This design comes from an exercise in tuning for small area on the open sky130 flow, not from production work.
The RTL was checked by simulation tests, not by an equivalence proof against the original design.
Some runs may be left out. An edit can pass the tests and still lose a function that they never use.
No activity file was given, so power comes from the tool's default toggle rates.

File: design.v
module lights
(
input [2:0] floornum,
input [1:0] state,
output reg [6:0] floorseg,
output reg [6:0] stateseg
);
always @(floornum)begin
   case(floornum)
	3'b000: floorseg<=7'b0000001; 
	3'b001: floorseg<=7'b1001111; 
	3'b010: floorseg<=7'b0010010; 
	3'b011: floorseg<=7'b0000110; 
	3'b100: floorseg<=7'b1001100; 
	3'b101: floorseg<=7'b0100100; 
	3'b110: floorseg<=7'b0100000; 
	3'b111: floorseg<=7'b0001111; 
	default:floorseg<=7'b1111111; 
   endcase 
end
always @(state)begin
   case(state)
	2'b01: stateseg<=7'b1000001; 
	2'b10: stateseg<=7'b1000010; 
	default:stateseg<=7'b1111111; 
   endcase 
end
endmodule 
module elevatorController
(
input clk, reset, Dsensor, Emergency,  
Dopen, Dclose,  
F1, F2, F3, F4, 
F1up, F2down, F2up, 
F3down, F3up, F4down, 
output [1:0] state, 
output reg [2:0] floor 
);
reg[1:0] elevatorstate; 
reg doorstate; 
reg[3:0] count; 
reg[1:0] nextstate; 
reg[1:0] nextfloor; 
parameter CT = 4'b0101; 
parameter OPEN = 1'b1, CLOSED = 1'b0;  
parameter IDLE = 2'b00, UP = 2'b01, DOWN = 2'b10;
always @(posedge clk)begin
   if (reset == 1) begin  
	elevatorstate <= IDLE;
	doorstate <= CLOSED;
	count <= 0;
	nextstate <= IDLE;
	nextfloor <= 0;
	floor <= 0;
   end
   else begin 
 case(floor)
   0:  
     if(Emergency == 1)begin 
	doorstate <= OPEN; 
	nextstate <= 0;
	count <= 0;
	nextfloor <= 0;
	elevatorstate <= IDLE; 
     end
     else begin
	if(elevatorstate == IDLE && nextstate == IDLE)begin 
	   if(doorstate == CLOSED)begin  
		if(F1up == 1)begin  
	  	   doorstate <= OPEN;  
	  	   nextstate <= UP; 
		   count <= 0;  
		   nextfloor <= 0; 
	  	end
	  	else if(F2up == 1)begin
		   nextstate <= UP;
		   count <= 0;
		   nextfloor <= 1;  
		   floor <= 1;
		   elevatorstate <= UP;
	  	end
		else if(F2down == 1)begin
		   nextstate <= DOWN; 
		   count <= 0;
		   nextfloor <= 1;
		   floor <= 1;
		   elevatorstate <= UP;
		end
	  	else begin
		   if (F3up == 1)begin
		       nextstate <= UP;
		       count <= 0;
		       nextfloor <= 2;
		       floor <= 1;
		       elevatorstate <= UP;
		   end
		   else if (F3down == 1)begin
		       nextstate <= DOWN;
		       count <= 0;
		       nextfloor <= 2;
		       floor <= 1;
		       elevatorstate <= UP;
		   end
		   else if (F4down == 1)begin
		       nextstate <= DOWN;
		       count <= 0;
		       nextfloor <= 3;
		       floor <= 1;
		       elevatorstate <= UP;
		   end
		   else begin 
		       if (Dopen == 1) begin  
		           doorstate <= OPEN; 
		           count <= 0;
		       end
		       else if (F1 == 1) begin 
		           doorstate <= OPEN; 
		           count <= 0;
		       end
		       else begin
		           if (F2 == 1) begin 
			       nextstate <= IDLE; 
			       count <= 0;
			       nextfloor <= 1; 
			       floor <= 1;
			       elevatorstate <= UP;
			   end
		           else if (F3 == 1) begin
			       nextstate <= IDLE;
			       count <= 0;
			       nextfloor <= 2;
			       floor <= 1;
			       elevatorstate <= UP;
			   end
		           else if (F4 == 1) begin
			       nextstate <= IDLE;
			       count <= 0;
			       nextfloor <= 3;
			       floor <= 1;
			       elevatorstate <= UP;
			   end
			   else begin
			       doorstate <= CLOSED;
			       nextstate <= IDLE;
			       nextfloor <= floor;
			   end
		       end
		  end
	        end
	   end
	   else begin  
		if(count >= CT)begin
		   if(Dsensor == 1)begin 
		      doorstate <= OPEN; 
		   end
		   else begin
		      doorstate <= CLOSED; 
	 	   end
		end 
		else begin
		    if(Dclose == 1 && count >=3) 
		       count <= 5;
		    else
		       count <= count + 1; 
		end
	   end
	end
	else if (elevatorstate == IDLE && nextstate != IDLE)begin  
	   if(doorstate == OPEN)begin  
		if(count >= CT)begin 
		   if(Dsensor == 1)
		      doorstate <= OPEN; 
		   else
		      doorstate <= CLOSED; 
		end
		else
		    if(Dclose == 1 && count >=3) 
		       count <= 5;
		    else
		       count <= count + 1;
	   end
	   else begin
		if(F1 == 1)begin
		   doorstate <= OPEN;
		   count <= 2;
		end
		else if(Dopen == 1)begin
		   doorstate <= OPEN;
		   count <= 2;
		end
		else if(F1up == 1) begin
		   doorstate <= OPEN;
		   count <= 2;
		end
		else if(F2 == 1)begin
		   nextfloor <= 1;
		   floor <= 1;
		   elevatorstate <= UP;
		end
		else if(F3 == 1)begin
		   nextfloor <= 2;
		   floor <= 1;
		   elevatorstate <= UP;
		end
		else if(F4 == 1)begin
		   nextfloor <= 3;
		   floor <= 1;
		   elevatorstate <= UP;
		end
		else 
		   nextstate <= 0;
	   end
	end
	else begin 
	   if(elevatorstate == DOWN)begin
	   	nextfloor <= 0;
		elevatorstate <= IDLE;
		nextstate <= IDLE;
		count <= 0;
		doorstate <= OPEN;
	   end
	end
     end
    1: 
     if(Emergency == 1)begin
	if(elevatorstate == 1) 
	   floor <= 2; 
	else 
	   floor <= 0; 
     end
     else begin
	if(elevatorstate == UP)begin 
	   if(nextfloor == 1)begin 
	      if(F3 == 1 || F4 == 1)begin
		 nextstate <= UP; 
		 floor <= 2; 
	      end
	      else if(F3up == 1 || F4down == 1)begin
		 nextstate <= UP;
		 floor <= 2;
	      end
	      else if (F3down == 1)begin
		 nextstate <= UP;
		 floor <= 2;
	      end
	      else if (F2up == 1)begin
	         nextstate <= IDLE;
		 floor <= 2;
	      end
	      else if (F2down == 1) begin
		 nextstate <= IDLE;
		 floor <= 2;
	      end
	      else if (F1up || F1 == 1)begin
		 nextstate <= DOWN;
		 floor <= 2;
	      end
	      else begin
		 nextstate <= IDLE;
		 floor <= 2;
	      end
	   end
	   else if(nextfloor == 2 || nextfloor == 3)begin
	      if(F2 == 1 || F2up == 1)begin
		 nextfloor <= 1;
		 nextstate <= UP;
		 floor <= 2;
	      end
	      else
		 floor <= 2;
		 nextstate <= UP;
	   end
	   else
		 floor <= 2;
	end
	else begin 
	      nextstate <= UP; 
	      floor <= 0; 
	end
     end
    2:  
     if(Emergency == 1)begin
	doorstate <= OPEN; 
	nextstate <= 0;
	count <= 0;
	nextfloor <= 1;
	elevatorstate <= IDLE; 
     end
     else begin
	if(elevatorstate == IDLE && nextstate == IDLE)begin 
	   if(doorstate == CLOSED)begin  
		if(F2up == 1)begin  
	  	   doorstate <= OPEN;  
	  	   nextstate <= UP; 
		   count <= 0;  
		   nextfloor <= 1; 
	  	end
	  	else if(F2down == 1)begin
		   doorstate <= OPEN;
		   nextstate <= DOWN;
		   count <= 0;
		   nextfloor <= 1;
	  	end
		else if(F3up == 1)begin
		   nextstate <= UP; 
		   count <= 0;
		   nextfloor <= 2;
		   floor <= 3;
		   elevatorstate <= UP;
		end
	  	else begin
		   if (F3down == 1)begin
		       nextstate <= DOWN;
		       count <= 0;
		       nextfloor <= 2;
		       floor <= 3;
		       elevatorstate <= UP;
		   end
		   else if (F1up == 1)begin
		       nextstate <= UP;
		       count <= 0;
		       nextfloor <= 0;
		       floor <= 1;
		       elevatorstate <= DOWN;
		   end
		   else if (F4down == 1)begin
		       nextstate <= DOWN;
		       count <= 0;
		       nextfloor <= 3;
		       floor <= 3;
		       elevatorstate <= UP;
		   end
		   else begin 
		       if (Dopen == 1) begin 
		           doorstate <= OPEN;
		           count <= 0;
		       end
		       else if (F2 == 1) begin  
		           doorstate <= OPEN; 
		           count <= 0;
		       end
		       else begin
		           if (F3 == 1) begin  
			       nextstate <= UP; 
			       count <= 0;
			       nextfloor <= 2; 
			       floor <= 3;
			       elevatorstate <= UP;
			   end
		           else if (F1 == 1) begin
			       nextstate <= DOWN;
			       count <= 0;
			       nextfloor <= 0; 
			       floor <= 1;
			       elevatorstate <= DOWN;
			   end
		           else if (F4 == 1) begin
			       nextstate <= UP;
			       count <= 0;
			       nextfloor <= 3; 
			       floor <= 3;
			       elevatorstate <= UP;
			   end
			   else begin
			       doorstate <= CLOSED;
			       nextstate <= IDLE;
			       nextfloor <= floor;
			   end
		       end
		   end
	        end
	   end
	   else begin  
		if(count >= CT)begin
		   if(Dsensor == 1)begin 
		      doorstate <= OPEN; 
		   end
		   else begin
		      doorstate <= CLOSED; 
	 	   end
		end 
		else begin
		    if(Dclose == 1 && count >=3) 
		       count <= 5;
		    else
		       count <= count + 1; 
		end
	   end
	end
	else if (elevatorstate == IDLE && nextstate != IDLE)begin  
	   if(doorstate == OPEN)begin  
		if(count >= CT)begin 
		   if(Dsensor == 1)
		      doorstate <= OPEN; 
		   else
		      doorstate <= CLOSED; 
		end
		else
		    if(Dclose == 1 && count >=3) 
		       count <= 5;
		    else
		       count <= count + 1; 
	   end
	   else begin
		if(nextstate == UP)begin 
		   if(F2 == 1 || Dopen == 1)begin
		      doorstate <= OPEN;
		      count <= 2;
		   end
		   else if(F2up == 1)begin
		      doorstate <= OPEN;
		      count <= 2;	
		   end
		   else if(F3 == 1)begin
		      nextfloor <= 2;
		      floor <= 3;
		      elevatorstate <= UP;
		   end
		   else if(F4 == 1)begin
		      nextfloor <= 3;
		      floor <= 3;
		      elevatorstate <= UP;
		   end
		   else begin
		      nextstate <= IDLE;
		   end
		end
		else begin
		   if(F2 == 1 || Dopen == 1)begin
		      doorstate <= OPEN;
		      count <= 2;
		   end
		   else if(F2down == 1)begin
		      doorstate <= OPEN;
		      count <= 2;	
		   end
		   else if(F1 == 1)begin
		      nextfloor <= 0;
		      floor <= 1;
		      elevatorstate <= DOWN;
		   end
		   else begin
		      nextstate <= IDLE;
		   end
		end
	   end
	end
	else begin 
	   if(elevatorstate == UP)begin 
	      if(doorstate == CLOSED)begin 
		 if(nextfloor == 1)begin
		    doorstate <= OPEN;
		    count <= 0;
		 end
		 else if(nextfloor == 2 || nextfloor == 3) 
		    floor <= 3;
		 else
		    floor <= 1;
	      end
	      else begin 
		 if(count >= CT)begin 
		    if(Dsensor == 1)
		       doorstate <= OPEN; 
		    else begin
		       if(nextstate == UP)begin
			  if(F2 == 1 || F2up == 1)begin
			     floor <= 2;
			     doorstate <= OPEN;
			     count <= 3;
			  end
			  else begin
			     floor <= 3;
			     elevatorstate <= UP;
		     	     doorstate <= CLOSED; 
			     if(F3 == 1 || F3up == 1)
				nextfloor <= 2;
			     else
				nextfloor <= 3;
			  end
		       end
		       else if(nextstate == DOWN)begin
			  if(F2 == 1 || F2down == 1)begin
			     floor <= 2;
			     doorstate <= OPEN;
			     count <= 3;
			  end
			  else begin
			     floor <= 1;
			     elevatorstate <= DOWN;
			     doorstate <= CLOSED;
			     nextfloor <= 0;
			  end
		       end
		       else begin
			  elevatorstate <= IDLE;
			  doorstate <= CLOSED;
		       end
		    end
		 end
		 else
		    if(Dclose == 1 && count >=3) 
		       count <= 5;
		    else
		       count <= count + 1; 
	      end
	   end
	   else begin 
	      if(doorstate == CLOSED)begin 
		 if(nextfloor == 1)begin
		    doorstate <= OPEN;
		    count <= 0;
		 end
		 else if(nextfloor == 0) 
		    floor <= 1; 
		 else
		    floor <= 3; 
	      end
	      else begin 
		 if(count >= CT)begin 
		    if(Dsensor == 1)
		       doorstate <= OPEN; 
		    else begin
		       if(nextstate == DOWN)begin
			  if(F2 == 1 || F2down == 1)begin
			     floor <= 2;
			     doorstate <= OPEN;
			     count <= 3;
			  end
			  else begin
			     floor <= 1;
			     elevatorstate <= DOWN;
		     	     doorstate <= CLOSED; 
			     nextfloor <= 0;
			  end
		       end
		       else if(nextstate == UP)begin
			  if(F2 == 1 || F2up == 1)begin
			     floor <= 2;
			     doorstate <= OPEN;
			     count <= 3;
			  end
			  else begin
			     floor <= 3;
			     elevatorstate <= UP;
			     doorstate <= CLOSED;
			     nextfloor <= 2;
			  end
		       end
		       else begin
			  elevatorstate <= IDLE;
			  doorstate <= CLOSED;
		       end
		    end
		 end
		 else
		    if(Dclose == 1 && count >=3) 
		       count <= 5;
		    else
		       count <= count + 1; 
	      end
	   end
	end
     end
    3:  
     if(Emergency == 1)begin
	if(elevatorstate == 1) 
	   floor <= 4; 
	else 
	   floor <= 2; 
     end
     else begin
	if(elevatorstate == UP)begin 
	   if(nextfloor == 2)begin 
	      if(F4 == 1)begin 
		 nextstate <= UP; 
		 floor <= 4; 
	      end
	      else if(F4down == 1)begin 
		 nextstate <= UP; 
		 floor <= 4;
	      end
	      else if (F3up == 1)begin
		 nextstate <= IDLE;
		 floor <= 4;
	      end
	      else if (F3down == 1 || F3 == 1)begin
	         nextstate <= IDLE;
		 floor <= 4;
	      end
	      else if (F2up == 1 || F2down == 1 || F2 == 1) begin
		 nextstate <= DOWN;
		 floor <= 4;
	      end
	      else if (F1up || F1 == 1)begin
		 nextstate <= DOWN;
		 floor <= 4;
	      end
	      else begin
		 nextstate <= IDLE;
		 floor <= 4;
	      end
	   end
	   else if(nextfloor == 3)begin
	      if(F3 == 1 || F3up == 1)begin
		 nextfloor <= 2;
		 nextstate <= UP;
		 floor <= 4;
	      end
	      else
		 floor <= 4;
		 nextstate <= UP;
	   end
	   else
		 floor <= 4;
	end
	else begin 
	   if(nextfloor == 1)begin 
	      if(F1 == 1||F1up == 1)begin
		 nextstate <= DOWN; 
		 floor <= 2; 
	      end
	      else if(F2 == 1 || F2down == 1 || F2up == 1)begin
		 nextstate <= IDLE;
		 floor <= 2;
	      end
	      else if (F3up == 1 || F3 == 1 || F3down == 1)begin
		 nextstate <= UP;
		 floor <= 2;
	      end
	      else if (F4down == 1|| F4 == 1)begin
	         nextstate <= UP;
		 floor <= 2;
	      end
	      else begin
		 nextstate <= IDLE;
		 floor <= 2;
	      end
	   end
	   else if(nextfloor == 0)begin
	      if(F2 == 1 || F2up == 1)begin
		 nextfloor <= 1;
		 nextstate <= DOWN;
		 floor <= 2;
	      end
	      else
		 floor <= 2;
		 nextstate <= DOWN;
	   end
	   else 
		 floor <= 2;
	end
     end
    4:
     if(Emergency == 1)begin
	doorstate <= OPEN; 
	nextstate <= 0;
	count <= 0;
	nextfloor <= 0;
	elevatorstate <= IDLE; 
     end
     else begin
	if(elevatorstate == IDLE && nextstate == IDLE)begin 
	   if(doorstate == CLOSED)begin  
		if(F3down == 1)begin  
	  	   doorstate <= OPEN;  
	  	   nextstate <= DOWN; 
		   count <= 0;  
		   nextfloor <= 2; 
	  	end
	  	else if(F3up == 1)begin
		   doorstate <= OPEN;
		   nextstate <= UP;
		   count <= 0;
		   nextfloor <= 2;
	  	end
		else if(F2down == 1)begin
		   nextstate <= DOWN; 
		   count <= 0;
		   nextfloor <= 1;
		   floor <= 3;
		   elevatorstate <= DOWN;
		end
	  	else begin
		   if (F2up == 1)begin
		       nextstate <= UP;
		       count <= 0;
		       nextfloor <= 1;
		       floor <= 3;
		       elevatorstate <= DOWN;
		   end
		   else if (F4down == 1)begin
		       nextstate <= DOWN;
		       count <= 0;
		       nextfloor <= 3;
		       floor <= 5;
		       elevatorstate <= UP;
		   end
		   else if (F1up == 1)begin
		       nextstate <= UP;
		       count <= 0;
		       nextfloor <= 0;
		       floor <= 3;
		       elevatorstate <= DOWN;
		   end
		   else begin 
		       if (Dopen == 1) begin 
		           doorstate <= OPEN;
		           count <= 0;
		       end
		       else if (F3 == 1) begin  
		           doorstate <= OPEN; 
		           count <= 0;
		       end
		       else begin
		           if (F2 == 1) begin  
			       nextstate <= DOWN; 
			       count <= 0;
			       nextfloor <= 1; 
			       floor <= 3;
			       elevatorstate <= DOWN;
			   end
		           else if (F4 == 1) begin
			       nextstate <= UP;
			       count <= 0;
			       nextfloor <= 3; 
			       floor <= 5;
			       elevatorstate <= UP;
			   end
		           else if (F1 == 1) begin
			       nextstate <= DOWN;
			       count <= 0;
			       nextfloor <= 0; 
			       floor <= 3;
			       elevatorstate <= DOWN;
			   end
			   else begin
			       doorstate <= CLOSED;
			       nextstate <= IDLE;
			       nextfloor <= floor;
			   end
		       end
		   end
	        end
	   end
	   else begin  
		if(count >= CT)begin
		   if(Dsensor == 1)begin 
		      doorstate <= OPEN; 
		   end
		   else begin
		      doorstate <= CLOSED; 
	 	   end
		end 
		else begin
		    if(Dclose == 1 && count >=3) 
		       count <= 5;
		    else
		       count <= count + 1; 
		end
	   end
	end
	else if (elevatorstate == IDLE && nextstate != IDLE)begin  
	   if(doorstate == OPEN)begin  
		if(count >= CT)begin 
		   if(Dsensor == 1)
		      doorstate <= OPEN; 
		   else
		      doorstate <= CLOSED; 
		end
		else
		    if(Dclose == 1 && count >=3) 
		       count <= 5;
		    else
		       count <= count + 1; 
	   end
	   else begin
		if(nextstate == DOWN)begin 
		   if(F3 == 1 || Dopen == 1)begin
		      doorstate <= OPEN;
		      count <= 2;
		   end
		   else if(F3down == 1)begin
		      doorstate <= OPEN;
		      count <= 2;	
		   end
		   else if(F2 == 1)begin
		      nextfloor <= 1;
		      floor <= 3;
		      elevatorstate <= DOWN;
		   end
		   else if(F1 == 1)begin
		      nextfloor <= 0;
		      floor <= 3;
		      elevatorstate <= DOWN;
		   end
		   else begin
		      nextstate <= IDLE;
		   end
		end
		else begin
		   if(F3 == 1 || Dopen == 1)begin
		      doorstate <= OPEN;
		      count <= 2;
		   end
		   else if(F3up == 1)begin
		      doorstate <= OPEN;
		      count <= 2;	
		   end
		   else if(F4 == 1)begin
		      nextfloor <= 3;
		      floor <= 5;
		      elevatorstate <= UP;
		   end
		   else begin
		      nextstate <= IDLE;
		   end
		end
	   end
	end
	else begin 
	   if(elevatorstate == UP)begin 
	      if(doorstate == CLOSED)begin 
		 if(nextfloor == 2)begin
		    doorstate <= OPEN;
		    count <= 0;
		 end
		 else if(nextfloor == 3) 
		    floor <= 5;
		 else
		    floor <= 3;
	      end
	      else begin 
		 if(count >= CT)begin 
		    if(Dsensor == 1)
		       doorstate <= OPEN; 
		    else begin
		       if(nextstate == UP)begin
			  if(F3 == 1 || F3up == 1)begin
			     floor <= 4;
			     doorstate <= OPEN;
			     count <= 3;
			  end
			  else begin
			     floor <= 5;
			     elevatorstate <= UP;
		     	     doorstate <= CLOSED; 
			     nextfloor <= 3;
			  end
		       end
		       else if(nextstate == DOWN)begin
			  if(F3 == 1 || F3down == 1)begin
			     floor <= 4;
			     doorstate <= OPEN;
			     count <= 3;
			  end
			  else begin
			     floor <= 3;
			     elevatorstate <= DOWN;
			     doorstate <= CLOSED;
			     if(F2 == 1 || F2down == 1)
				nextfloor <= 1;
			     else
				nextfloor <= 0;
			  end
		       end
		       else begin
			  elevatorstate <= IDLE;
			  doorstate <= CLOSED;
		       end
		    end
		 end
		 else
		    if(Dclose == 1 && count >=3) 
		       count <= 5;
		    else
		       count <= count + 1; 
	      end
	   end
	   else begin 
	      if(doorstate == CLOSED)begin 
		 if(nextfloor == 2)begin
		    doorstate <= OPEN;
		    count <= 0;
		 end
		 else if(nextfloor == 0 || nextfloor == 1) 
		    floor <= 3; 
		 else
		    floor <= 5; 
	      end
	      else begin 
		 if(count >= CT)begin 
		    if(Dsensor == 1)
		       doorstate <= OPEN; 
		    else begin
		       if(nextstate == DOWN)begin
			  if(F3 == 1 || F3down == 1)begin
			     floor <= 4;
			     doorstate <= OPEN;
			     count <= 3;
			  end
			  else begin
			     floor <= 3;
			     elevatorstate <= DOWN;
		     	     doorstate <= CLOSED; 
			     if(F2 == 1 || F2down == 1)
				nextfloor <= 1;
			     else
				nextfloor <= 0;
			  end
		       end
		       else if(nextstate == UP)begin
			  floor <= 5;
			  elevatorstate <= UP;
			  doorstate <= CLOSED;
			  nextfloor <= 3;
		       end
		       else begin
			  elevatorstate <= IDLE;
			  doorstate <= CLOSED;
		       end
		    end
		 end
		 else
		    if(Dclose == 1 && count >=3) 
		       count <= 5;
		    else
		       count <= count + 1; 
	      end
	   end
	end
     end
    5: 
     if(Emergency == 1)begin
	if(elevatorstate == 1) 
	   floor <= 6; 
	else 
	   floor <= 4; 
     end
     else begin
	if(elevatorstate == DOWN)begin 
	   if(nextfloor == 2)begin 
	      if(F1 == 1 || F2 == 1)begin
		 nextstate <= DOWN; 
		 floor <= 4; 
	      end
	      else if(F1up == 1 || F2down == 1)begin
		 nextstate <= DOWN;
		 floor <= 4;
	      end
	      else if (F2up == 1)begin
		 nextstate <= DOWN;
		 floor <= 4;
	      end
	      else if (F3down == 1)begin
	         nextstate <= IDLE;
		 floor <= 4;
	      end
	      else if (F3up == 1 || F3 == 1) begin
		 nextstate <= IDLE;
		 floor <= 4;
	      end
	      else if (F4down || F4 == 1)begin
		 nextstate <= UP;
		 floor <= 4;
	      end
	      else begin
		 nextstate <= IDLE;
		 floor <= 4;
	      end
	   end
	   else if(nextfloor == 0 || nextfloor == 1)begin
	      if(F3 == 1 || F3down == 1)begin
		 nextfloor <= 2;
		 nextstate <= DOWN;
		 floor <= 4;
	      end
	      else
		 floor <= 4;
		 nextstate <= DOWN;
	   end
	   else
		 floor <= 4;
	end
	else begin 
	      nextstate <= DOWN; 
	      floor <= 6; 
	end
     end
    6:
     if(Emergency == 1)begin
	doorstate <= OPEN; 
	nextstate <= 0;
	count <= 0;
	nextfloor <= 0;
	elevatorstate <= IDLE; 
     end
     else begin
	if(elevatorstate == IDLE && nextstate == IDLE)begin 
	   if(doorstate == CLOSED)begin  
		if(F4down == 1)begin  
	  	   doorstate <= OPEN;  
	  	   nextstate <= DOWN; 
		   count <= 0;  
		   nextfloor <= 3; 
	  	end
	  	else if(F3down == 1)begin
		   nextstate <= DOWN;
		   count <= 0;
		   nextfloor <= 2;  
		   floor <= 5;
		   elevatorstate <= DOWN;
	  	end
		else if(F3up == 1)begin
		   nextstate <= UP; 
		   count <= 0;
		   nextfloor <= 2;
		   floor <= 5;
		   elevatorstate <= DOWN;
		end
	  	else begin
		   if (F2down == 1)begin
		       nextstate <= DOWN;
		       count <= 0;
		       nextfloor <= 1;
		       floor <= 5;
		       elevatorstate <= DOWN;
		   end
		   else if (F2up == 1)begin
		       nextstate <= UP;
		       count <= 0;
		       nextfloor <= 1;
		       floor <= 5;
		       elevatorstate <= DOWN;
		   end
		   else if (F1up == 1)begin
		       nextstate <= UP;
		       count <= 0;
		       nextfloor <= 0;
		       floor <= 5;
		       elevatorstate <= DOWN;
		   end
		   else begin 
		       if (Dopen == 1) begin  
		           doorstate <= OPEN; 
		           count <= 0;
		       end
		       else if (F4 == 1) begin 
		           doorstate <= OPEN; 
		           count <= 0;
		       end
		       else begin
		           if (F3 == 1) begin 
			       nextstate <= IDLE; 
			       count <= 0;
			       nextfloor <= 2; 
			       floor <= 5;
			       elevatorstate <= DOWN;
			   end
		           else if (F2 == 1) begin
			       nextstate <= IDLE;
			       count <= 0;
			       nextfloor <= 1;
			       floor <= 5;
			       elevatorstate <= DOWN;
			   end
		           else if (F1 == 1) begin
			       nextstate <= IDLE;
			       count <= 0;
			       nextfloor <= 0;
			       floor <= 5;
			       elevatorstate <= DOWN;
			   end
			   else begin
			       doorstate <= CLOSED;
			       nextstate <= IDLE;
			       nextfloor <= floor;
			   end
		       end
		  end
	        end
	   end
	   else begin  
		if(count >= CT)begin
		   if(Dsensor == 1)begin 
		      doorstate <= OPEN; 
		   end
		   else begin
		      doorstate <= CLOSED; 
	 	   end
		end 
		else begin
		    if(Dclose == 1 && count >=3) 
		       count <= 5;
		    else
		       count <= count + 1; 
		end
	   end
	end
	else if (elevatorstate == IDLE && nextstate != IDLE)begin  
	   if(doorstate == OPEN)begin  
		if(count >= CT)begin 
		   if(Dsensor == 1)
		      doorstate <= OPEN; 
		   else
		      doorstate <= CLOSED; 
		end
		else
		    if(Dclose == 1 && count >=3) 
		       count <= 5;
		    else
		       count <= count + 1;
	   end
	   else begin
		if(F4 == 1)begin
		   doorstate <= OPEN;
		   count <= 2;
		end
		else if(Dopen == 1)begin
		   doorstate <= OPEN;
		   count <= 2; 
		end
		else if(F4down == 1) begin
		   doorstate <= OPEN;
		   count <= 2;
		end
		else if(F3 == 1)begin
		   nextfloor <= 2;
		   floor <= 5;
		   elevatorstate <= DOWN;
		end
		else if(F2 == 1)begin
		   nextfloor <= 1;
		   floor <= 5;
		   elevatorstate <= DOWN;
		end
		else if(F1 == 1)begin
		   nextfloor <= 0;
		   floor <= 5;
		   elevatorstate <= DOWN;
		end
		else 
		   nextstate <= 0; 
	   end
	end
	else begin 
	   if(elevatorstate == UP)begin
	   	nextfloor <= 3;
		elevatorstate <= IDLE;
		nextstate <= IDLE;
		count <= 0;
		doorstate <= OPEN;
	   end
	end
     end
	default 
	begin 
	floor <= 0;
	elevatorstate <= 0;
	doorstate <= 0;
	count <= 0;
	nextstate <= 0;
	nextfloor <= 0;
	end
 endcase 
 end
end
assign state = elevatorstate;
endmodule 
module elevator_top
(
input clk, reset, Dsensor, Emergency,
Dopen, Dclose,
F1, F2, F3, F4,
F1up, F2down, F2up,
F3down, F3up, F4down,
output reg [6:0] floordisp, 
output reg [6:0] statedisp, 
output emergencylight 
);
wire [2:0] tempfloor;
wire [1:0] tempstate;
reg [2:0] floor;
reg [2:0] heldfloor; 
reg [1:0] state;
wire [6:0] fseg, sseg; 
elevatorController eC1(
clk, reset, Dsensor, Emergency, Dopen, Dclose,
F1, F2, F3, F4, F1up, F2down, F2up, F3down, F3up, F4down,
tempstate, tempfloor);
always@(*)begin
   state <= tempstate;
   floordisp <= fseg;
   statedisp <= sseg;
end
always@(posedge clk)begin
   if(reset == 1)
      heldfloor <= 1;
   else
      heldfloor <= floor;
end
always@(*)begin
   if(tempfloor == 0)
      floor <= 1;
   else if(tempfloor == 2)
      floor <= 2;
   else if(tempfloor == 4)
      floor <= 3;
   else if(tempfloor == 6)
      floor <= 4;
   else
      floor <= heldfloor;
end
lights lut1(
floor, state,
fseg, sseg);
assign emergencylight = Emergency;
endmodule
File: run.sh
#!/bin/bash
# synth_recipe.tcl (not shown) runs the flow's synth.tcl, then flattens the netlist and writes it again
# the make line also repeats each setting of config.mk as NAME=value (left out here)
make -C /OpenROAD-flow-scripts/flow DESIGN_CONFIG=/design/flow/config.mk WORK_HOME=/design/flow/orfs CLKGATE_MAP_FILE= SYNTH_SCRIPT=/design/flow/synth_recipe.tcl finish
File: config.mk
export PLATFORM = sky130hd
export DESIGN_NAME = elevator_top
export DESIGN_NICKNAME = elevator_top
export VERILOG_FILES = /design/flow/design.v
export SDC_FILE = /design/flow/constraint.sdc
export NUM_CORES = 4
export LEC_CHECK = 0
export CAP_MARGIN = 20
export CORE_MARGIN = 2
export CORE_UTILIZATION = 30
export PLACE_DENSITY = 0.5
export SLEW_MARGIN = 20
File: constraint.sdc
create_clock -name core_clock -period 5.0 [get_ports {clk}]
set_input_delay 1.0000 -clock core_clock [delete_from_list [all_inputs] [get_ports {clk}]]
set_output_delay 1.0000 -clock core_clock [all_outputs]
set_load 0.01 [all_outputs]
==> results.txt, run 1 <==
layout cell share with drive strength beyond 1 7.69%; Hold Crit Class reg2reg; initial antenna violation count 0; Async S/R FF share, synth 0%; fin. max-slew vios 0; Hold Vio Cnt, Final 0; yosys warns 3; Seq cells post-synth 17; complex-gate fraction of the synthesized area 44.0%; Die Area 15,800 sq um; CTS root buf clkbuf_16; synth cell count leaders a21oi_1 (71), nor2_1 (65), o21ai_0 (59); dpl cell area 4800 sq um; setup ws final 1080 ps; P_leak 1.64 nW; Setup crit end kind flop; FP Rows 44; CTS tree yes; Post-synth top flop dfxtp_1; area share of xor/xnor cells in the synthesized design 0.394%; Finished Cell Area 4880 sq um; number of H-tree levels 1; Max-Cap Viols 0; chip width 126 um; Final setup viols 0; Die H 126 um; Post-Synth Adder-Cell Area 4.78%; post-synthesis simple-gate area fraction 29.6%; dpl hpwl 16,100 um; hold depth 2; Area Growth Syn to Fin 9.68%; post-layout min period 3920 ps; GRT Total Usage 27.3%; Power Density 421 nW/um^2; count leader, synth a21oi_1; core area 14,500 sq um; # IOs 31; clk_skew 2.00 ps; CTS sink count 17; Fmax 0.255 GHz; Post-synth EDFFs 0; Worst-path clk slew 60 ps; post-route ant nets 0; DR vias 6,062; # nets final 710; Total Wirelength 22,700 um; main combinational cell family by area after synthesis compound AO/OA/AOI/OAI gates; Netlist cell types 80; kind of critical path reg2reg; unrepaired setup endpoints after global routing no; Initial Util 30.7%; Crit path required time 5170 ps; drt initial violations 1,199; pre-CTS setup slack 1020 ps; largest fanout on the critical path 27; largest net degree at the start of global routing 41; CTS resizes 0; status finished clean; Worst VDD drop 182 uV; Post-CTS Setup Bufs 0
[run 1: metrics by stage]
step,utilization (%),hold slack (ps),instances
2_1_floorplan,-,499,697
3_3_place_gp,33.1,557,856
3_5_place_dp,33.1,544,856
4_1_cts,33.7,566,860
5_1_grt,33.7,598,860
6_report,33.7,566,860
[run 1: layout by cell type (no fill, tap or decap), drive strengths merged, types with 13 or more instances in the layout]
cell / n
a21oi: 71
nor2: 65
o21ai: 62
nand2: 47
clkdlybuf4s50: 29
buf: 28
inv: 24
nor3: 22
a31oi: 21
nand3: 20
o211ai: 18
ha: 17
dfxtp: 17
o31ai: 14
nor2b: 13
a211oi: 13
[run 1: state kept, by name (all words and copies together) (netlist names)]
register,flops
eC1.doorstate,1
eC1.nextstate,2
eC1.count,4
eC1.elevatorstate,2
eC1.nextfloor,2
heldfloor,3
eC1.floor,3
[run 1: critical path: cells and delay by family (launching register included)]
family | cells | cell delay [ps]
AND/OR/NAND/NOR | 1 | 460
flip-flops | 1 | 400
buffers and inverters | 1 | 250
adder cells (fa/ha/maj) | 1 | 930
AO/OA/AOI/OAI | 6 | 1790
[run 1: final timing paths]
check                       start            to  slack (ps)
max reg2reg  eC1.elevatorstate[1]  eC1.count[2]        1080
min                  heldfloor[0]  heldfloor[0]         570
max          eC1.elevatorstate[1]  eC1.count[2]        1080
min reg2reg          heldfloor[0]  heldfloor[0]         570
[run 1: kinds of logic after synthesis]
group,count (synthesis)
buffers and inverters,109
other,1
adders and majority gates,17
AOI/OAI and AO/OA,292
xor gates and xnor gates,2
muxes,12
DFF,17
and+or+nand+nor,247
[run 1: area by class of cell]
| type | count | area, sq um |
|---|---|---|
| fill | 1581 | 9600 |
| multi-input combinational | 571 | 3620 |
| timing repair buffer | 57 | 500 |
| sequential | 17 | 340 |
| tap | 184 | 230 |
| inverter | 27 | 101 |
| clock buffer | 3 | 75.1 |
| clock inverter | 1 | 5.00 |
[run 1: per-layer routing]
layer / vias to the layer above / share of wire [%] / GRT usage (%)
met4: 0 / 6.3 / 13.8
li1: 2601 / - / -
met2: 555 / 41 / 40.3
met3: 111 / 13 / 6.37
met1: 2795 / 40 / 36.8
met5: - / 0 / 2.48
[run 1: where the power goes]
part / switching [W] / internal [W] / total (W)
logic: 0.00109 / 0.000525 / 0.00161
registers: 0.0000934 / 0.000164 / 0.000258
clock network: 0.0000708 / 0.000108 / 0.000179
total: 0.00125 / 0.000798 / 0.00205
run_1/m2.png
Bar = 50 um.
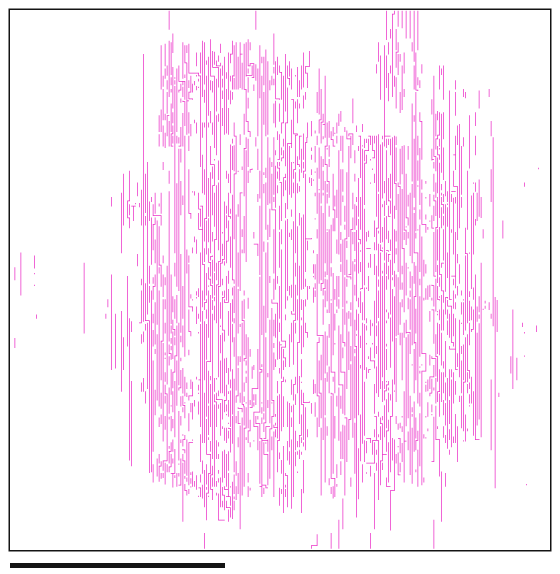
nets with wire on the layer = 576
wire length on this layer = 9,290 um
longest straight run = 62.2 um

run_1/layers.png
Only two layers are drawn.
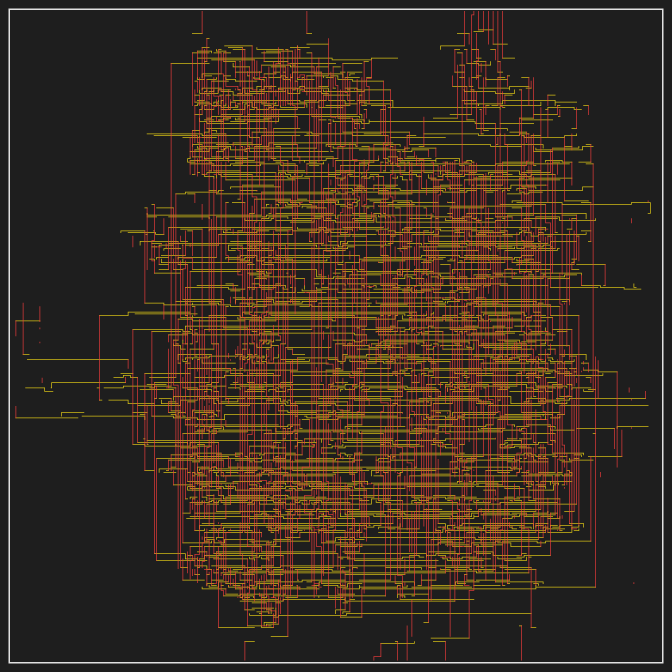
M2 -> red  # wire length 9,290 um
M1 -> yellow  # wire length 9,100 um

run_1/ff_map.png
Other sequential cells in the stronger gray, the rest of the logic in the fainter gray.
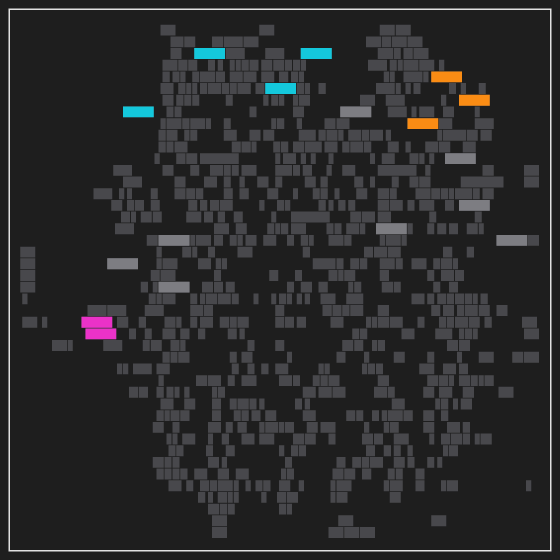
eC1.elevatorstate -> magenta  # placed flops 2
eC1.count -> cyan  # placed flops 4, where top center
heldfloor -> orange  # placed flops 3
not colored = 8

run_1/util_map.png
The die is cut into 13 by 13 equal tiles; black is low, pale yellow is high, 0 to 100% covered.
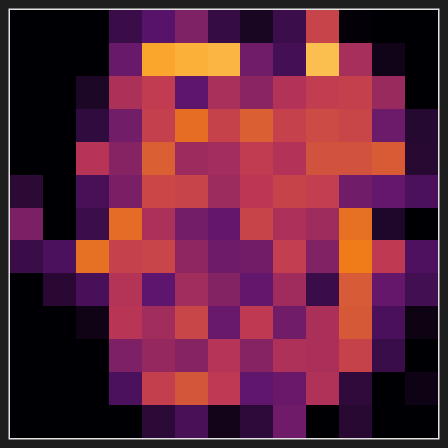

## Run 2: files that changed since run 1, shown whole
removed: run.sh
==> design.v <==
module lights
(
input [1:0] floornum,    
input [1:0] state,
output reg [6:0] floorseg,
output reg [6:0] stateseg
);
always @(*) begin
   case(floornum)
	2'd0: floorseg = 7'b1001111; 
	2'd1: floorseg = 7'b0010010; 
	2'd2: floorseg = 7'b0000110; 
	default: floorseg = 7'b1001100; 
   endcase
end
always @(*) begin
   case(state)
	2'b01: stateseg = 7'b1000001; 
	2'b10: stateseg = 7'b1000010; 
	default: stateseg = 7'b1111111;
   endcase
end
endmodule
module elevatorController
(
input clk, reset, Dsensor, Emergency,
Dopen, Dclose,
F1, F2, F3, F4,
F1up, F2down, F2up,
F3down, F3up, F4down,
output [1:0] state,
output [1:0] dfloor
);
parameter IDLE = 2'b00, UP = 2'b01, DOWN = 2'b10;
parameter C0 = 3'b000, C2 = 3'b011, C3 = 3'b111;
reg [1:0] d;
reg odd;
reg [1:0] es;
reg door;
reg [2:0] c;
reg [1:0] ns;
reg [1:0] nf;
wire done = c[2] & ~c[1];                                    
wire [2:0] c_step = {c[1], c[0] & ~(Dclose & c[2]), ~c[2]};  
wire [3:0] Fin   = {F4, F3, F2, F1};
wire [3:0] Hup   = {1'b0, F3up, F2up, F1up};
wire [3:0] Hdown = {F4down, F3down, F2down, 1'b0};
always @(posedge clk) begin
  if (reset) begin
    d <= 0; odd <= 0; es <= IDLE; door <= 0; c <= C0; ns <= IDLE; nf <= 0;
  end else if (odd) begin
    odd <= 0;
    d <= es[0] ? d + 2'd1 : d - 2'd1;
    if (!Emergency) begin
      if (es[0]) begin
        case (d)
        2'd0:  
          if (nf == 2'd1) begin
            if (F3 | F4 | F3up | F4down | F3down) ns <= UP;
            else if (F2up | F2down) ns <= IDLE;
            else if (F1up | F1) ns <= DOWN;
            else ns <= IDLE;
          end else if (nf[1]) begin
            ns <= UP;
            if (F2 | F2up) nf <= 2'd1;
          end
        2'd1:  
          if (nf == 2'd2) begin
            if (F4 | F4down) ns <= UP;
            else if (F3up | F3down | F3) ns <= IDLE;
            else if (F2up | F2down | F2 | F1up | F1) ns <= DOWN;
            else ns <= IDLE;
          end else if (nf == 2'd3) begin
            ns <= UP;
            if (F3 | F3up) nf <= 2'd2;
          end
        default: ;
        endcase
      end else begin
        case (d)
        2'd2:  
          if (nf == 2'd1) begin
            if (F1 | F1up) ns <= DOWN;
            else if (F2 | F2down | F2up) ns <= IDLE;
            else if (F3up | F3 | F3down | F4down | F4) ns <= UP;
            else ns <= IDLE;
          end else if (nf == 2'd0) begin
            ns <= DOWN;
            if (F2 | F2up) nf <= 2'd1;
          end
        2'd3:  
          if (nf == 2'd2) begin
            if (F1 | F2 | F1up | F2down | F2up) ns <= DOWN;
            else if (F3down | F3up | F3) ns <= IDLE;
            else if (F4down | F4) ns <= UP;
            else ns <= IDLE;
          end else if (~nf[1]) begin
            ns <= DOWN;
            if (F3 | F3down) nf <= 2'd2;
          end
        default: ;
        endcase
      end
    end
  end else if (Emergency) begin
    door <= 1; ns <= IDLE; c <= C0; es <= IDLE;
  end else if (es == IDLE) begin
    if (door) begin
      if (done) door <= Dsensor;
      else c <= c_step;
    end else if (ns == IDLE) begin
      c <= C0;
      case (d)
      2'd0:
        if (F1up) begin door <= 1; ns <= UP; end
        else if (F2up)   begin ns <= UP;   nf <= 2'd1; odd <= 1; es <= UP; end
        else if (F2down) begin ns <= DOWN; nf <= 2'd1; odd <= 1; es <= UP; end
        else if (F3up)   begin ns <= UP;   nf <= 2'd2; odd <= 1; es <= UP; end
        else if (F3down) begin ns <= DOWN; nf <= 2'd2; odd <= 1; es <= UP; end
        else if (F4down) begin ns <= DOWN; nf <= 2'd3; odd <= 1; es <= UP; end
        else if (Dopen | F1) door <= 1;
        else if (F2) begin nf <= 2'd1; odd <= 1; es <= UP; end
        else if (F3) begin nf <= 2'd2; odd <= 1; es <= UP; end
        else if (F4) begin nf <= 2'd3; odd <= 1; es <= UP; end
      2'd1:
        if (F2up) begin door <= 1; ns <= UP; end
        else if (F2down) begin door <= 1; ns <= DOWN; end
        else if (F3up)   begin ns <= UP;   nf <= 2'd2; odd <= 1; es <= UP; end
        else if (F3down) begin ns <= DOWN; nf <= 2'd2; odd <= 1; es <= UP; end
        else if (F1up)   begin ns <= UP;   nf <= 2'd0; odd <= 1; es <= DOWN; end
        else if (F4down) begin ns <= DOWN; nf <= 2'd3; odd <= 1; es <= UP; end
        else if (Dopen | F2) door <= 1;
        else if (F3) begin ns <= UP;   nf <= 2'd2; odd <= 1; es <= UP; end
        else if (F1) begin ns <= DOWN; nf <= 2'd0; odd <= 1; es <= DOWN; end
        else if (F4) begin ns <= UP;   nf <= 2'd3; odd <= 1; es <= UP; end
      2'd2:
        if (F3down) begin door <= 1; ns <= DOWN; end
        else if (F3up) begin door <= 1; ns <= UP; end
        else if (F2down) begin ns <= DOWN; nf <= 2'd1; odd <= 1; es <= DOWN; end
        else if (F2up)   begin ns <= UP;   nf <= 2'd1; odd <= 1; es <= DOWN; end
        else if (F4down) begin ns <= DOWN; nf <= 2'd3; odd <= 1; es <= UP; end
        else if (F1up)   begin ns <= UP;   nf <= 2'd0; odd <= 1; es <= DOWN; end
        else if (Dopen | F3) door <= 1;
        else if (F2) begin ns <= DOWN; nf <= 2'd1; odd <= 1; es <= DOWN; end
        else if (F4) begin ns <= UP;   nf <= 2'd3; odd <= 1; es <= UP; end
        else if (F1) begin ns <= DOWN; nf <= 2'd0; odd <= 1; es <= DOWN; end
      2'd3:
        if (F4down) begin door <= 1; ns <= DOWN; end
        else if (F3down) begin ns <= DOWN; nf <= 2'd2; odd <= 1; es <= DOWN; end
        else if (F3up)   begin ns <= UP;   nf <= 2'd2; odd <= 1; es <= DOWN; end
        else if (F2down) begin ns <= DOWN; nf <= 2'd1; odd <= 1; es <= DOWN; end
        else if (F2up)   begin ns <= UP;   nf <= 2'd1; odd <= 1; es <= DOWN; end
        else if (F1up)   begin ns <= UP;   nf <= 2'd0; odd <= 1; es <= DOWN; end
        else if (Dopen | F4) door <= 1;
        else if (F3) begin nf <= 2'd2; odd <= 1; es <= DOWN; end
        else if (F2) begin nf <= 2'd1; odd <= 1; es <= DOWN; end
        else if (F1) begin nf <= 2'd0; odd <= 1; es <= DOWN; end
      endcase
    end else begin
      c <= C2;
      case (d)
      2'd0:
        if (F1 | Dopen | F1up) door <= 1;
        else if (F2) begin nf <= 2'd1; odd <= 1; es <= UP; end
        else if (F3) begin nf <= 2'd2; odd <= 1; es <= UP; end
        else if (F4) begin nf <= 2'd3; odd <= 1; es <= UP; end
        else ns <= IDLE;
      2'd1:
        if (ns[0]) begin
          if (F2 | Dopen | F2up) door <= 1;
          else if (F3) begin nf <= 2'd2; odd <= 1; es <= UP; end
          else if (F4) begin nf <= 2'd3; odd <= 1; es <= UP; end
          else ns <= IDLE;
        end else begin
          if (F2 | Dopen | F2down) door <= 1;
          else if (F1) begin nf <= 2'd0; odd <= 1; es <= DOWN; end
          else ns <= IDLE;
        end
      2'd2:
        if (ns[1]) begin
          if (F3 | Dopen | F3down) door <= 1;
          else if (F2) begin nf <= 2'd1; odd <= 1; es <= DOWN; end
          else if (F1) begin nf <= 2'd0; odd <= 1; es <= DOWN; end
          else ns <= IDLE;
        end else begin
          if (F3 | Dopen | F3up) door <= 1;
          else if (F4) begin nf <= 2'd3; odd <= 1; es <= UP; end
          else ns <= IDLE;
        end
      2'd3:
        if (F4 | Dopen | F4down) door <= 1;
        else if (F3) begin nf <= 2'd2; odd <= 1; es <= DOWN; end
        else if (F2) begin nf <= 2'd1; odd <= 1; es <= DOWN; end
        else if (F1) begin nf <= 2'd0; odd <= 1; es <= DOWN; end
        else ns <= IDLE;
      endcase
    end
  end else if (d == 2'd0 || d == 2'd3) begin
    es <= IDLE; ns <= IDLE; c <= C0; door <= 1;
  end else if (~door) begin
    if (nf == d) begin door <= 1; c <= C0; end
    else odd <= 1;
  end else if (~done) begin
    c <= c_step;
  end else if (~Dsensor) begin
    if (d == 2'd1) begin
      if (ns == UP) begin
        if (F2 | F2up) c <= C3;
        else begin odd <= 1; es <= UP; door <= 0; nf <= (es[0] & ~(F3 | F3up)) ? 2'd3 : 2'd2; end
      end else if (ns == DOWN) begin
        if (F2 | F2down) c <= C3;
        else begin odd <= 1; es <= DOWN; door <= 0; nf <= 2'd0; end
      end else begin
        es <= IDLE; door <= 0;
      end
    end else begin
      if (ns == UP) begin
        if (es[0] & (F3 | F3up)) c <= C3;
        else begin odd <= 1; es <= UP; door <= 0; nf <= 2'd3; end
      end else if (ns == DOWN) begin
        if (F3 | F3down) c <= C3;
        else begin odd <= 1; es <= DOWN; door <= 0; nf <= (F2 | F2down) ? 2'd1 : 2'd0; end
      end else begin
        es <= IDLE; door <= 0;
      end
    end
  end
end
assign state = es;
assign dfloor = d;
endmodule
module elevator_top
(
input clk, reset, Dsensor, Emergency,
Dopen, Dclose,
F1, F2, F3, F4,
F1up, F2down, F2up,
F3down, F3up, F4down,
output [6:0] floordisp, 
output [6:0] statedisp, 
output emergencylight 
);
wire [1:0] dfloor;   
wire [1:0] state;
elevatorController eC1(
clk, reset, Dsensor, Emergency, Dopen, Dclose,
F1, F2, F3, F4, F1up, F2down, F2up, F3down, F3up, F4down,
state, dfloor);
lights lut1(dfloor, state, floordisp, statedisp);
assign emergencylight = Emergency;
endmodule
==> flow/run.sh <==
#!/bin/bash
# Layout flow: the standard synthesis, then the combinational logic between
# the standard synthesis's flip-flops is re-optimised for area with ABC
# (flip-flop instances, names and cell types are kept; four tries with
# different ABC seeds, the smallest is used), then the standard flow from
# floorplan to finish.
set -euo pipefail
RES=$PWD/orfs/results/$FLOW_PLATFORM/elevator_top/base
bash standard.sh $RES/1_2_yosys.v > standard_synth.log 2>&1
cp $RES/1_2_yosys.v $RES/1_2_yosys_std.v
LIB=$FLOW_HOME/platforms/$FLOW_PLATFORM/lib/sky130_fd_sc_hd__tt_025C_1v80.lib
for s in 1 2 3 4; do
  sed -e "s#@SEED@#$s#g" flow/area.abc > area_$s.abc
  sed -e "s#@LIB@#$LIB#g" -e "s#@IN@#$RES/1_2_yosys_std.v#g" -e "s#@OUT@#$PWD/resynth_$s.v#g" \
      -e "s#@ABC@#$PWD/area_$s.abc#g" -e "s#@STAT@#$PWD/resynth_$s.stat#g" flow/resynth.ys > resynth_$s.ys
  yosys -s resynth_$s.ys > resynth_$s.log 2>&1 &
done
wait
best=$(for s in 1 2 3 4; do echo "$(grep 'Chip area' resynth_$s.stat | awk '{print $NF}') $s"; done | sort -g | head -1 | awk '{print $2}')
echo "using resynth_$best" > resynth_choice.txt
cat resynth_*.stat | grep 'Chip area' >> resynth_choice.txt
cp resynth_$best.v $RES/1_2_yosys.v
bash standard.sh BUFFER_PORTS_ARGS="-buffer_cell sky130_fd_sc_hd__buf_1" finish > standard_finish.log 2>&1
==> flow/area.abc <==
strash
&get -n
&deepsyn -T 60 -S @SEED@
&put
dch -f
amap
topo
==> flow/resynth.ys <==
# read the cells' functions, keep the flip-flops and tie cells as instances
read_liberty -ignore_miss_func @LIB@
read_verilog -defer @IN@
hierarchy -top elevator_top
blackbox sky130_fd_sc_hd__df* sky130_fd_sc_hd__conb_1
# hide the names of the combinational cells so that nets keep the netlist's names
rename -hide c:* t:sky130_fd_sc_hd__df* %d
flatten
opt -purge
abc -script @ABC@ -liberty @LIB@ -dont_use sky130_fd_sc_hd__probe_p_8 -dont_use sky130_fd_sc_hd__probec_p_8 -dont_use sky130_fd_sc_hd__lpflow_*
opt_clean -purge
hilomap -singleton -hicell sky130_fd_sc_hd__conb_1 HI -locell sky130_fd_sc_hd__conb_1 LO
insbuf -buf sky130_fd_sc_hd__buf_1 A X
splitnets
opt_clean -purge
select elevator_top
write_verilog -noattr -noexpr -nohex -nodec -selected @OUT@
select -clear
blackbox sky130_fd_sc_hd__*
tee -o @STAT@ stat -liberty @LIB@
==> standard.sh <==
#!/bin/bash
# synth_recipe.tcl (not shown) runs the flow's synth.tcl, then flattens the netlist and writes it again
# the make line also repeats each setting of config.mk as NAME=value (left out here)
make -C /OpenROAD-flow-scripts/flow DESIGN_CONFIG=/design/flow/config.mk WORK_HOME=/design/flow/orfs CLKGATE_MAP_FILE= SYNTH_SCRIPT=/design/flow/synth_recipe.tcl "${@:-finish}"
==> config.mk <==
export PLATFORM = sky130hd
export DESIGN_NAME = elevator_top
export DESIGN_NICKNAME = elevator_top
export VERILOG_FILES = /design/flow/design.v
export SDC_FILE = /design/flow/constraint.sdc
export NUM_CORES = 4
export LEC_CHECK = 0
export CAP_MARGIN = 20
export CORE_MARGIN = 2
export CORE_UTILIZATION = 30
export CTS_BUF_LIST = sky130_fd_sc_hd__clkbuf_4
export CTS_CLUSTER_DIAMETER = 100
export CTS_CLUSTER_SIZE = 30
export PLACE_DENSITY = 0.5
export SLEW_MARGIN = 20
run_2/util_map.png
The die is cut into 7 by 7 equal tiles; black is low, pale yellow is high, 0 to 100% covered.
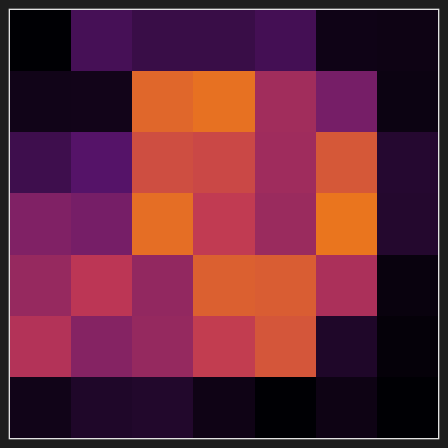
emptiest ninth of the die = lower right
densest ninth of the die = center
nearly empty tiles = 8.2%
fullest tile = 68%

==> run 2 against run 1 <==
Against the previous run:
- routed wire length shrank 78%
- synthesized area is 71% lower
- highest routed layer unchanged
- sequential power fell by 29%
- synthesized cell count is 69% lower
- clock skew barely moved
- clock power fell by 59%
- largest cell class unchanged
- critical path depth up 6
- still clean
==> results.txt, run 2 <==
Total Wirelength 4920 um; Die Area 4890 sq um; Hold Crit Class reg2reg; # nets final 260; logic gate share of total power 67.2%; drt initial violations 193; Clk Latency, worst-skew pair 280 ps; post-route ant nets 0; most common cell after layout, fill and taps aside nor2_1; chip width 69.9 um; cell area after synthesis 1300 sq um; Die H 69.9 um; Placed Cells 289; fin. max-slew vios 0; CTS resizes 0; Critical Path Source eC1.d[0]; CTS sink count 13; Biggest register eC1.c; hold_ws 472 ps; Final setup viols 0; Area Growth Syn to Fin 14.9%; number of flip-flops in the largest register 3; r2r startpoint eC1.d[0]; Worst-path clk slew 80 ps; Setup crit end kind flop; Post-Layout Cell Count 293; # IOs 31; FP Rows 23; Setup crit end eC1.nf[0]; part of the power in registers 23.4%; dpl cell area 1470 sq um; number of H-tree levels 1; FF-to-FF setup slack 1430 ps; Max-Cap Viols 0; Finished Cell Area 1500 sq um; Initial Util 31.9%; largest net degree at the start of global routing 12; Fmax 0.280 GHz; kind of critical path reg2reg; dpl hpwl 3870 um; r2r endpoint eC1.nf[0]; CTS tree yes; GRT Total Usage 20.1%; clk_skew 1.64 ps; unrepaired setup endpoints after global routing no; switch share 55.6%; commonest non-fill, non-tap cells in the layout nor2_1 (40), clkinv_1 (31), buf_1 (28), a21oi_1 (20), o21ai_0 (17); initial antenna violation count 0; Power Density 517 nW/um^2; status finished clean; Int Pwr 0.000344 W; core area 4090 sq um
run_2/ff_map.png
Other sequential cells in the stronger gray, the rest of the logic in the fainter gray.
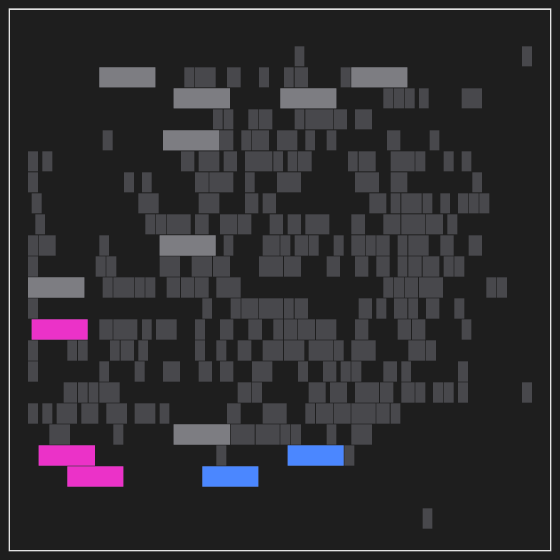
eC1.ns -> blue  # placed flops 2
eC1.c -> magenta  # placed flops 3
not colored = 8

[run 2: worst min path at each step]
stage	start	end	depth (start not counted)
2_1_floorplan	eC1.c[0]	eC1.c[0]	2
3_3_place_gp	eC1.c[0]	eC1.c[0]	2
6_report	eC1.c[0]	eC1.c[0]	2
5_1_grt	eC1.c[0]	eC1.c[0]	2
3_5_place_dp	eC1.c[0]	eC1.c[0]	2
4_1_cts	eC1.c[0]	eC1.c[0]	2
[run 2: final cells by class]
cell class	instances	area (sq um)	share of cell area (%)
multi-input combinational	164	901	60.2
sequential	13	260	17.4
timing repair buffer	31	128	8.52
inverter	31	116	7.77
tap	50	62.6	4.18
clock buffer	4	30.0	2.01
[run 2: routing by layer]
metal	share of wire [%]	vias to the layer above	track usage, %
met3	11	10	3.61
met1	43	782	26.6
li1	-	845	-
met5	0	-	0
met4	2.4	0	9.83
met2	44	116	31.3
[run 2: critical path, cell delays in order, from the launching register on]
cell and delay, ps:
dfxtp_1 560, clkinv_1 390, nor2_1 380, clkinv_1 150, nor3_1 220, nor2_1 100
o21ai_0 180, nor2_1 80, a31o_1 210, o21a_1 100, nor2_1 100, o21ai_0 210
o41ai_1 180, a21boi_0 320, o311a_1 210, nor3_1 50
[run 2: power by group through the flow]
stage	sequential, W	clock, W	combinational [W]
2_1_floorplan	0.000166	0	0.000380
3_3_place_gp	0.000185	0	0.000522
3_5_place_dp	0.000182	0	0.000512
4_1_cts	0.000180	0.0000766	0.000515
5_1_grt	0.000185	0.0000813	0.000587
6_report	0.000182	0.0000727	0.000520
[run 2: metrics by stage]
stage          setup WS [ps]  utilization (%)
4_1_cts                 1540             36.7
3_3_place_gp            1310             35.9
6_report                1430             36.7
5_1_grt                 1140             36.7
2_1_floorplan           1970                -
3_5_place_dp            1280             35.9
run_2/critical_path.png
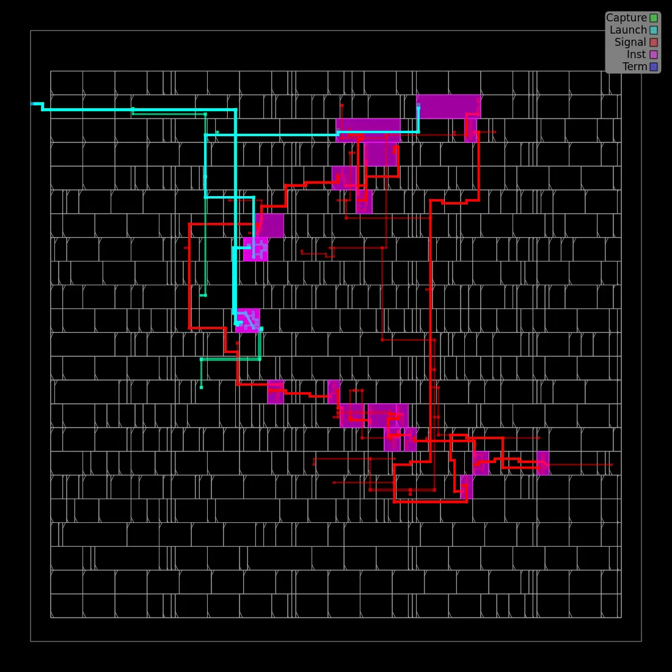

--- run 3 (diff from run 2) ---
--- a/flow/run.sh
+++ b/flow/run.sh
@@ -22,2 +22,2 @@
 cp resynth_$best.v $RES/1_2_yosys.v
-bash standard.sh BUFFER_PORTS_ARGS="-buffer_cell sky130_fd_sc_hd__buf_1" finish > standard_finish.log 2>&1
+bash standard.sh > standard_finish.log 2>&1
--- a/config.mk
+++ b/config.mk
@@ -10,5 +10,2 @@
 export CORE_UTILIZATION = 30
-export CTS_BUF_LIST = sky130_fd_sc_hd__clkbuf_4
-export CTS_CLUSTER_DIAMETER = 100
-export CTS_CLUSTER_SIZE = 30
 export PLACE_DENSITY = 0.5
run_3/critical_path.png
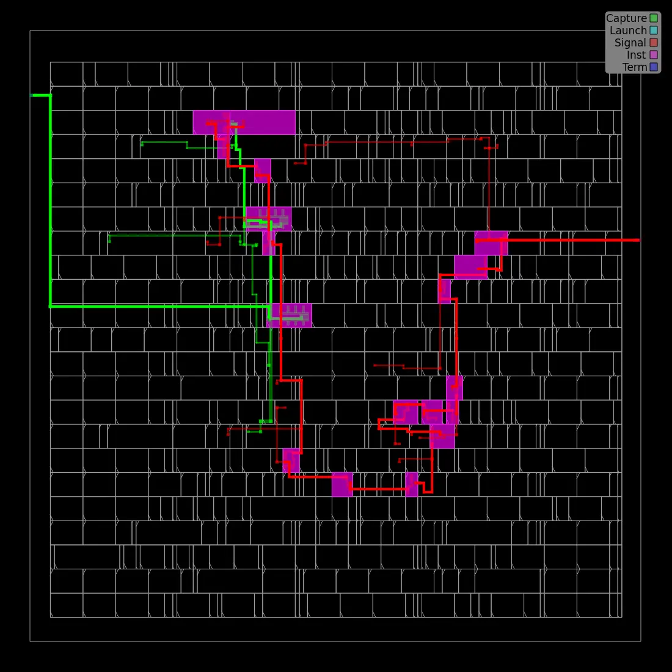
Post-Layout Cell Count: 283
Setup TNS: 0 ps

==> run 3 against run 2 <==
Against the previous run:
- die area down 3.1%
- critical path depth unchanged
- still clean on timing, DRC and antenna
- highest routed layer unchanged
- critical path type is now in2reg
- flip-flop and latch count unchanged
- clock-buffer cell count down 1
- clock skew up 8.3 ps
- sequential share of layout area down 1.4 points
==> results.txt, run 3 <==
r2r startpoint eC1.d[1]; FP Rows 23; hold_ws 475 ps; DR vias 1,619; post-route ant nets 0; P_leak 0.544 nW; chip width 68.8 um; Die Area 4740 sq um; dpl hpwl 3690 um; CTS tree yes; largest net degree at the start of global routing 13; core area 4030 sq um; Clk Latency, worst-skew pair 260 ps; Hold Vio Cnt, Final 0; status finished clean; # IOs 31; commonest non-fill, non-tap cells in the layout nor2_1 (42), clkinv_1 (36), clkdlybuf4s50_1 (28), o21ai_0 (20), nand2_1 (17); Max-Cap Viols 0; Power Density 557 nW/um^2; worst hold start eC1.c[0]; clk_skew 9.98 ps; GRT Total Usage 21.5%; Setup crit end eC1.nf[0]; CTS resizes 0; # nets final 250; Worst-path clk slew 70 ps; fill cell count 439; Post-CTS Setup Bufs 0; layout cell share with drive strength beyond 1 1.72%; post-layout min period 3820 ps; initial antenna violation count 0; crit-path most repeated cell nor2_1; delay-heaviest family, CP compound AO/OA/AOI/OAI gates; CTS root buf clkbuf_8; Initial Util 31.3%; number of H-tree levels 1; Hold Crit Class reg2reg; Worst VDD drop 233 uV; Crit path required time 5140 ps; Critical path buffers and inverters 1; drt initial violations 227
run_3/layers.png
Only two layers are drawn.
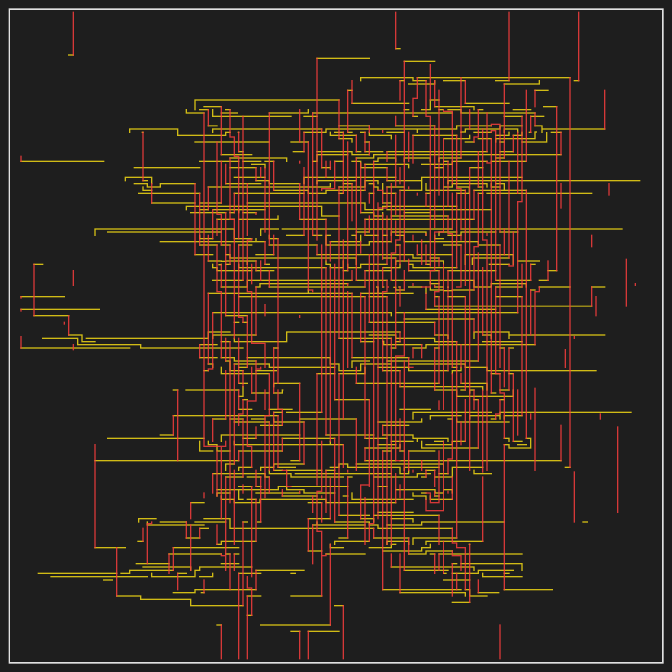
M1 -> yellow  # wire length 2,110 um
M2 -> red  # wire length 2,150 um

## run 3: through the flow
step	utilization (%)	cell area, sq um	setup WS, ps	instances
floorplan	-	1260	1940	208
global placement	39.2	1580	947	279
detailed placement	39.2	1580	974	279
CTS	40.3	1620	1240	283
global route	40.3	1620	919	283
finish	40.3	1620	1180	283
## run 3: area by class of cell
cell class | instances | area, sq um | share of cell area, %
Tap cell | 50 | 62.6 | 3.85
Clock buffer | 3 | 41.3 | 2.54
Inverter | 36 | 135 | 8.32
Clock inverter | 1 | 5.00 | 0.308
Sequential cell | 13 | 260 | 16.0
Multi-Input combinational cell | 152 | 840 | 51.7
Timing Repair Buffer | 28 | 280 | 17.3
## run 3: metal layers
| layer | GRT usage (%) | wire length [um] |
|---|---|---|
| met1 | 28.4 | 2110 |
| met2 | 36.2 | 2150 |
| met3 | 2.44 | 341 |
| met4 | 7.35 | 120 |
| met5 | 0 | 0 |
## run 3: power breakdown
part	internal (W)	switching [W]
Sequential	0.000140	0.0000619
Combinational	0.000238	0.000361
Clock	0.0000553	0.0000481
## run 3: how the worst min path moves through the flow
stage / to / slack [ps] / cells after the start
final: eC1.c[0] / 480 / 2
after global routing: eC1.c[0] / 500 / 2
after CTS: eC1.c[0] / 480 / 2
after detailed placement: eC1.c[0] / 460 / 2
after global placement: eC1.c[0] / 470 / 2
after floorplan: eC1.c[0] / 430 / 2
## run 3: worst register-to-register path: stages (launching register included)
cell      delay, ps
dfxtp_1         630
clkinv_1        350
nor2_1          600
o221ai_1        280
o21a_1          240
nor2_1          110
a31oi_1          70
nor3_1          430
nor2_1          160
a21oi_1         200
nand2_1          70
o221a_1         200
--- run 4 (diff from run 3) ---
--- a/design.v
+++ b/design.v
@@ -49,3 +49,3 @@
   if (reset) begin
-    d <= 0; odd <= 0; es <= IDLE; door <= 0; c <= C0; ns <= IDLE; nf <= 0;
+    d <= 0; odd <= 0; es <= IDLE; door <= 0; ns <= IDLE;
   end else if (odd) begin
--- a/flow/run.sh
+++ b/flow/run.sh
@@ -3,3 +3,3 @@
 # the standard synthesis's flip-flops is re-optimised for area with ABC
-# (flip-flop instances, names and cell types are kept; four tries with
+# (flip-flop instances, names and cell types are kept; eight tries with
 # different ABC seeds, the smallest is used), then the standard flow from
@@ -11,3 +11,3 @@
 LIB=$FLOW_HOME/platforms/$FLOW_PLATFORM/lib/sky130_fd_sc_hd__tt_025C_1v80.lib
-for s in 1 2 3 4; do
+for s in 1 2 3 4 5 6 7 8; do
   sed -e "s#@SEED@#$s#g" flow/area.abc > area_$s.abc
@@ -15,6 +15,9 @@
       -e "s#@ABC@#$PWD/area_$s.abc#g" -e "s#@STAT@#$PWD/resynth_$s.stat#g" flow/resynth.ys > resynth_$s.ys
+done
+for s in 1 2 3 4 5 6 7 8; do
   yosys -s resynth_$s.ys > resynth_$s.log 2>&1 &
+  if [ $s = 4 ]; then wait; fi
 done
 wait
-best=$(for s in 1 2 3 4; do echo "$(grep 'Chip area' resynth_$s.stat | awk '{print $NF}') $s"; done | sort -g | head -1 | awk '{print $2}')
+best=$(for s in 1 2 3 4 5 6 7 8; do echo "$(grep 'Chip area' resynth_$s.stat | awk '{print $NF}') $s"; done | sort -g | head -1 | awk '{print $2}')
 echo "using resynth_$best" > resynth_choice.txt
@@ -22,2 +25,3 @@
 cp resynth_$best.v $RES/1_2_yosys.v
-bash standard.sh > standard_finish.log 2>&1
+# ports are buffered with the smallest buffer
+bash standard.sh BUFFER_PORTS_ARGS="-buffer_cell sky130_fd_sc_hd__buf_1" finish > standard_finish.log 2>&1
--- a/config.mk
+++ b/config.mk
@@ -10,2 +10,5 @@
 export CORE_UTILIZATION = 30
+export CTS_BUF_LIST = sky130_fd_sc_hd__clkbuf_4
+export CTS_CLUSTER_DIAMETER = 100
+export CTS_CLUSTER_SIZE = 30
 export PLACE_DENSITY = 0.5
==> run 4 against run 3 <==
Against the previous run:
- the run now fails in 1_synth
==> results.txt, run 4 <==
yosys warns 2; First Err [ERROR ORD-2013] instance _415__reg LEF master $_DFF_P_ not found.; Exit stage 1_synth; status did not finish
--- run 5 (diff from run 4) ---
==> design.v (replaced) <==
module lights
(
input [1:0] floornum,    
input [1:0] state,
output reg [6:0] floorseg,
output reg [6:0] stateseg
);
always @(*) begin
   case(floornum)
	2'd0: floorseg = 7'b1001111; 
	2'd1: floorseg = 7'b0010010; 
	2'd2: floorseg = 7'b0000110; 
	default: floorseg = 7'b1001100; 
   endcase
end
always @(*) begin
   case(state)
	2'b01: stateseg = 7'b1000001; 
	2'b10: stateseg = 7'b1000010; 
	default: stateseg = 7'b1111111;
   endcase
end
endmodule
module elevatorController
(
input clk, reset, Dsensor, Emergency,
Dopen, Dclose,
F1, F2, F3, F4,
F1up, F2down, F2up,
F3down, F3up, F4down,
output [1:0] state,
output [1:0] dfloor
);
parameter IDLE = 2'b00, UP = 2'b01, DOWN = 2'b10;
parameter C0 = 3'b000, C2 = 3'b011, C3 = 3'b111;
reg [1:0] d;
reg odd;
reg [1:0] es;
reg door;
reg [2:0] c;
reg [1:0] ns;
reg [1:0] nf;
wire done = c[2] & ~c[1];                                    
wire [2:0] c_step = {c[1], c[0] & ~(Dclose & c[2]), ~c[2]};  
wire [3:0] Fin   = {F4, F3, F2, F1};
wire [3:0] Hup   = {1'b0, F3up, F2up, F1up};
wire [3:0] Hdown = {F4down, F3down, F2down, 1'b0};
wire [3:0] hall = Hup | Hdown;
wire anyhall = |hall;
wire [3:0] above = 4'b1110 << d;
wire [3:0] below = (4'b0001 << d) - 4'd1;
wire [3:0] beyond = (ns == IDLE) ? 4'b1111 : (ns[0] ? above : below);
wire [3:0] R = ((ns == IDLE) & anyhall) ? hall : (Fin & beyond);
wire found = |R;
reg [1:0] j;
always @(*) begin
  case (d)
  2'd0: j = R[0] ? 2'd0 : R[1] ? 2'd1 : R[2] ? 2'd2 : 2'd3;
  2'd1: j = R[1] ? 2'd1 : R[2] ? 2'd2 : R[0] ? 2'd0 : 2'd3;
  2'd2: j = R[2] ? 2'd2 : R[1] ? 2'd1 : R[3] ? 2'd3 : 2'd0;
  default: j = R[3] ? 2'd3 : R[2] ? 2'd2 : R[1] ? 2'd1 : 2'd0;
  endcase
end
wire jup = j > d;
wire jdir_up = d[1] ? ~Hdown[j] : Hup[j];
wire [1:0] jdir = jdir_up ? UP : DOWN;
wire [3:0] Hns = ns[0] ? Hup : Hdown;
wire [1:0] n = ns[0] ? d + 2'd1 : d - 2'd1;
wire stay = (Fin[d] | Hns[d]) & ~(d[1] & ns[0] & ~es[0]);
always @(posedge clk) begin
  if (reset) begin
    d <= 0; odd <= 0; es <= IDLE; door <= 0; c <= C0; ns <= IDLE; nf <= 0;
  end else if (odd) begin
    odd <= 0;
    d <= es[0] ? d + 2'd1 : d - 2'd1;
    if (!Emergency) begin
      if (es[0]) begin
        case (d)
        2'd0:  
          if (nf == 2'd1) begin
            if (F3 | F4 | F3up | F4down | F3down) ns <= UP;
            else if (F2up | F2down) ns <= IDLE;
            else if (F1up | F1) ns <= DOWN;
            else ns <= IDLE;
          end else if (nf[1]) begin
            ns <= UP;
            if (F2 | F2up) nf <= 2'd1;
          end
        2'd1:  
          if (nf == 2'd2) begin
            if (F4 | F4down) ns <= UP;
            else if (F3up | F3down | F3) ns <= IDLE;
            else if (F2up | F2down | F2 | F1up | F1) ns <= DOWN;
            else ns <= IDLE;
          end else if (nf == 2'd3) begin
            ns <= UP;
            if (F3 | F3up) nf <= 2'd2;
          end
        default: ;
        endcase
      end else begin
        case (d)
        2'd2:  
          if (nf == 2'd1) begin
            if (F1 | F1up) ns <= DOWN;
            else if (F2 | F2down | F2up) ns <= IDLE;
            else if (F3up | F3 | F3down | F4down | F4) ns <= UP;
            else ns <= IDLE;
          end else if (nf == 2'd0) begin
            ns <= DOWN;
            if (F2 | F2up) nf <= 2'd1;
          end
        2'd3:  
          if (nf == 2'd2) begin
            if (F1 | F2 | F1up | F2down | F2up) ns <= DOWN;
            else if (F3down | F3up | F3) ns <= IDLE;
            else if (F4down | F4) ns <= UP;
            else ns <= IDLE;
          end else if (~nf[1]) begin
            ns <= DOWN;
            if (F3 | F3down) nf <= 2'd2;
          end
        default: ;
        endcase
      end
    end
  end else if (Emergency) begin
    door <= 1; ns <= IDLE; c <= C0; es <= IDLE;
  end else if (es == IDLE) begin
    if (door) begin
      if (done) door <= Dsensor;
      else c <= c_step;
    end else if (ns == IDLE) begin
      c <= C0;
      if (anyhall & (j == d)) begin door <= 1; ns <= jdir; end
      else if (anyhall) begin odd <= 1; es <= jup ? UP : DOWN; ns <= jdir; nf <= j; end
      else if (Dopen | Fin[d]) door <= 1;
      else if (found) begin
        odd <= 1; es <= jup ? UP : DOWN; nf <= j;
        ns <= (d == 2'd1 || d == 2'd2) ? (jup ? UP : DOWN) : IDLE;
      end
    end else begin
      c <= C2;
      if (Dopen | Fin[d] | (ns[0] ? Hup[d] : Hdown[d])) door <= 1;
      else if (found) begin odd <= 1; es <= ns; nf <= j; end
      else ns <= IDLE;
    end
  end else if (d == 2'd0 || d == 2'd3) begin
    es <= IDLE; ns <= IDLE; c <= C0; door <= 1;
  end else if (~door) begin
    if (nf == d) begin door <= 1; c <= C0; end
    else odd <= 1;
  end else if (~done) begin
    c <= c_step;
  end else if (~Dsensor) begin
    if (ns == IDLE) begin
      es <= IDLE; door <= 0;
    end else if (stay) begin
      c <= C3;
    end else begin
      odd <= 1; es <= ns; door <= 0;
      nf <= (Fin[n] | Hns[n] | (d == 2'd1 & ~es[0])) ? n : {2{ns[0]}};
    end
  end
end
assign state = es;
assign dfloor = d;
endmodule
module elevator_top
(
input clk, reset, Dsensor, Emergency,
Dopen, Dclose,
F1, F2, F3, F4,
F1up, F2down, F2up,
F3down, F3up, F4down,
output [6:0] floordisp, 
output [6:0] statedisp, 
output emergencylight 
);
wire [1:0] dfloor;   
wire [1:0] state;
elevatorController eC1(
clk, reset, Dsensor, Emergency, Dopen, Dclose,
F1, F2, F3, F4, F1up, F2down, F2up, F3down, F3up, F4down,
state, dfloor);
lights lut1(dfloor, state, floordisp, statedisp);
assign emergencylight = Emergency;
endmodule
--- a/flow/resynth.ys
+++ b/flow/resynth.ys
@@ -4,3 +4,3 @@
 hierarchy -top elevator_top
-blackbox sky130_fd_sc_hd__df* sky130_fd_sc_hd__conb_1
+blackbox sky130_fd_sc_hd__df* sky130_fd_sc_hd__edf* sky130_fd_sc_hd__sdf* sky130_fd_sc_hd__sedf* sky130_fd_sc_hd__dl* sky130_fd_sc_hd__conb_1
 # hide the names of the combinational cells so that nets keep the netlist's names
run_5/m2.png
Bar = 20 um.
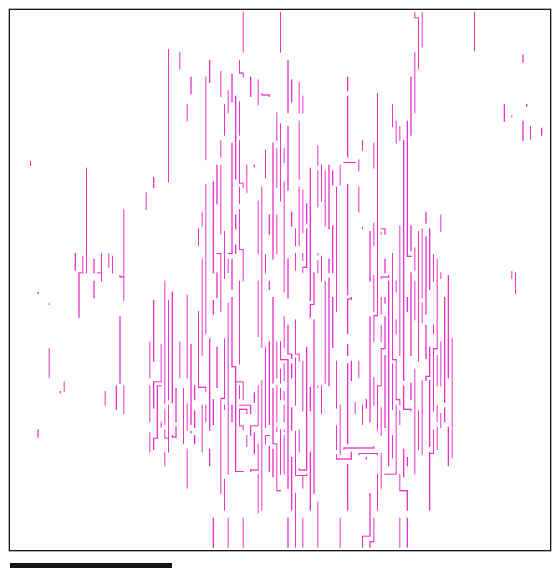
share of all routed wire = 46%
nets with wire on the layer = 204
main direction = vertical
longest straight run = 29.6 um

run_5/util_map.png
The die is cut into 7 by 7 equal tiles; black is low, pale yellow is high, 0 to 100% covered.
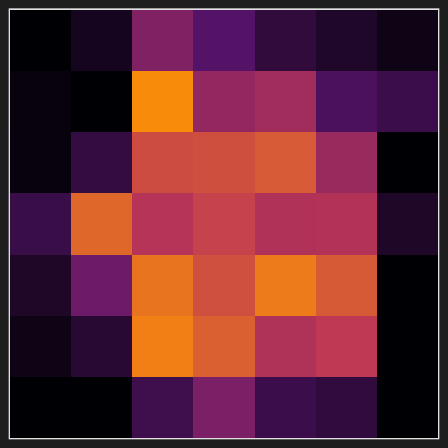
densest ninth of the die = center
nearly empty tiles = 16%
emptiest ninth of the die = upper left

==> run 5 against run 4 <==
Against the previous run:
- now clean on timing, DRC and antenna
==> results.txt, run 5 <==
fin. max-slew vios 0; Fmax 0.259 GHz; post-layout min period 3860 ps; FP Rows 22; commonest non-fill, non-tap cells in the layout nor2_1 (41), buf_1 (28), clkinv_1 (19), nand2_1 (17); number of flip-flops in the largest register 3; Total Wirelength 3720 um; clk_skew 5.07 ps; layout cell share with drive strength beyond 1 1.87%; Core Util, Final 36.2%; largest net degree at the start of global routing 13; Crit path required time 5230 ps; hold depth 1; Final setup viols 0; Net Sw Power 0.000409 W; Hold Vio Cnt, Final 0; largest fanout on the critical path 4; part of the power in registers 26.9%; Post-Layout Cell Count 262; most common cell after layout, fill and taps aside nor2_1; Area Growth Syn to Fin 14.4%; P_leak 0.420 nW; Clk Latency, worst-skew pair 280 ps; clock power share 9.1%; yosys warns 2; switch share 53.5%; Setup crit end kind flop; drt initial violations 146; Max-Cap Viols 0; # IOs 31; status finished clean; unrepaired setup endpoints after global routing no
run 5: per-stage QoR:
| step | cell area (sq um) | setup slack, ps | hold slack, ps |
|---|---|---|---|
| finish | 1340 | 1140 | 488 |
| global route | 1340 | 818 | 520 |
| CTS | 1340 | 1210 | 492 |
| detailed placement | 1310 | 940 | 473 |
| global placement | 1310 | 861 | 475 |
| floorplan | 1170 | 1410 | 450 |
run 5: cell type report:
type	instances	area, sq um
clock buffers	4	30.0
fillers	428	2370
inverters	19	71.3
multi-input cells	150	817
flip-flops and latches	13	260
well taps	48	60.1
repair buffers	28	105
run 5: power groups by stage:
stage | registers [W] | logic [W] | clock network (W)
floorplan | 0.000183 | 0.000374 | 0
global placement | 0.000211 | 0.000498 | 0
detailed placement | 0.000205 | 0.000482 | 0
CTS | 0.000203 | 0.000486 | 0.0000738
global route | 0.000213 | 0.000553 | 0.0000768
finish | 0.000205 | 0.000490 | 0.0000696
run 5: layer usage:
metal	part of all wire, %	track usage (%)
met1	47	24.9
met2	46	29.4
met3	7.1	4.22
met4	0.38	3.06
met5	0	0
run 5: worst paths after layout:
| path | from | end | slack, ps |
|---|---|---|---|
| max reg2reg | eC1.d[0] | eC1.nf[0] | 1490 |
| min | eC1.c[0] | eC1.c[0] | 490 |
| min reg2reg | eC1.c[0] | eC1.c[0] | 490 |
| max | F2up | eC1.nf[0] | 1140 |
run 5: critical path, stage by stage:
cell and delay [ps]:
buf_1 100, or2_0 290, nor4_1 360, clkinv_1 140, nor2_1 190, nand2_1 80
nand2_1 80, o21a_1 140, a21oi_1 90, o21ai_0 120, nor2_1 110, nor2_1 90
a21oi_1 90, a211o_1 260, o21ai_0 330, o31ai_1 170, a31o_1 210, o21ai_0 70
o311a_1 170
--- run 6 (diff from run 5) ---
--- a/design.v
+++ b/design.v
@@ -34,3 +34,3 @@
 parameter IDLE = 2'b00, UP = 2'b01, DOWN = 2'b10;
-parameter C0 = 3'b000, C2 = 3'b011, C3 = 3'b111;
+parameter C0 = 3'b000, C2 = 3'b011, C3 = 3'b111, CL = 3'b010;
 reg [1:0] d;
@@ -38,3 +38,3 @@
 reg [1:0] es;
-reg door;
+wire door = ~(~c[2] & c[1] & ~c[0]);    
 reg [2:0] c;
@@ -71,3 +71,3 @@
   if (reset) begin
-    d <= 0; odd <= 0; es <= IDLE; door <= 0; c <= C0; ns <= IDLE; nf <= 0;
+    d <= 0; odd <= 0; es <= IDLE; c <= CL; ns <= IDLE; nf <= 0;
   end else if (odd) begin
@@ -127,12 +127,11 @@
   end else if (Emergency) begin
-    door <= 1; ns <= IDLE; c <= C0; es <= IDLE;
+    ns <= IDLE; c <= C0; es <= IDLE;
   end else if (es == IDLE) begin
     if (door) begin
-      if (done) door <= Dsensor;
+      if (done) begin if (~Dsensor) c <= CL; end
       else c <= c_step;
     end else if (ns == IDLE) begin
-      c <= C0;
-      if (anyhall & (j == d)) begin door <= 1; ns <= jdir; end
+      if (anyhall & (j == d)) begin c <= C0; ns <= jdir; end
       else if (anyhall) begin odd <= 1; es <= jup ? UP : DOWN; ns <= jdir; nf <= j; end
-      else if (Dopen | Fin[d]) door <= 1;
+      else if (Dopen | Fin[d]) c <= C0;
       else if (found) begin
@@ -142,4 +141,3 @@
     end else begin
-      c <= C2;
-      if (Dopen | Fin[d] | (ns[0] ? Hup[d] : Hdown[d])) door <= 1;
+      if (Dopen | Fin[d] | (ns[0] ? Hup[d] : Hdown[d])) c <= C2;
       else if (found) begin odd <= 1; es <= ns; nf <= j; end
@@ -148,5 +146,5 @@
   end else if (d == 2'd0 || d == 2'd3) begin
-    es <= IDLE; ns <= IDLE; c <= C0; door <= 1;
+    es <= IDLE; ns <= IDLE; c <= C0;
   end else if (~door) begin
-    if (nf == d) begin door <= 1; c <= C0; end
+    if (nf == d) c <= C0;
     else odd <= 1;
@@ -156,3 +154,3 @@
     if (ns == IDLE) begin
-      es <= IDLE; door <= 0;
+      es <= IDLE; c <= CL;
     end else if (stay) begin
@@ -160,3 +158,3 @@
     end else begin
-      odd <= 1; es <= ns; door <= 0;
+      odd <= 1; es <= ns; c <= CL;
       nf <= (Fin[n] | Hns[n] | (d == 2'd1 & ~es[0])) ? n : {2{ns[0]}};
--- a/flow/run.sh
+++ b/flow/run.sh
@@ -17,3 +17,3 @@
 for s in 1 2 3 4 5 6 7 8; do
-  yosys -s resynth_$s.ys > resynth_$s.log 2>&1 &
+  (yosys -s resynth_$s.ys > resynth_$s.log 2>&1 || true) &
   if [ $s = 4 ]; then wait; fi
@@ -21,7 +21,17 @@
 wait
-best=$(for s in 1 2 3 4 5 6 7 8; do echo "$(grep 'Chip area' resynth_$s.stat | awk '{print $NF}') $s"; done | sort -g | head -1 | awk '{print $2}')
-echo "using resynth_$best" > resynth_choice.txt
-cat resynth_*.stat | grep 'Chip area' >> resynth_choice.txt
+# candidates: finished tries whose netlist holds only library cells
+best=$(for s in 1 2 3 4 5 6 7 8; do
+  a=$(grep -s 'Chip area' resynth_$s.stat | awk '{print $NF}')
+  if [ -n "$a" ] && [ -s resynth_$s.v ] && ! grep -qE '^\s*\\\$' resynth_$s.v; then echo "$a $s"; fi
+done | sort -g | head -1 | awk '{print $2}')
+if [ -z "$best" ]; then
+  echo "no usable resynthesis, keeping the standard netlist" > resynth_choice.txt
+  cp $RES/1_2_yosys_std.v resynth_std.v
+  best=std
+else
+  echo "using resynth_$best" > resynth_choice.txt
+fi
+cat resynth_*.stat | grep 'Chip area' >> resynth_choice.txt || true
 cp resynth_$best.v $RES/1_2_yosys.v
 # ports are buffered with the smallest buffer
-bash standard.sh BUFFER_PORTS_ARGS="-buffer_cell sky130_fd_sc_hd__buf_1" finish > standard_finish.log 2>&1
+bash standard.sh BUFFER_PORTS_ARGS="-buffer_cell sky130_fd_sc_hd__buf_1" CTS_ARGS="-sink_clustering_enable -sink_clustering_size 30 -sink_clustering_max_diameter 100 -buf_list sky130_fd_sc_hd__clkbuf_4 -root_buf sky130_fd_sc_hd__clkbuf_4 -dont_use_dummy_load -repair_clock_nets" finish > standard_finish.log 2>&1
==> run 6 against run 5 <==
Against the previous run:
- critical endpoint is now eC1.nf[1]
- total power down 15%
- sequential share of layout area down 1.0 points
- global-route usage down 0.46 points
- still clean on timing, DRC and antenna
- fmax down 3.7%
==> results.txt, run 6 <==
status finished clean; CTS root buf clkbuf_4; GRT Total Usage 17.7%; crit-path cells clkinv_1, nor2_1, clkinv_1, nor3_1, a2111oi_0, o21ai_0, a21oi_1, or3_1, a2111oi_0, and2_0, a21oi_1, o21ai_0, clkinv_1, nor2b_1, nor2_1, a31oi_1, nor2_1; Critical Path Source eC1.d[0]; initial antenna violation count 0; met2 Track Usage GR 30.1%; DR vias 1,445; core area 3630 sq um; Biggest register eC1.c; largest net degree at the start of global routing 16; Storage cell area 240 sq um; area taken by multi-input logic gates 758 sq um; Power Density 494 nW/um^2; Worst-path clk slew 70 ps; Total Wirelength 3680 um; clock power share 9.2%; CP max-delay cell a2111oi_0; # IOs 31; layout cell share with drive strength beyond 1 2.35%; met1 Use GR 23.4%; pre-CTS setup slack 854 ps; P_leak 0.408 nW; CTS sink count 12; Die Area 4290 sq um; Clk Latency, worst-skew pair 270 ps; most common cell after layout, fill and taps aside nor2_1; post-layout min period 4010 ps; CTS tree yes; Core Util, Final 36.1%; Area Growth Syn to Fin 15.6%; worst stage delay on the critical path 560 ps; unrepaired setup endpoints after global routing no; Post-CTS Setup Bufs 0; Final setup viols 0; switch share 54.1%; Worst VDD drop 166 uV; Hold Vio Cnt, Final 0; CTS resizes 0; Max-Cap Viols 0; chip width 65.5 um; Hold Path End eC1.es[1]; logic gate share of total power 65.6%; part of the power in registers 25.2%
-- run 6: layer usage --
metal  part of all wire, %  wire length [um]
met1                    45              1650
met2                    47              1740
met3                   7.0               257
met4                  0.98                36
met5                     0                 0
-- run 6: power by group through the flow --
stage                     Sequential, W   Clock, W  Combinational [W]
after detailed placement       0.000165          0           0.000419
final                          0.000163  0.0000599           0.000425
after global routing           0.000168  0.0000670           0.000479
after floorplan                0.000156          0           0.000311
after CTS                      0.000162  0.0000622           0.000421
after global placement         0.000167          0           0.000430
-- run 6: worst max path at each step --
| stage | endpoint | slack (ps) |
|---|---|---|
| 3_3_place_gp | eC1.nf[1] | 770 |
| 6_report | eC1.nf[1] | 990 |
| 4_1_cts | eC1.nf[1] | 990 |
| 5_1_grt | eC1.nf[1] | 540 |
| 2_1_floorplan | eC1.nf[1] | 1480 |
| 3_5_place_dp | eC1.nf[1] | 850 |
-- run 6: worst max-delay path, delay by kind of cell (launching register included) --
kind / cells / cell delay, ps
AND/OR/NAND/NOR: 7 / 1400
AO/OA/AOI/OAI: 7 / 1360
buffers and inverters: 3 / 620
flip-flops: 1 / 510
-- run 6: area by class of cell --
class                   instances  share of cell area [%]
multi-input cells             139                    57.9
repair buffers                 30                    9.17
well taps                      48                    4.58
clock buffers                   3                    1.72
inverters                      29                    8.31
flip-flops and latches         12                    18.3
-- run 6: per-stage QoR --
stage                     area (sq um)  hold WS (ps)
after floorplan                   1130           462
after global placement            1290           491
after detailed placement          1290           489
after CTS                         1310           500
after global routing              1310           531
final                             1310           495
run_6/util_map.png
The die is cut into 7 by 7 equal tiles; black is low, pale yellow is high, 0 to 100% covered.
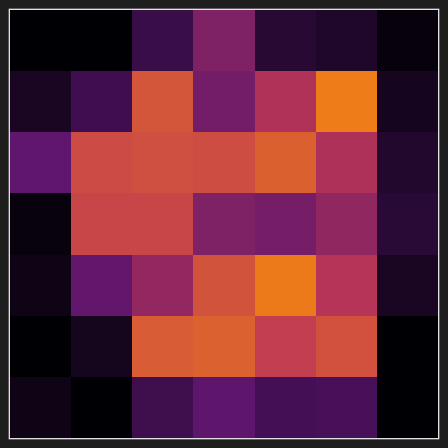
densest ninth of the die = center
emptiest ninth of the die = lower left
nearly empty tiles = 16%
mean over tiles = 29%

run_6/m2.png
Bar = 20 um.
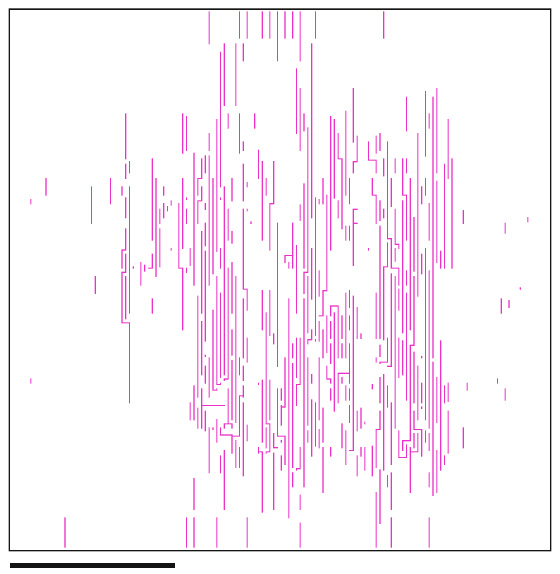
main direction = vertical
nets with wire on the layer = 201
share of all routed wire = 47%
longest straight run = 31.6 um
wire length on this layer = 1,740 um

--- run 7 (diff from run 6) ---
--- a/flow/run.sh
+++ b/flow/run.sh
@@ -36,2 +36,2 @@
 # ports are buffered with the smallest buffer
-bash standard.sh BUFFER_PORTS_ARGS="-buffer_cell sky130_fd_sc_hd__buf_1" CTS_ARGS="-sink_clustering_enable -sink_clustering_size 30 -sink_clustering_max_diameter 100 -buf_list sky130_fd_sc_hd__clkbuf_4 -root_buf sky130_fd_sc_hd__clkbuf_4 -dont_use_dummy_load -repair_clock_nets" finish > standard_finish.log 2>&1
+bash standard.sh BUFFER_PORTS_ARGS="-buffer_cell sky130_fd_sc_hd__buf_1" finish > standard_finish.log 2>&1
run_7/layers.png
Only two layers are drawn.
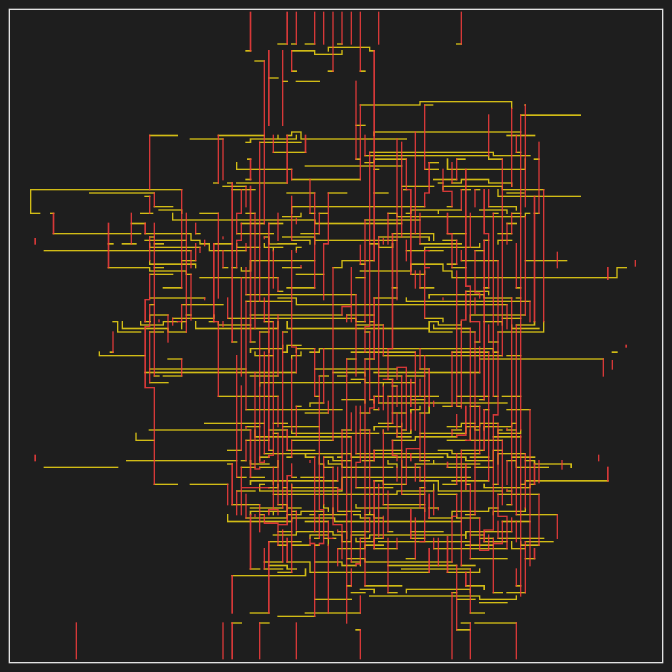
M2 -> red  # wire length 1,740 um
M1 -> yellow  # wire length 1,650 um

run_7/critical_path.png
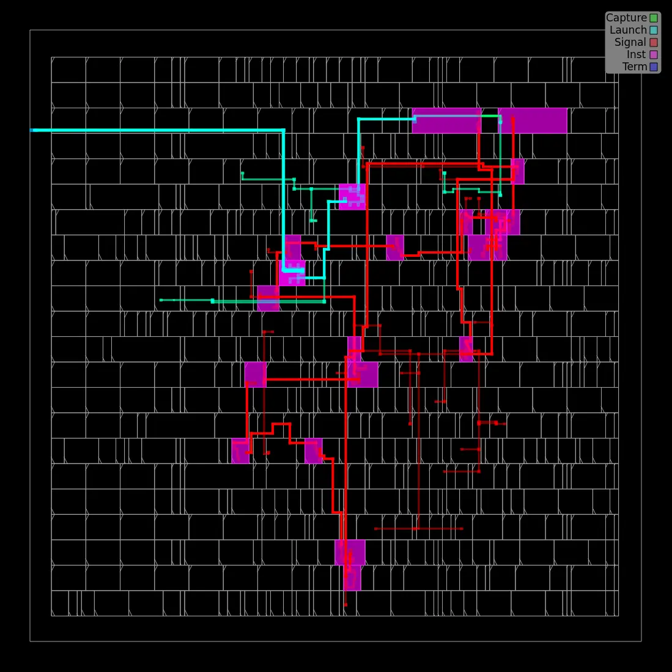
Post-Layout Cell Count: 261
Core Util, Final: 36.1%

==> run 7 against run 6 <==
Against the previous run:
- still clean on timing, DRC and antenna
- sequential power hardly changed
- total power stayed put
- synthesized cell count stayed put
- utilization stayed put
- setup slack stayed put
- global-route usage stayed put
- synthesized area stayed put
- cell area stayed put
- sequential share of layout area stayed put
- critical path type unchanged
- largest power group unchanged
- highest routed layer unchanged
==> results.txt, run 7 <==
status finished clean; P_leak 0.408 nW; unrepaired setup endpoints after global routing no; number of flip-flops in the largest register 3; logic gate share of total power 65.6%; CTS sink count 12; CTS tree yes; Hold Vio Cnt, Final 0; fin. max-slew vios 0; Net Sw Power 0.000350 W; Power Density 494 nW/um^2; GRT Total Usage 17.7%; met2 Track Usage GR 30.1%; Initial Util 31.2%; chip width 65.5 um; CTS resizes 0; Max-Cap Viols 0; Die H 65.5 um; largest fanout on the critical path 8; post-route ant nets 0; vias per inst 5.54; part of the power in registers 25.2%; Setup crit end kind flop; Biggest register eC1.c; switch share 54.1%; most common cell after layout, fill and taps aside nor2_1; layout cell share with drive strength beyond 1 2.35%; clk_skew 1.10 ps; Post-CTS Setup Bufs 0; Worst VDD drop 166 uV; DR vias 1,445; clock power share 9.2%; cell area after synthesis 1130 sq um; drt initial violations 111; FF-to-FF setup slack 990 ps; kind of critical path reg2reg; Fmax 0.249 GHz; number of H-tree levels 1; yosys warns 2; Worst-path clk slew 70 ps; Int Pwr 0.000297 W; Final setup viols 0; commonest non-fill, non-tap cells in the layout nor2_1 (34), clkinv_1 (29), buf_1 (28), nand2_1 (16), o21ai_0 (15); # IOs 31; post-layout min period 4010 ps; Total Wirelength 3680 um; Die Area 4290 sq um; met1 Use GR 23.4%; CTS root buf clkbuf_4; core area 3630 sq um; dpl cell area 1290 sq um
run 7: power groups by stage:
stage / Clock [W] / Combinational, W / Sequential [W]
2_1_floorplan: 0 / 0.000311 / 0.000156
5_1_grt: 0.0000670 / 0.000479 / 0.000168
3_3_place_gp: 0 / 0.000430 / 0.000167
6_report: 0.0000599 / 0.000425 / 0.000163
4_1_cts: 0.0000622 / 0.000421 / 0.000162
3_5_place_dp: 0 / 0.000419 / 0.000165
run 7: metrics by stage:
step | setup slack, ps | instances | hold WS (ps)
floorplan | 1480 | 187 | 462
global placement | 769 | 258 | 491
detailed placement | 854 | 258 | 489
CTS | 995 | 261 | 500
global route | 540 | 261 | 531
finish | 991 | 261 | 495
run 7: worst max-delay path, stage by stage (launching register included):
cell and delay, ps:
dfxtp_1 510, clkinv_1 300, nor2_1 340, clkinv_1 190, nor3_1 150, a2111oi_0 90, o21ai_0 140, a21oi_1 110
or3_1 400, a2111oi_0 560, and2_0 230, a21oi_1 60, o21ai_0 260, clkinv_1 130, nor2b_1 170, nor2_1 50
a31oi_1 140, nor2_1 60
run 7: final timing paths:
path | cells after the start | start | end
max | 17 | eC1.d[0] | eC1.nf[1]
min | 2 | eC1.es[1] | eC1.es[1]
max reg2reg | 17 | eC1.d[0] | eC1.nf[1]
min reg2reg | 2 | eC1.es[1] | eC1.es[1]
run 7: layer usage:
| metal | share of wire [%] | up-vias | wire length, um |
|---|---|---|---|
| li1 | - | 725 | - |
| met1 | 45 | 655 | 1650 |
| met2 | 47 | 59 | 1740 |
| met3 | 7.0 | 6 | 257 |
| met4 | 0.98 | 0 | 36 |
| met5 | 0 | - | 0 |
run 7: cell type report:
class	instances	area (sq um)
flip-flops and latches	12	240
fillers	439	2320
inverters	29	109
clock buffers	3	22.5
well taps	48	60.1
multi-input cells	139	758
repair buffers	30	120
--- run 8 (diff from run 7) ---
--- a/flow/run.sh
+++ b/flow/run.sh
@@ -36,2 +36,2 @@
 # ports are buffered with the smallest buffer
-bash standard.sh BUFFER_PORTS_ARGS="-buffer_cell sky130_fd_sc_hd__buf_1" finish > standard_finish.log 2>&1
+bash standard.sh BUFFER_PORTS_ARGS="-buffer_cell sky130_fd_sc_hd__buf_1" CTS_ARGS="-buf_list sky130_fd_sc_hd__clkbuf_4 -root_buf sky130_fd_sc_hd__clkbuf_4 -repair_clock_nets" finish > standard_finish.log 2>&1
==> run 8 against run 7 <==
Against the previous run:
- synthesized area is the same
- clock power is essentially flat
- sequential share of layout area is the same
- combinational power is essentially flat
- register-to-register slack is essentially flat
- sequential power is essentially flat
- utilization is the same
- critical path type unchanged
- synthesized cell count is the same
- via count is the same
==> results.txt, run 8 <==
status finished clean; layout cell share with drive strength beyond 1 2.35%; post-layout min period 4010 ps; commonest non-fill, non-tap cells in the layout nor2_1 (34), clkinv_1 (29), buf_1 (28), nand2_1 (16), o21ai_0 (15); Initial Util 31.2%; hold depth 2; Hold Path End eC1.es[1]; DR vias 1,445; hold_ws 495 ps; fin. max-slew vios 0; dpl hpwl 3030 um; unrepaired setup endpoints after global routing no; Post-CTS Setup Bufs 0; CTS tree yes; Hold Vio Cnt, Final 0; Biggest register eC1.c; Area Growth Syn to Fin 15.6%; Power Density 494 nW/um^2; FF-to-FF setup slack 990 ps; clk_skew 1.10 ps; CTS sink count 12; Setup crit end kind flop; cell area after synthesis 1130 sq um; Worst VDD drop 166 uV; Worst-path clk slew 70 ps; initial antenna violation count 0; CTS resizes 0; FP Rows 22; dpl cell area 1290 sq um; number of H-tree levels 1; Clk Latency, worst-skew pair 270 ps
run 8: stage by stage:
stage               util, %  std cells
detailed placement     35.4        258
finish                 36.1        261
floorplan                 -        187
CTS                    36.1        261
global route           36.1        261
global placement       35.4        258
run 8: how the worst max path moves through the flow:
stage | slack (ps) | from | cells after the start | to
floorplan | 1480 | F1 | 15 | eC1.nf[1]
global placement | 770 | F1up | 16 | eC1.nf[1]
detailed placement | 850 | F1 | 16 | eC1.nf[1]
CTS | 990 | eC1.d[0] | 17 | eC1.nf[1]
global route | 540 | eC1.d[0] | 17 | eC1.nf[1]
finish | 990 | eC1.d[0] | 17 | eC1.nf[1]
run 8: routing by layer:
layer,part of all wire (%),GRT usage [%],up-vias
li1,-,-,725
met1,45,23.4,655
met2,47,30.1,59
met3,7.0,3.42,6
met4,0.98,3.39,0
met5,0,0,-
run 8: critical path, cell delays in order (launching register included):
cell and delay, ps:
dfxtp_1 510, clkinv_1 300, nor2_1 340, clkinv_1 190, nor3_1 150, a2111oi_0 90
o21ai_0 140, a21oi_1 110, or3_1 400, a2111oi_0 560, and2_0 230, a21oi_1 60
o21ai_0 260, clkinv_1 130, nor2b_1 170, nor2_1 50, a31oi_1 140, nor2_1 60
run 8: area by class of cell:
type,instances,area [sq um]
Fill cell,439,2320
Multi-Input combinational cell,139,758
Sequential cell,12,240
Timing Repair Buffer,30,120
Inverter,29,109
Tap cell,48,60.1
Clock buffer,3,22.5
run 8: where the power goes:
part | internal (W) | switching, W
clock | 0.0000279 | 0.0000320
combinational | 0.000146 | 0.000279
sequential | 0.000123 | 0.0000396
total | 0.000297 | 0.000350
run_8/ff_map.png
Other sequential cells in the stronger gray, the rest of the logic in the fainter gray.
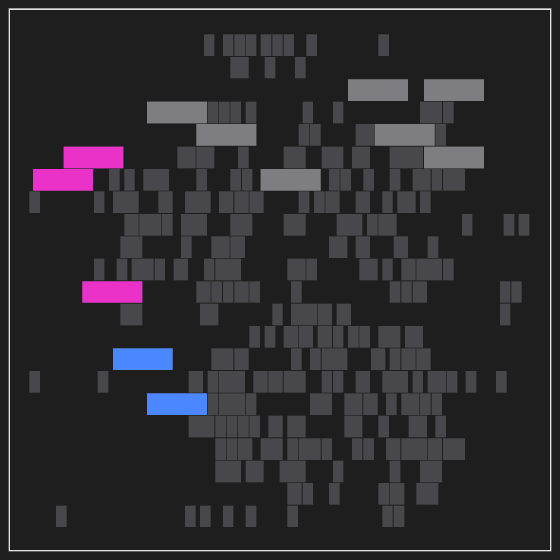
eC1.ns -> blue  # placed flops 2
eC1.c -> magenta  # placed flops 3

--- run 9 (diff from run 8) ---
--- a/flow/run.sh
+++ b/flow/run.sh
@@ -36,2 +36,2 @@
 # ports are buffered with the smallest buffer
-bash standard.sh BUFFER_PORTS_ARGS="-buffer_cell sky130_fd_sc_hd__buf_1" CTS_ARGS="-buf_list sky130_fd_sc_hd__clkbuf_4 -root_buf sky130_fd_sc_hd__clkbuf_4 -repair_clock_nets" finish > standard_finish.log 2>&1
+bash standard.sh BUFFER_PORTS_ARGS="-buffer_cell sky130_fd_sc_hd__buf_1" CTS_ARGS="-sink_clustering_enable -sink_clustering_size 50 -sink_clustering_max_diameter 500 -sink_clustering_levels 1 -buf_list sky130_fd_sc_hd__clkbuf_4 -root_buf sky130_fd_sc_hd__clkbuf_4 -repair_clock_nets" finish > standard_finish.log 2>&1
==> run 9 against run 8 <==
Against the previous run:
- sequential share of layout area did not move
- die area is the same
- fmax unchanged
- clock power barely moved
- critical path depth unchanged
==> results.txt, run 9 <==
P_leak 0.408 nW; Levels on crit path 17; FP Rows 22; met3 track demand over resource 3.42%; commonest non-fill, non-tap cells in the layout nor2_1 (34), clkinv_1 (29), buf_1 (28), nand2_1 (16), o21ai_0 (15); Hold Vio Cnt, Final 0; Setup crit end eC1.nf[1]; Worst-path clk slew 70 ps; Final setup viols 0; Total Wirelength 3680 um; layout cell share with drive strength beyond 1 2.35%; CTS tree yes; initial antenna violation count 0; chip width 65.5 um; worst stage delay on the critical path 560 ps; hold_ws 495 ps; CP max-delay cell a2111oi_0; number of H-tree levels 1; kind of critical path reg2reg; Post-Layout Cell Count 261; worst r2r path cells 17; Post-CTS Setup Bufs 0; Fmax 0.249 GHz; met2 Track Usage GR 30.1%; Placed Cells 258; Area Growth Syn to Fin 15.6%; CTS resizes 0; largest fanout on the critical path 8; CTS sink count 12; vias per inst 5.54; number of flip-flops in the largest register 3; Max-Cap Viols 0; GRT Total Usage 17.7%; Finished Cell Area 1310 sq um; core area 3630 sq um; Hold Crit Class reg2reg; dpl hpwl 3030 um; Clk Latency, worst-skew pair 270 ps; Setup crit end kind flop; unrepaired setup endpoints after global routing no; largest net degree at the start of global routing 16; Initial Util 31.2%; post-layout min period 4010 ps; yosys warns 2; status finished clean
==> run 9: metal layers <==
layer,part of all wire [%],wire (um)
met1,45,1650
met2,47,1740
met3,7.0,257
met4,0.98,36
met5,0,0
==> run 9: worst min-delay path by stage <==
stage	endpoint	slack, ps	depth (start not counted)
after floorplan	eC1.es[1]	460	2
after global placement	eC1.es[1]	490	2
after detailed placement	eC1.es[1]	490	2
after CTS	eC1.es[1]	500	2
after global routing	eC1.es[1]	530	2
final	eC1.es[1]	500	2
==> run 9: layout make-up <==
type                       instances  area (sq um)
inverter                          29           109
tap                               48          60.1
fill                             439          2320
multi-input combinational        139           758
sequential                        12           240
clock buffer                       3          22.5
timing repair buffer              30           120
==> run 9: worst min-delay path: stages, from the launching register on <==
cell and delay [ps]:
dfxtp_1 330, clkinv_1 60, o22ai_1 70
==> run 9: metrics by stage <==
stage / utilization [%] / worst slack, ps / power [W]
2_1_floorplan: - / 1480 / 0.000468
3_3_place_gp: 35.4 / 769 / 0.000598
3_5_place_dp: 35.4 / 854 / 0.000583
4_1_cts: 36.1 / 995 / 0.000646
5_1_grt: 36.1 / 540 / 0.000714
6_report: 36.1 / 991 / 0.000648
==> run 9: power by group <==
part / total [W] / internal [W] / switching [W]
registers: 0.000163 / 0.000123 / 0.0000396
logic: 0.000425 / 0.000146 / 0.000279
clock network: 0.0000599 / 0.0000279 / 0.0000320
--- run 10 (diff from run 9) ---
--- a/flow/run.sh
+++ b/flow/run.sh
@@ -3,3 +3,3 @@
 # the standard synthesis's flip-flops is re-optimised for area with ABC
-# (flip-flop instances, names and cell types are kept; eight tries with
+# (flip-flop instances, names and cell types are kept; sixteen tries with
 # different ABC seeds, the smallest is used), then the standard flow from
@@ -11,3 +11,3 @@
 LIB=$FLOW_HOME/platforms/$FLOW_PLATFORM/lib/sky130_fd_sc_hd__tt_025C_1v80.lib
-for s in 1 2 3 4 5 6 7 8; do
+for s in $(seq 1 16); do
   sed -e "s#@SEED@#$s#g" flow/area.abc > area_$s.abc
@@ -16,5 +16,5 @@
 done
-for s in 1 2 3 4 5 6 7 8; do
+for s in $(seq 1 16); do
   (yosys -s resynth_$s.ys > resynth_$s.log 2>&1 || true) &
-  if [ $s = 4 ]; then wait; fi
+  if [ $s = 8 ]; then wait; fi
 done
@@ -22,3 +22,3 @@
 # candidates: finished tries whose netlist holds only library cells
-best=$(for s in 1 2 3 4 5 6 7 8; do
+best=$(for s in $(seq 1 16); do
   a=$(grep -s 'Chip area' resynth_$s.stat | awk '{print $NF}')
@@ -36,2 +36,2 @@
 # ports are buffered with the smallest buffer
-bash standard.sh BUFFER_PORTS_ARGS="-buffer_cell sky130_fd_sc_hd__buf_1" CTS_ARGS="-sink_clustering_enable -sink_clustering_size 50 -sink_clustering_max_diameter 500 -sink_clustering_levels 1 -buf_list sky130_fd_sc_hd__clkbuf_4 -root_buf sky130_fd_sc_hd__clkbuf_4 -repair_clock_nets" finish > standard_finish.log 2>&1
+bash standard.sh BUFFER_PORTS_ARGS="-buffer_cell sky130_fd_sc_hd__buf_1" finish > standard_finish.log 2>&1
==> flow/area.abc (replaced) <==
strash
&get -n
&deepsyn -T 90 -S @SEED@
&put
dch -f
amap
topo
run_10/critical_path.png
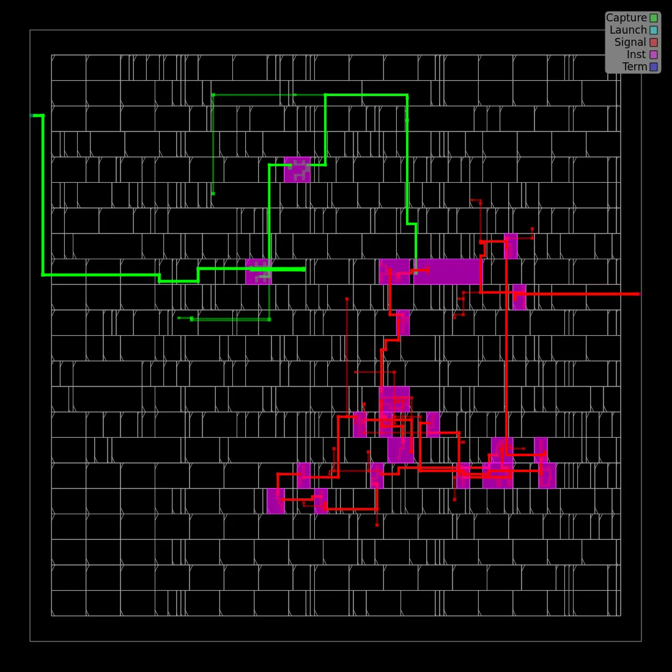
Core Util, Final: 35.6%
post-layout min period: 3730 ps

==> run 10 against run 9 <==
Against the previous run:
- cell area fell by 1.2%
- sequential power is 7% higher
- critical path depth grew 1
- fmax increased by 7.5%
- cell count shrank 0.77%
- critical path type is now in2reg
==> results.txt, run 10 <==
status finished clean; CTS sink count 12; post-route ant nets 0; vias per inst 5.52; CTS tree yes; Max-Cap Viols 0; largest net degree at the start of global routing 14; kind of critical path in2reg; Power Density 543 nW/um^2; Die Area 4250 sq um; # IOs 31; Setup crit end kind flop; Biggest register eC1.c; CTS resizes 0; Clk Latency, worst-skew pair 270 ps; Setup TNS 0 ps; Post-CTS Setup Bufs 0; Fmax 0.268 GHz; FP Rows 22; Crit path required time 5190 ps; number of flip-flops in the largest register 3; hold_ws 482 ps; setup ws final 1270 ps; Storage cell area 240 sq um; Final setup viols 0; clock power share 8.5%; logic gate share of total power 66.6%; initial antenna violation count 0; Die H 65.2 um; Finished Cell Area 1290 sq um; yosys warns 2; unrepaired setup endpoints after global routing no; cell area after synthesis 1120 sq um; largest fanout on the critical path 4; Int Pwr 0.000310 W; commonest non-fill, non-tap cells in the layout nor2_1 (38), buf_1 (28), clkinv_1 (26), o21ai_0 (14), a21oi_1 (14); part of the power in registers 24.9%; Hold Vio Cnt, Final 0; dpl cell area 1270 sq um; Initial Util 31.0%; Hold Crit Class reg2reg; GRT Total Usage 19.6%; fill cell count 443
run_10/util_map.png
The die is cut into 7 by 7 equal tiles; black is low, pale yellow is high, 0 to 100% covered.
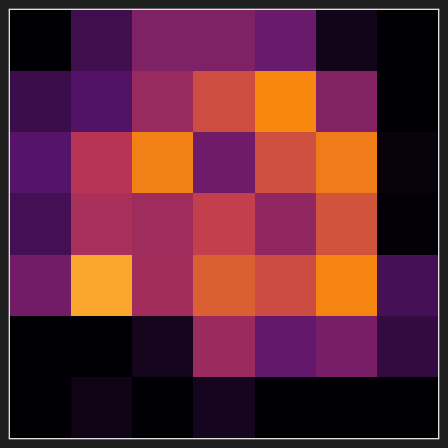
mean over tiles = 29%
densest ninth of the die = center
nearly empty tiles = 22%
emptiest ninth of the die = lower left
fullest tile = 81%
tiles over 75% full = 2.0%

run 10: critical path, cell delays in order:
cell and delay [ps]:
buf_1 110, nor2_1 220, nand2_1 80, nor3_1 380, nor2_1 150, clkinv_1 80, o311ai_0 150, o22ai_1 320
nor2_1 130, nand2_1 90, o21ai_0 80, nor2_1 180, clkinv_1 120, o21bai_1 190, nor2_1 60, a221oi_1 300
clkinv_1 120, o221ai_1 170
run 10: per-stage QoR:
stage | util, % | total power, W
floorplan | - | 0.000508
global placement | 35.0 | 0.000646
detailed placement | 35.0 | 0.000636
CTS | 35.6 | 0.000700
global route | 35.6 | 0.000785
finish | 35.6 | 0.000703
run 10: routing by layer:
layer / global-route usage (%) / share of wire, % / vias up
li1: - / - / 713
met1: 26.6 / 48 / 652
met2: 30.7 / 43 / 58
met3: 4.11 / 7.7 / 6
met4: 7.03 / 1.4 / 0
met5: 0 / 0 / -
run 10: path summary, 6_finish.rpt:
| check | startpoint | endpoint | slack (ps) | cells after the start |
|---|---|---|---|---|
| min | eC1.c[0] | eC1.c[0] | 480 | 2 |
| max | F2down | eC1.ns[0] | 1270 | 18 |
| min reg2reg | eC1.c[0] | eC1.c[0] | 480 | 2 |
| max reg2reg | eC1.d[0] | eC1.nf[1] | 1850 | 11 |
run 10: power groups by stage:
stage	Sequential (W)	Combinational, W	Clock [W]
after floorplan	0.000163	0.000345	0
after global placement	0.000179	0.000466	0
after detailed placement	0.000176	0.000460	0
after CTS	0.000174	0.000462	0.0000639
after global routing	0.000182	0.000532	0.0000712
final	0.000175	0.000468	0.0000597
run 10: final cells by class:
type	instances	share of cell area, %
multi-input cells	141	58.8
flip-flops and latches	12	18.6
repair buffers	29	8.70
inverters	26	7.54
well taps	48	4.64
clock buffers	3	1.74
--- run 11 (diff from run 10) ---
==> flow/area.abc (replaced) <==
strash
&get -n
&deepsyn -T 240 -S @SEED@
&put
dch -f
amap
topo
run_11/m2.png
Bar = 20 um.
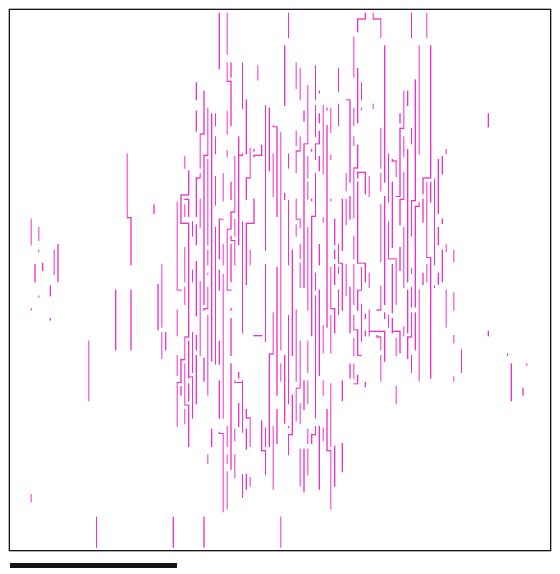
main direction = vertical
longest straight run = 29.6 um
wire length on this layer = 1,490 um
nets with wire on the layer = 186
share of all routed wire = 43%

==> run 11 against run 10 <==
Against the previous run:
- flip-flop and latch count did not move
- sequential share of layout area grew 0.37 points
- utilization decreased by 0.42 points
- via count is 2.0% lower
- register-to-register slack lost 80 ps
- clock skew decreased by 1.2 ps
- worst hold slack improved by 5.6 ps
- critical path depth is the same
- cell count shrank 0.39%
- fmax decreased by 7.3%
- critical endpoint unchanged
- largest power group unchanged
==> results.txt, run 11 <==
dpl cell area 1240 sq um; cell area after synthesis 1100 sq um; Critical path buffers and inverters 4; CTS resizes 0; core area 3610 sq um; CTS sink count 12; GRT Total Usage 17.6%; r2r endpoint eC1.nf[1]; Max-Cap Viols 0; FP Rows 22; P_leak 0.389 nW; Net Sw Power 0.000416 W; clk_skew 2.32 ps; vias per inst 5.43; yosys warns 2; CTS root buf clkbuf_4; Die H 64.7 um; post-route ant nets 0; crit-path cells buf_1, nor2_1, nand2_1, nor3_1, clkinv_1, o21ai_0, o21ai_0, o22ai_1, a21oi_1, nor2_1, a21oi_1, o21ai_0, clkinv_1, o21bai_1, nor2_1, a221oi_1, clkinv_1, o221ai_1; dpl hpwl 2780 um; Worst VDD drop 164 uV; Setup TNS 0 ps; Crit path required time 5210 ps; part of the power in registers 25.8%; worst stage delay on the critical path 480 ps; Hold Crit Class reg2reg; Initial Util 30.6%; status finished clean; CP max-delay cell nor3_1; largest net degree at the start of global routing 20; drt initial violations 106
run_11/layers.png
Only two layers are drawn.
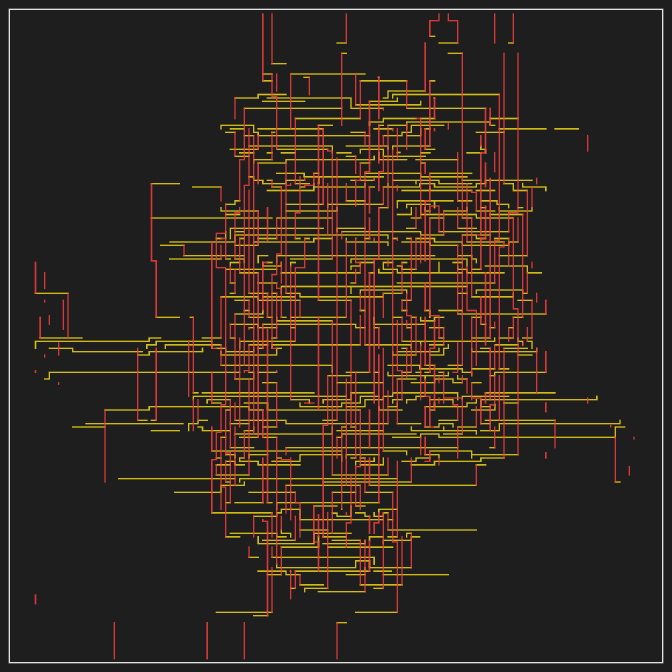
M2 -> red  # wire length 1,490 um
M1 -> yellow  # wire length 1,630 um

-- run 11: cell type report --
class / count / area, sq um
Fill cell: 400 / 2340
Multi-Input combinational cell: 144 / 754
Sequential cell: 12 / 240
Timing Repair Buffer: 28 / 105
Inverter: 22 / 82.6
Tap cell: 48 / 60.1
Clock buffer: 3 / 22.5
Clock inverter: 1 / 3.75
-- run 11: per-stage QoR --
stage               setup slack [ps]  cells
floorplan                       1480    185
global placement                 965    254
detailed placement               760    254
CTS                             1050    258
global route                     494    258
finish                           976    258
-- run 11: metal layers --
| metal | vias to the layer above | share of wire (%) | track usage (%) |
|---|---|---|---|
| met5 | - | 0 | 0 |
| met4 | 0 | 3.4 | 9.31 |
| met3 | 10 | 7.2 | 3.13 |
| met2 | 63 | 43 | 27.1 |
| met1 | 625 | 47 | 23.3 |
| li1 | 703 | - | - |
-- run 11: worst max-delay path by stage --
stage | depth (start not counted) | end | slack (ps)
floorplan | 17 | eC1.ns[0] | 1480
global placement | 18 | eC1.ns[0] | 960
detailed placement | 18 | eC1.ns[0] | 760
CTS | 18 | eC1.ns[0] | 1050
global route | 18 | eC1.ns[0] | 490
finish | 18 | eC1.ns[0] | 980
-- run 11: power by group through the flow --
| stage | Clock, W | Sequential (W) | Combinational, W |
|---|---|---|---|
| after floorplan | 0 | 0.000171 | 0.000367 |
| after global placement | 0 | 0.000194 | 0.000478 |
| after detailed placement | 0 | 0.000191 | 0.000470 |
| after CTS | 0.0000645 | 0.000189 | 0.000472 |
| after global routing | 0.0000678 | 0.000196 | 0.000547 |
| final | 0.0000653 | 0.000190 | 0.000482 |
-- run 11: tightest hold or removal path: stages (launching register included) --
cell	delay, ps
dfxtp_1	330
clkinv_1	60
a21oi_1	50
--- run 12 (diff from run 11) ---
--- a/flow/run.sh
+++ b/flow/run.sh
@@ -3,3 +3,3 @@
 # the standard synthesis's flip-flops is re-optimised for area with ABC
-# (flip-flop instances, names and cell types are kept; sixteen tries with
+# (flip-flop instances, names and cell types are kept; thirty-two tries with
 # different ABC seeds, the smallest is used), then the standard flow from
@@ -11,3 +11,3 @@
 LIB=$FLOW_HOME/platforms/$FLOW_PLATFORM/lib/sky130_fd_sc_hd__tt_025C_1v80.lib
-for s in $(seq 1 16); do
+for s in $(seq 1 32); do
   sed -e "s#@SEED@#$s#g" flow/area.abc > area_$s.abc
@@ -16,5 +16,5 @@
 done
-for s in $(seq 1 16); do
+for s in $(seq 1 32); do
   (yosys -s resynth_$s.ys > resynth_$s.log 2>&1 || true) &
-  if [ $s = 8 ]; then wait; fi
+  if [ $((s % 8)) = 0 ]; then wait; fi
 done
@@ -22,3 +22,3 @@
 # candidates: finished tries whose netlist holds only library cells
-best=$(for s in $(seq 1 16); do
+best=$(for s in $(seq 1 32); do
   a=$(grep -s 'Chip area' resynth_$s.stat | awk '{print $NF}')
run_12/critical_path.png
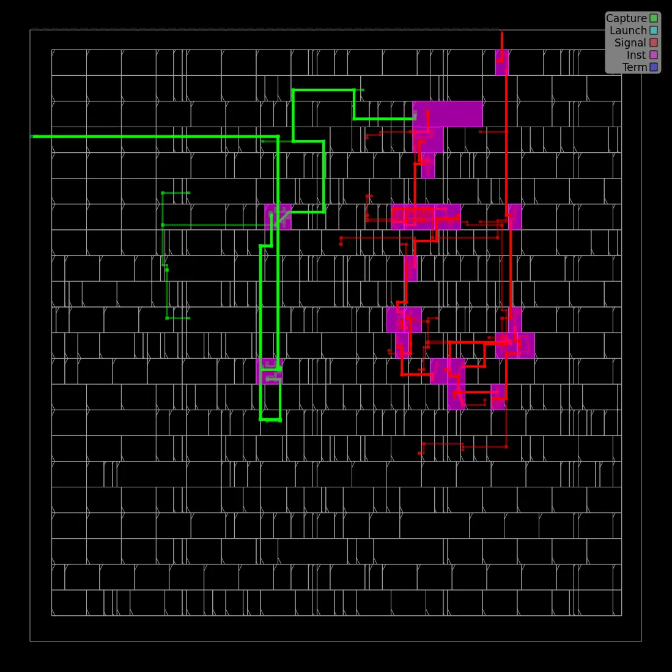
Core Util, Final: 35.2%
Post-Layout Cell Count: 258
setup ws final: 976 ps
post-layout min period: 4020 ps

==> run 12 against run 11 <==
Against the previous run:
- total power did not move
- largest cell class unchanged
- non-clock buffer count did not move
- critical path depth did not move
- flip-flop and latch count is the same
- global-route usage did not move
- register-to-register slack is essentially flat
- largest power group unchanged
- cell count did not move
- combinational power barely moved
- still clean
- clock skew unchanged
- fmax did not move
- clock power about the same
- synthesized cell count stayed put
==> results.txt, run 12 <==
Finished Cell Area 1270 sq um; dpl hpwl 2780 um; Net Sw Power 0.000416 W; Power Density 581 nW/um^2; Setup crit end kind flop; dpl cell area 1240 sq um; fin. max-slew vios 0; part of the power in registers 25.8%; Area Growth Syn to Fin 15.0%; post-route ant nets 0; Total Wirelength 3490 um; crit-path cells buf_1, nor2_1, nand2_1, nor3_1, clkinv_1, o21ai_0, o21ai_0, o22ai_1, a21oi_1, nor2_1, a21oi_1, o21ai_0, clkinv_1, o21bai_1, nor2_1, a221oi_1, clkinv_1, o221ai_1; # IOs 31; Die Area 4180 sq um; most common cell after layout, fill and taps aside nor2_1; Final Power 0.000737 W; delay-heaviest family, CP compound AO/OA/AOI/OAI gates; yosys warns 2; CTS root buf clkbuf_4; unrepaired setup endpoints after global routing no; FP Rows 22; switch share 56.5%; CTS tree yes; r2r startpoint eC1.d[1]; Setup TNS 0 ps; number of flip-flops in the largest register 3; status finished clean; Initial Util 30.6%; chip width 64.7 um; GRT Total Usage 17.6%; clock power share 8.9%; vias per inst 5.43; Crit path required time 5210 ps; Clk Latency, worst-skew pair 280 ps; number of H-tree levels 1; Hold Vio Cnt, Final 0; Die H 64.7 um; Critical path buffers and inverters 4; CTS resizes 0; clk_skew 2.32 ps; logic gate share of total power 65.4%
run_12/ff_map.png
Other sequential cells in the stronger gray, the rest of the logic in the fainter gray.
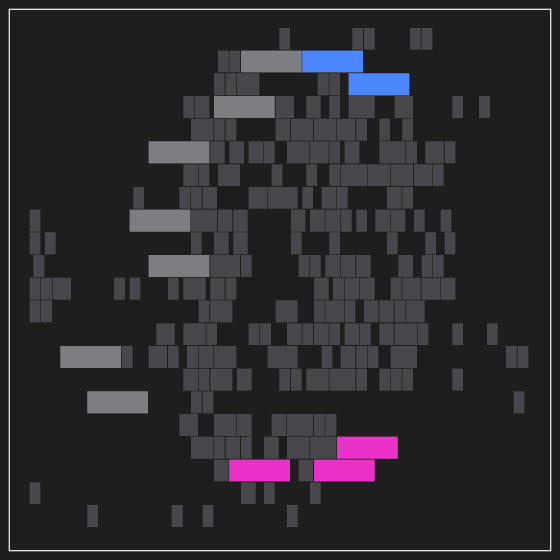
eC1.ns -> blue  # placed flops 2
eC1.c -> magenta  # placed flops 3
not colored = 7

-- run 12: cell type report --
class	instances	area [sq um]
Inverter	22	82.6
Clock inverter	1	3.75
Timing Repair Buffer	28	105
Clock buffer	3	22.5
Sequential cell	12	240
Multi-Input combinational cell	144	754
Tap cell	48	60.1
Fill cell	400	2340
-- run 12: worst reg2reg max path, cell delays in order, from the launching register on --
cell	delay, ps
dfxtp_1	710
clkinv_1	300
nor2_1	350
nand2_1	80
o311ai_0	140
nor3_1	150
nor2_1	110
o211ai_1	130
nor3_1	360
nand2_1	120
o21ai_0	130
a21oi_1	160
a21oi_1	190
o22a_1	150
nor2_1	40
-- run 12: per-stage QoR --
stage,utilization [%],std cells,setup WS (ps)
after floorplan,-,185,1480
after global placement,34.5,254,965
after detailed placement,34.5,254,760
after CTS,35.2,258,1050
after global routing,35.2,258,494
final,35.2,258,976
-- run 12: power by group through the flow --
| stage | Sequential, W | Clock, W | Combinational (W) |
|---|---|---|---|
| 6_report | 0.000190 | 0.0000653 | 0.000482 |
| 5_1_grt | 0.000196 | 0.0000678 | 0.000547 |
| 4_1_cts | 0.000189 | 0.0000645 | 0.000472 |
| 3_5_place_dp | 0.000191 | 0 | 0.000470 |
| 3_3_place_gp | 0.000194 | 0 | 0.000478 |
| 2_1_floorplan | 0.000171 | 0 | 0.000367 |
-- run 12: worst paths after layout --
kind,endpoint,slack (ps),cells after the start
setup / recovery,eC1.ns[0],980,18
hold / removal,eC1.c[0],490,2
setup reg to reg,eC1.nf[1],1770,14
hold reg to reg,eC1.c[0],490,2
-- run 12: layer usage --
metal | track usage (%) | vias up | wire, um
li1 | - | 703 | -
met1 | 23.3 | 625 | 1630
met2 | 27.1 | 63 | 1490
met3 | 3.13 | 10 | 252
met4 | 9.31 | 0 | 118
met5 | 0 | - | 0

==> layout pictures side by side <==
Signal wires by layer.
Only two layers are drawn.
image #1
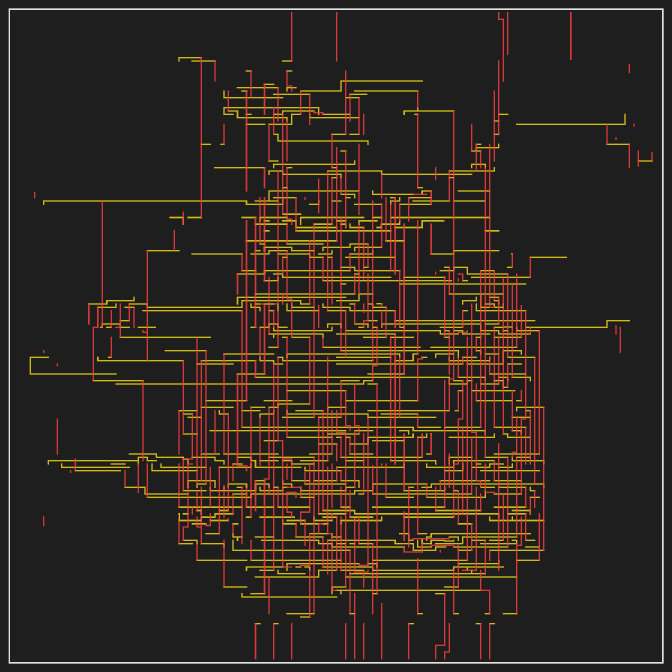
image #2
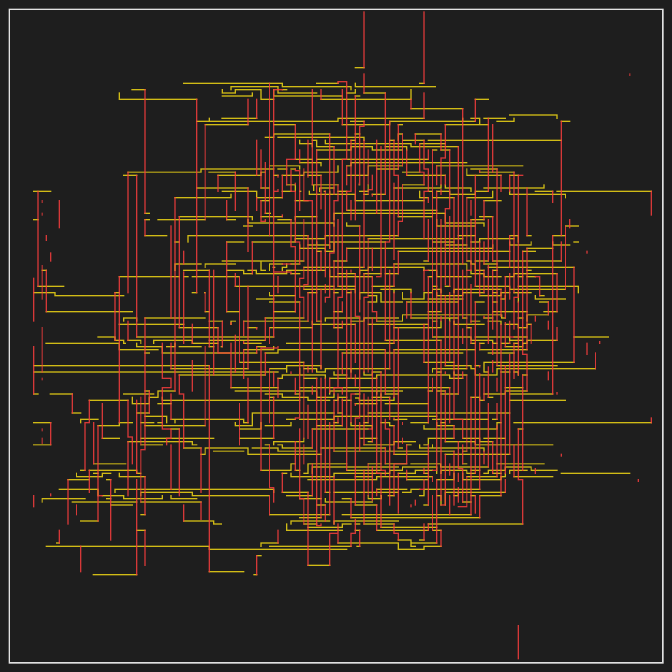
image #3
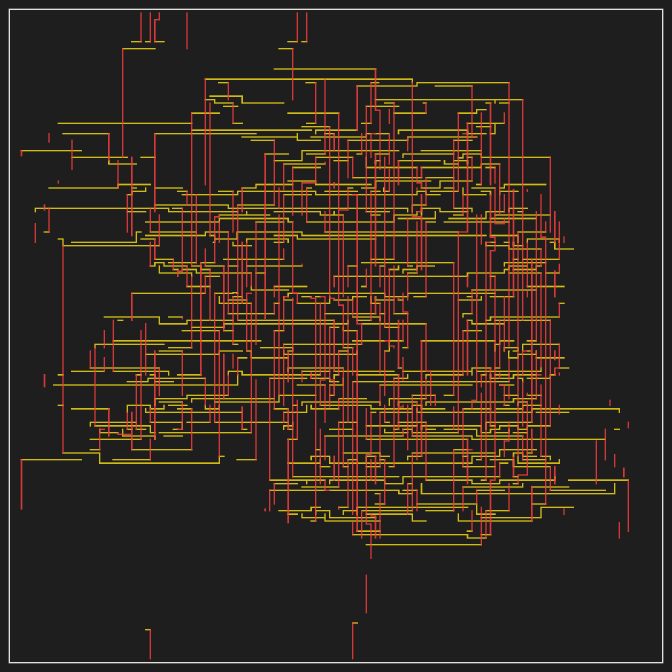
image #2: run 2
image #3: run 10
image #1: run 5
- most wire: image #2

Key to image #2:
M2 -> red  # wire length 2,150 um
M1 -> yellow  # wire length 2,130 um


==> notes/layouts.md <==
Pictures saved along the way, in no particular order.

M2 wires.
Bar = 20 um.
picture 1
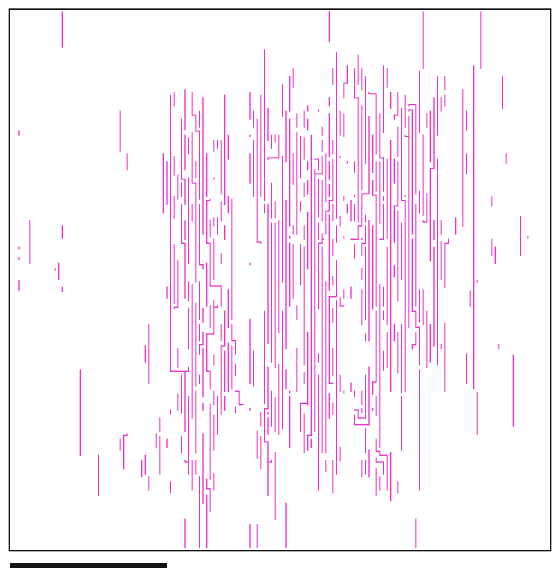
picture 2
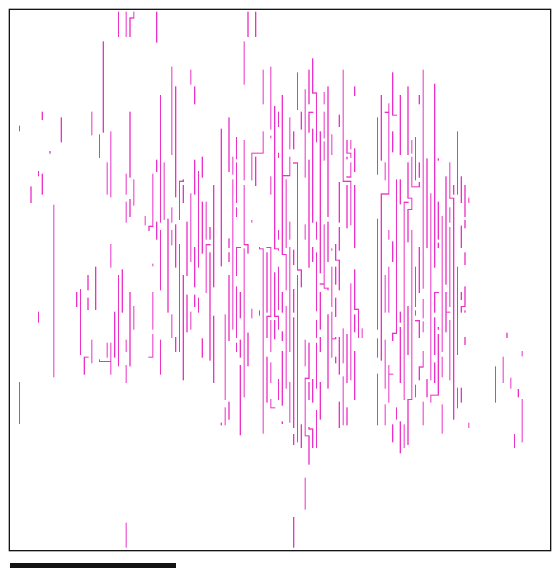
| picture | from |
|---|---|
| picture 1 | run 3 |
| picture 2 | run 10 |

Key to picture 2:
nets with wire on the layer = 201
share of all routed wire = 43%
main direction = vertical
wire length on this layer = 1,650 um

## what the ideal ports hide
How much do the figures lean on ideal ports? The routed layouts below were timed once more, with nothing changed but the port constraints. Step 1, drivers: a clkbuf_16 drives clk and a buf_2 each remaining input, both assumed. Step 2, shift: input delay + t, output delay - t, t = (earliest + latest rising clock arrival at the registers) / 2. This alone moves slack from input paths to output paths. Slacks: ideal / step 1 / step 2; pairs: ideal / step 1.
run	shift t [ns]	slack for setup (ns)	hold slack, ns	latest minus earliest clock arrival (ns)	worst slew at a driven data input, ns
run 1	0.303	1.076 / 1.076 / 0.943	0.566 / 0.566 / 0.566	0.002 / 0.002	0.03
run 2	0.297	1.430 / 1.430 / 1.193	0.472 / 0.472 / 0.472	0.001 / 0.002	0.03
run 3	0.276	1.184 / 1.178 / 0.902	0.475 / 0.475 / 0.475	0.010 / 0.010	0.04
run 5	0.295	1.138 / 1.142 / 0.846	0.488 / 0.488 / 0.488	0.005 / 0.005	0.03
run 6	0.291	0.991 / 0.991 / 0.857	0.495 / 0.495 / 0.495	0.001 / 0.001	0.03
run 7	0.291	0.991 / 0.991 / 0.857	0.495 / 0.495 / 0.495	0.001 / 0.001	0.03
run 8	0.291	0.991 / 0.991 / 0.857	0.495 / 0.495 / 0.495	0.001 / 0.001	0.03
run 9	0.291	0.991 / 0.991 / 0.857	0.495 / 0.495 / 0.495	0.001 / 0.001	0.03
run 10	0.290	1.270 / 1.264 / 0.974	0.482 / 0.482 / 0.482	0.004 / 0.003	0.04
run 11	0.302	0.976 / 0.979 / 0.677	0.488 / 0.488 / 0.488	0.002 / 0.002	0.03
run 12	0.302	0.976 / 0.979 / 0.677	0.488 / 0.488 / 0.488	0.002 / 0.002	0.03
After both steps every run listed still meets setup and hold.
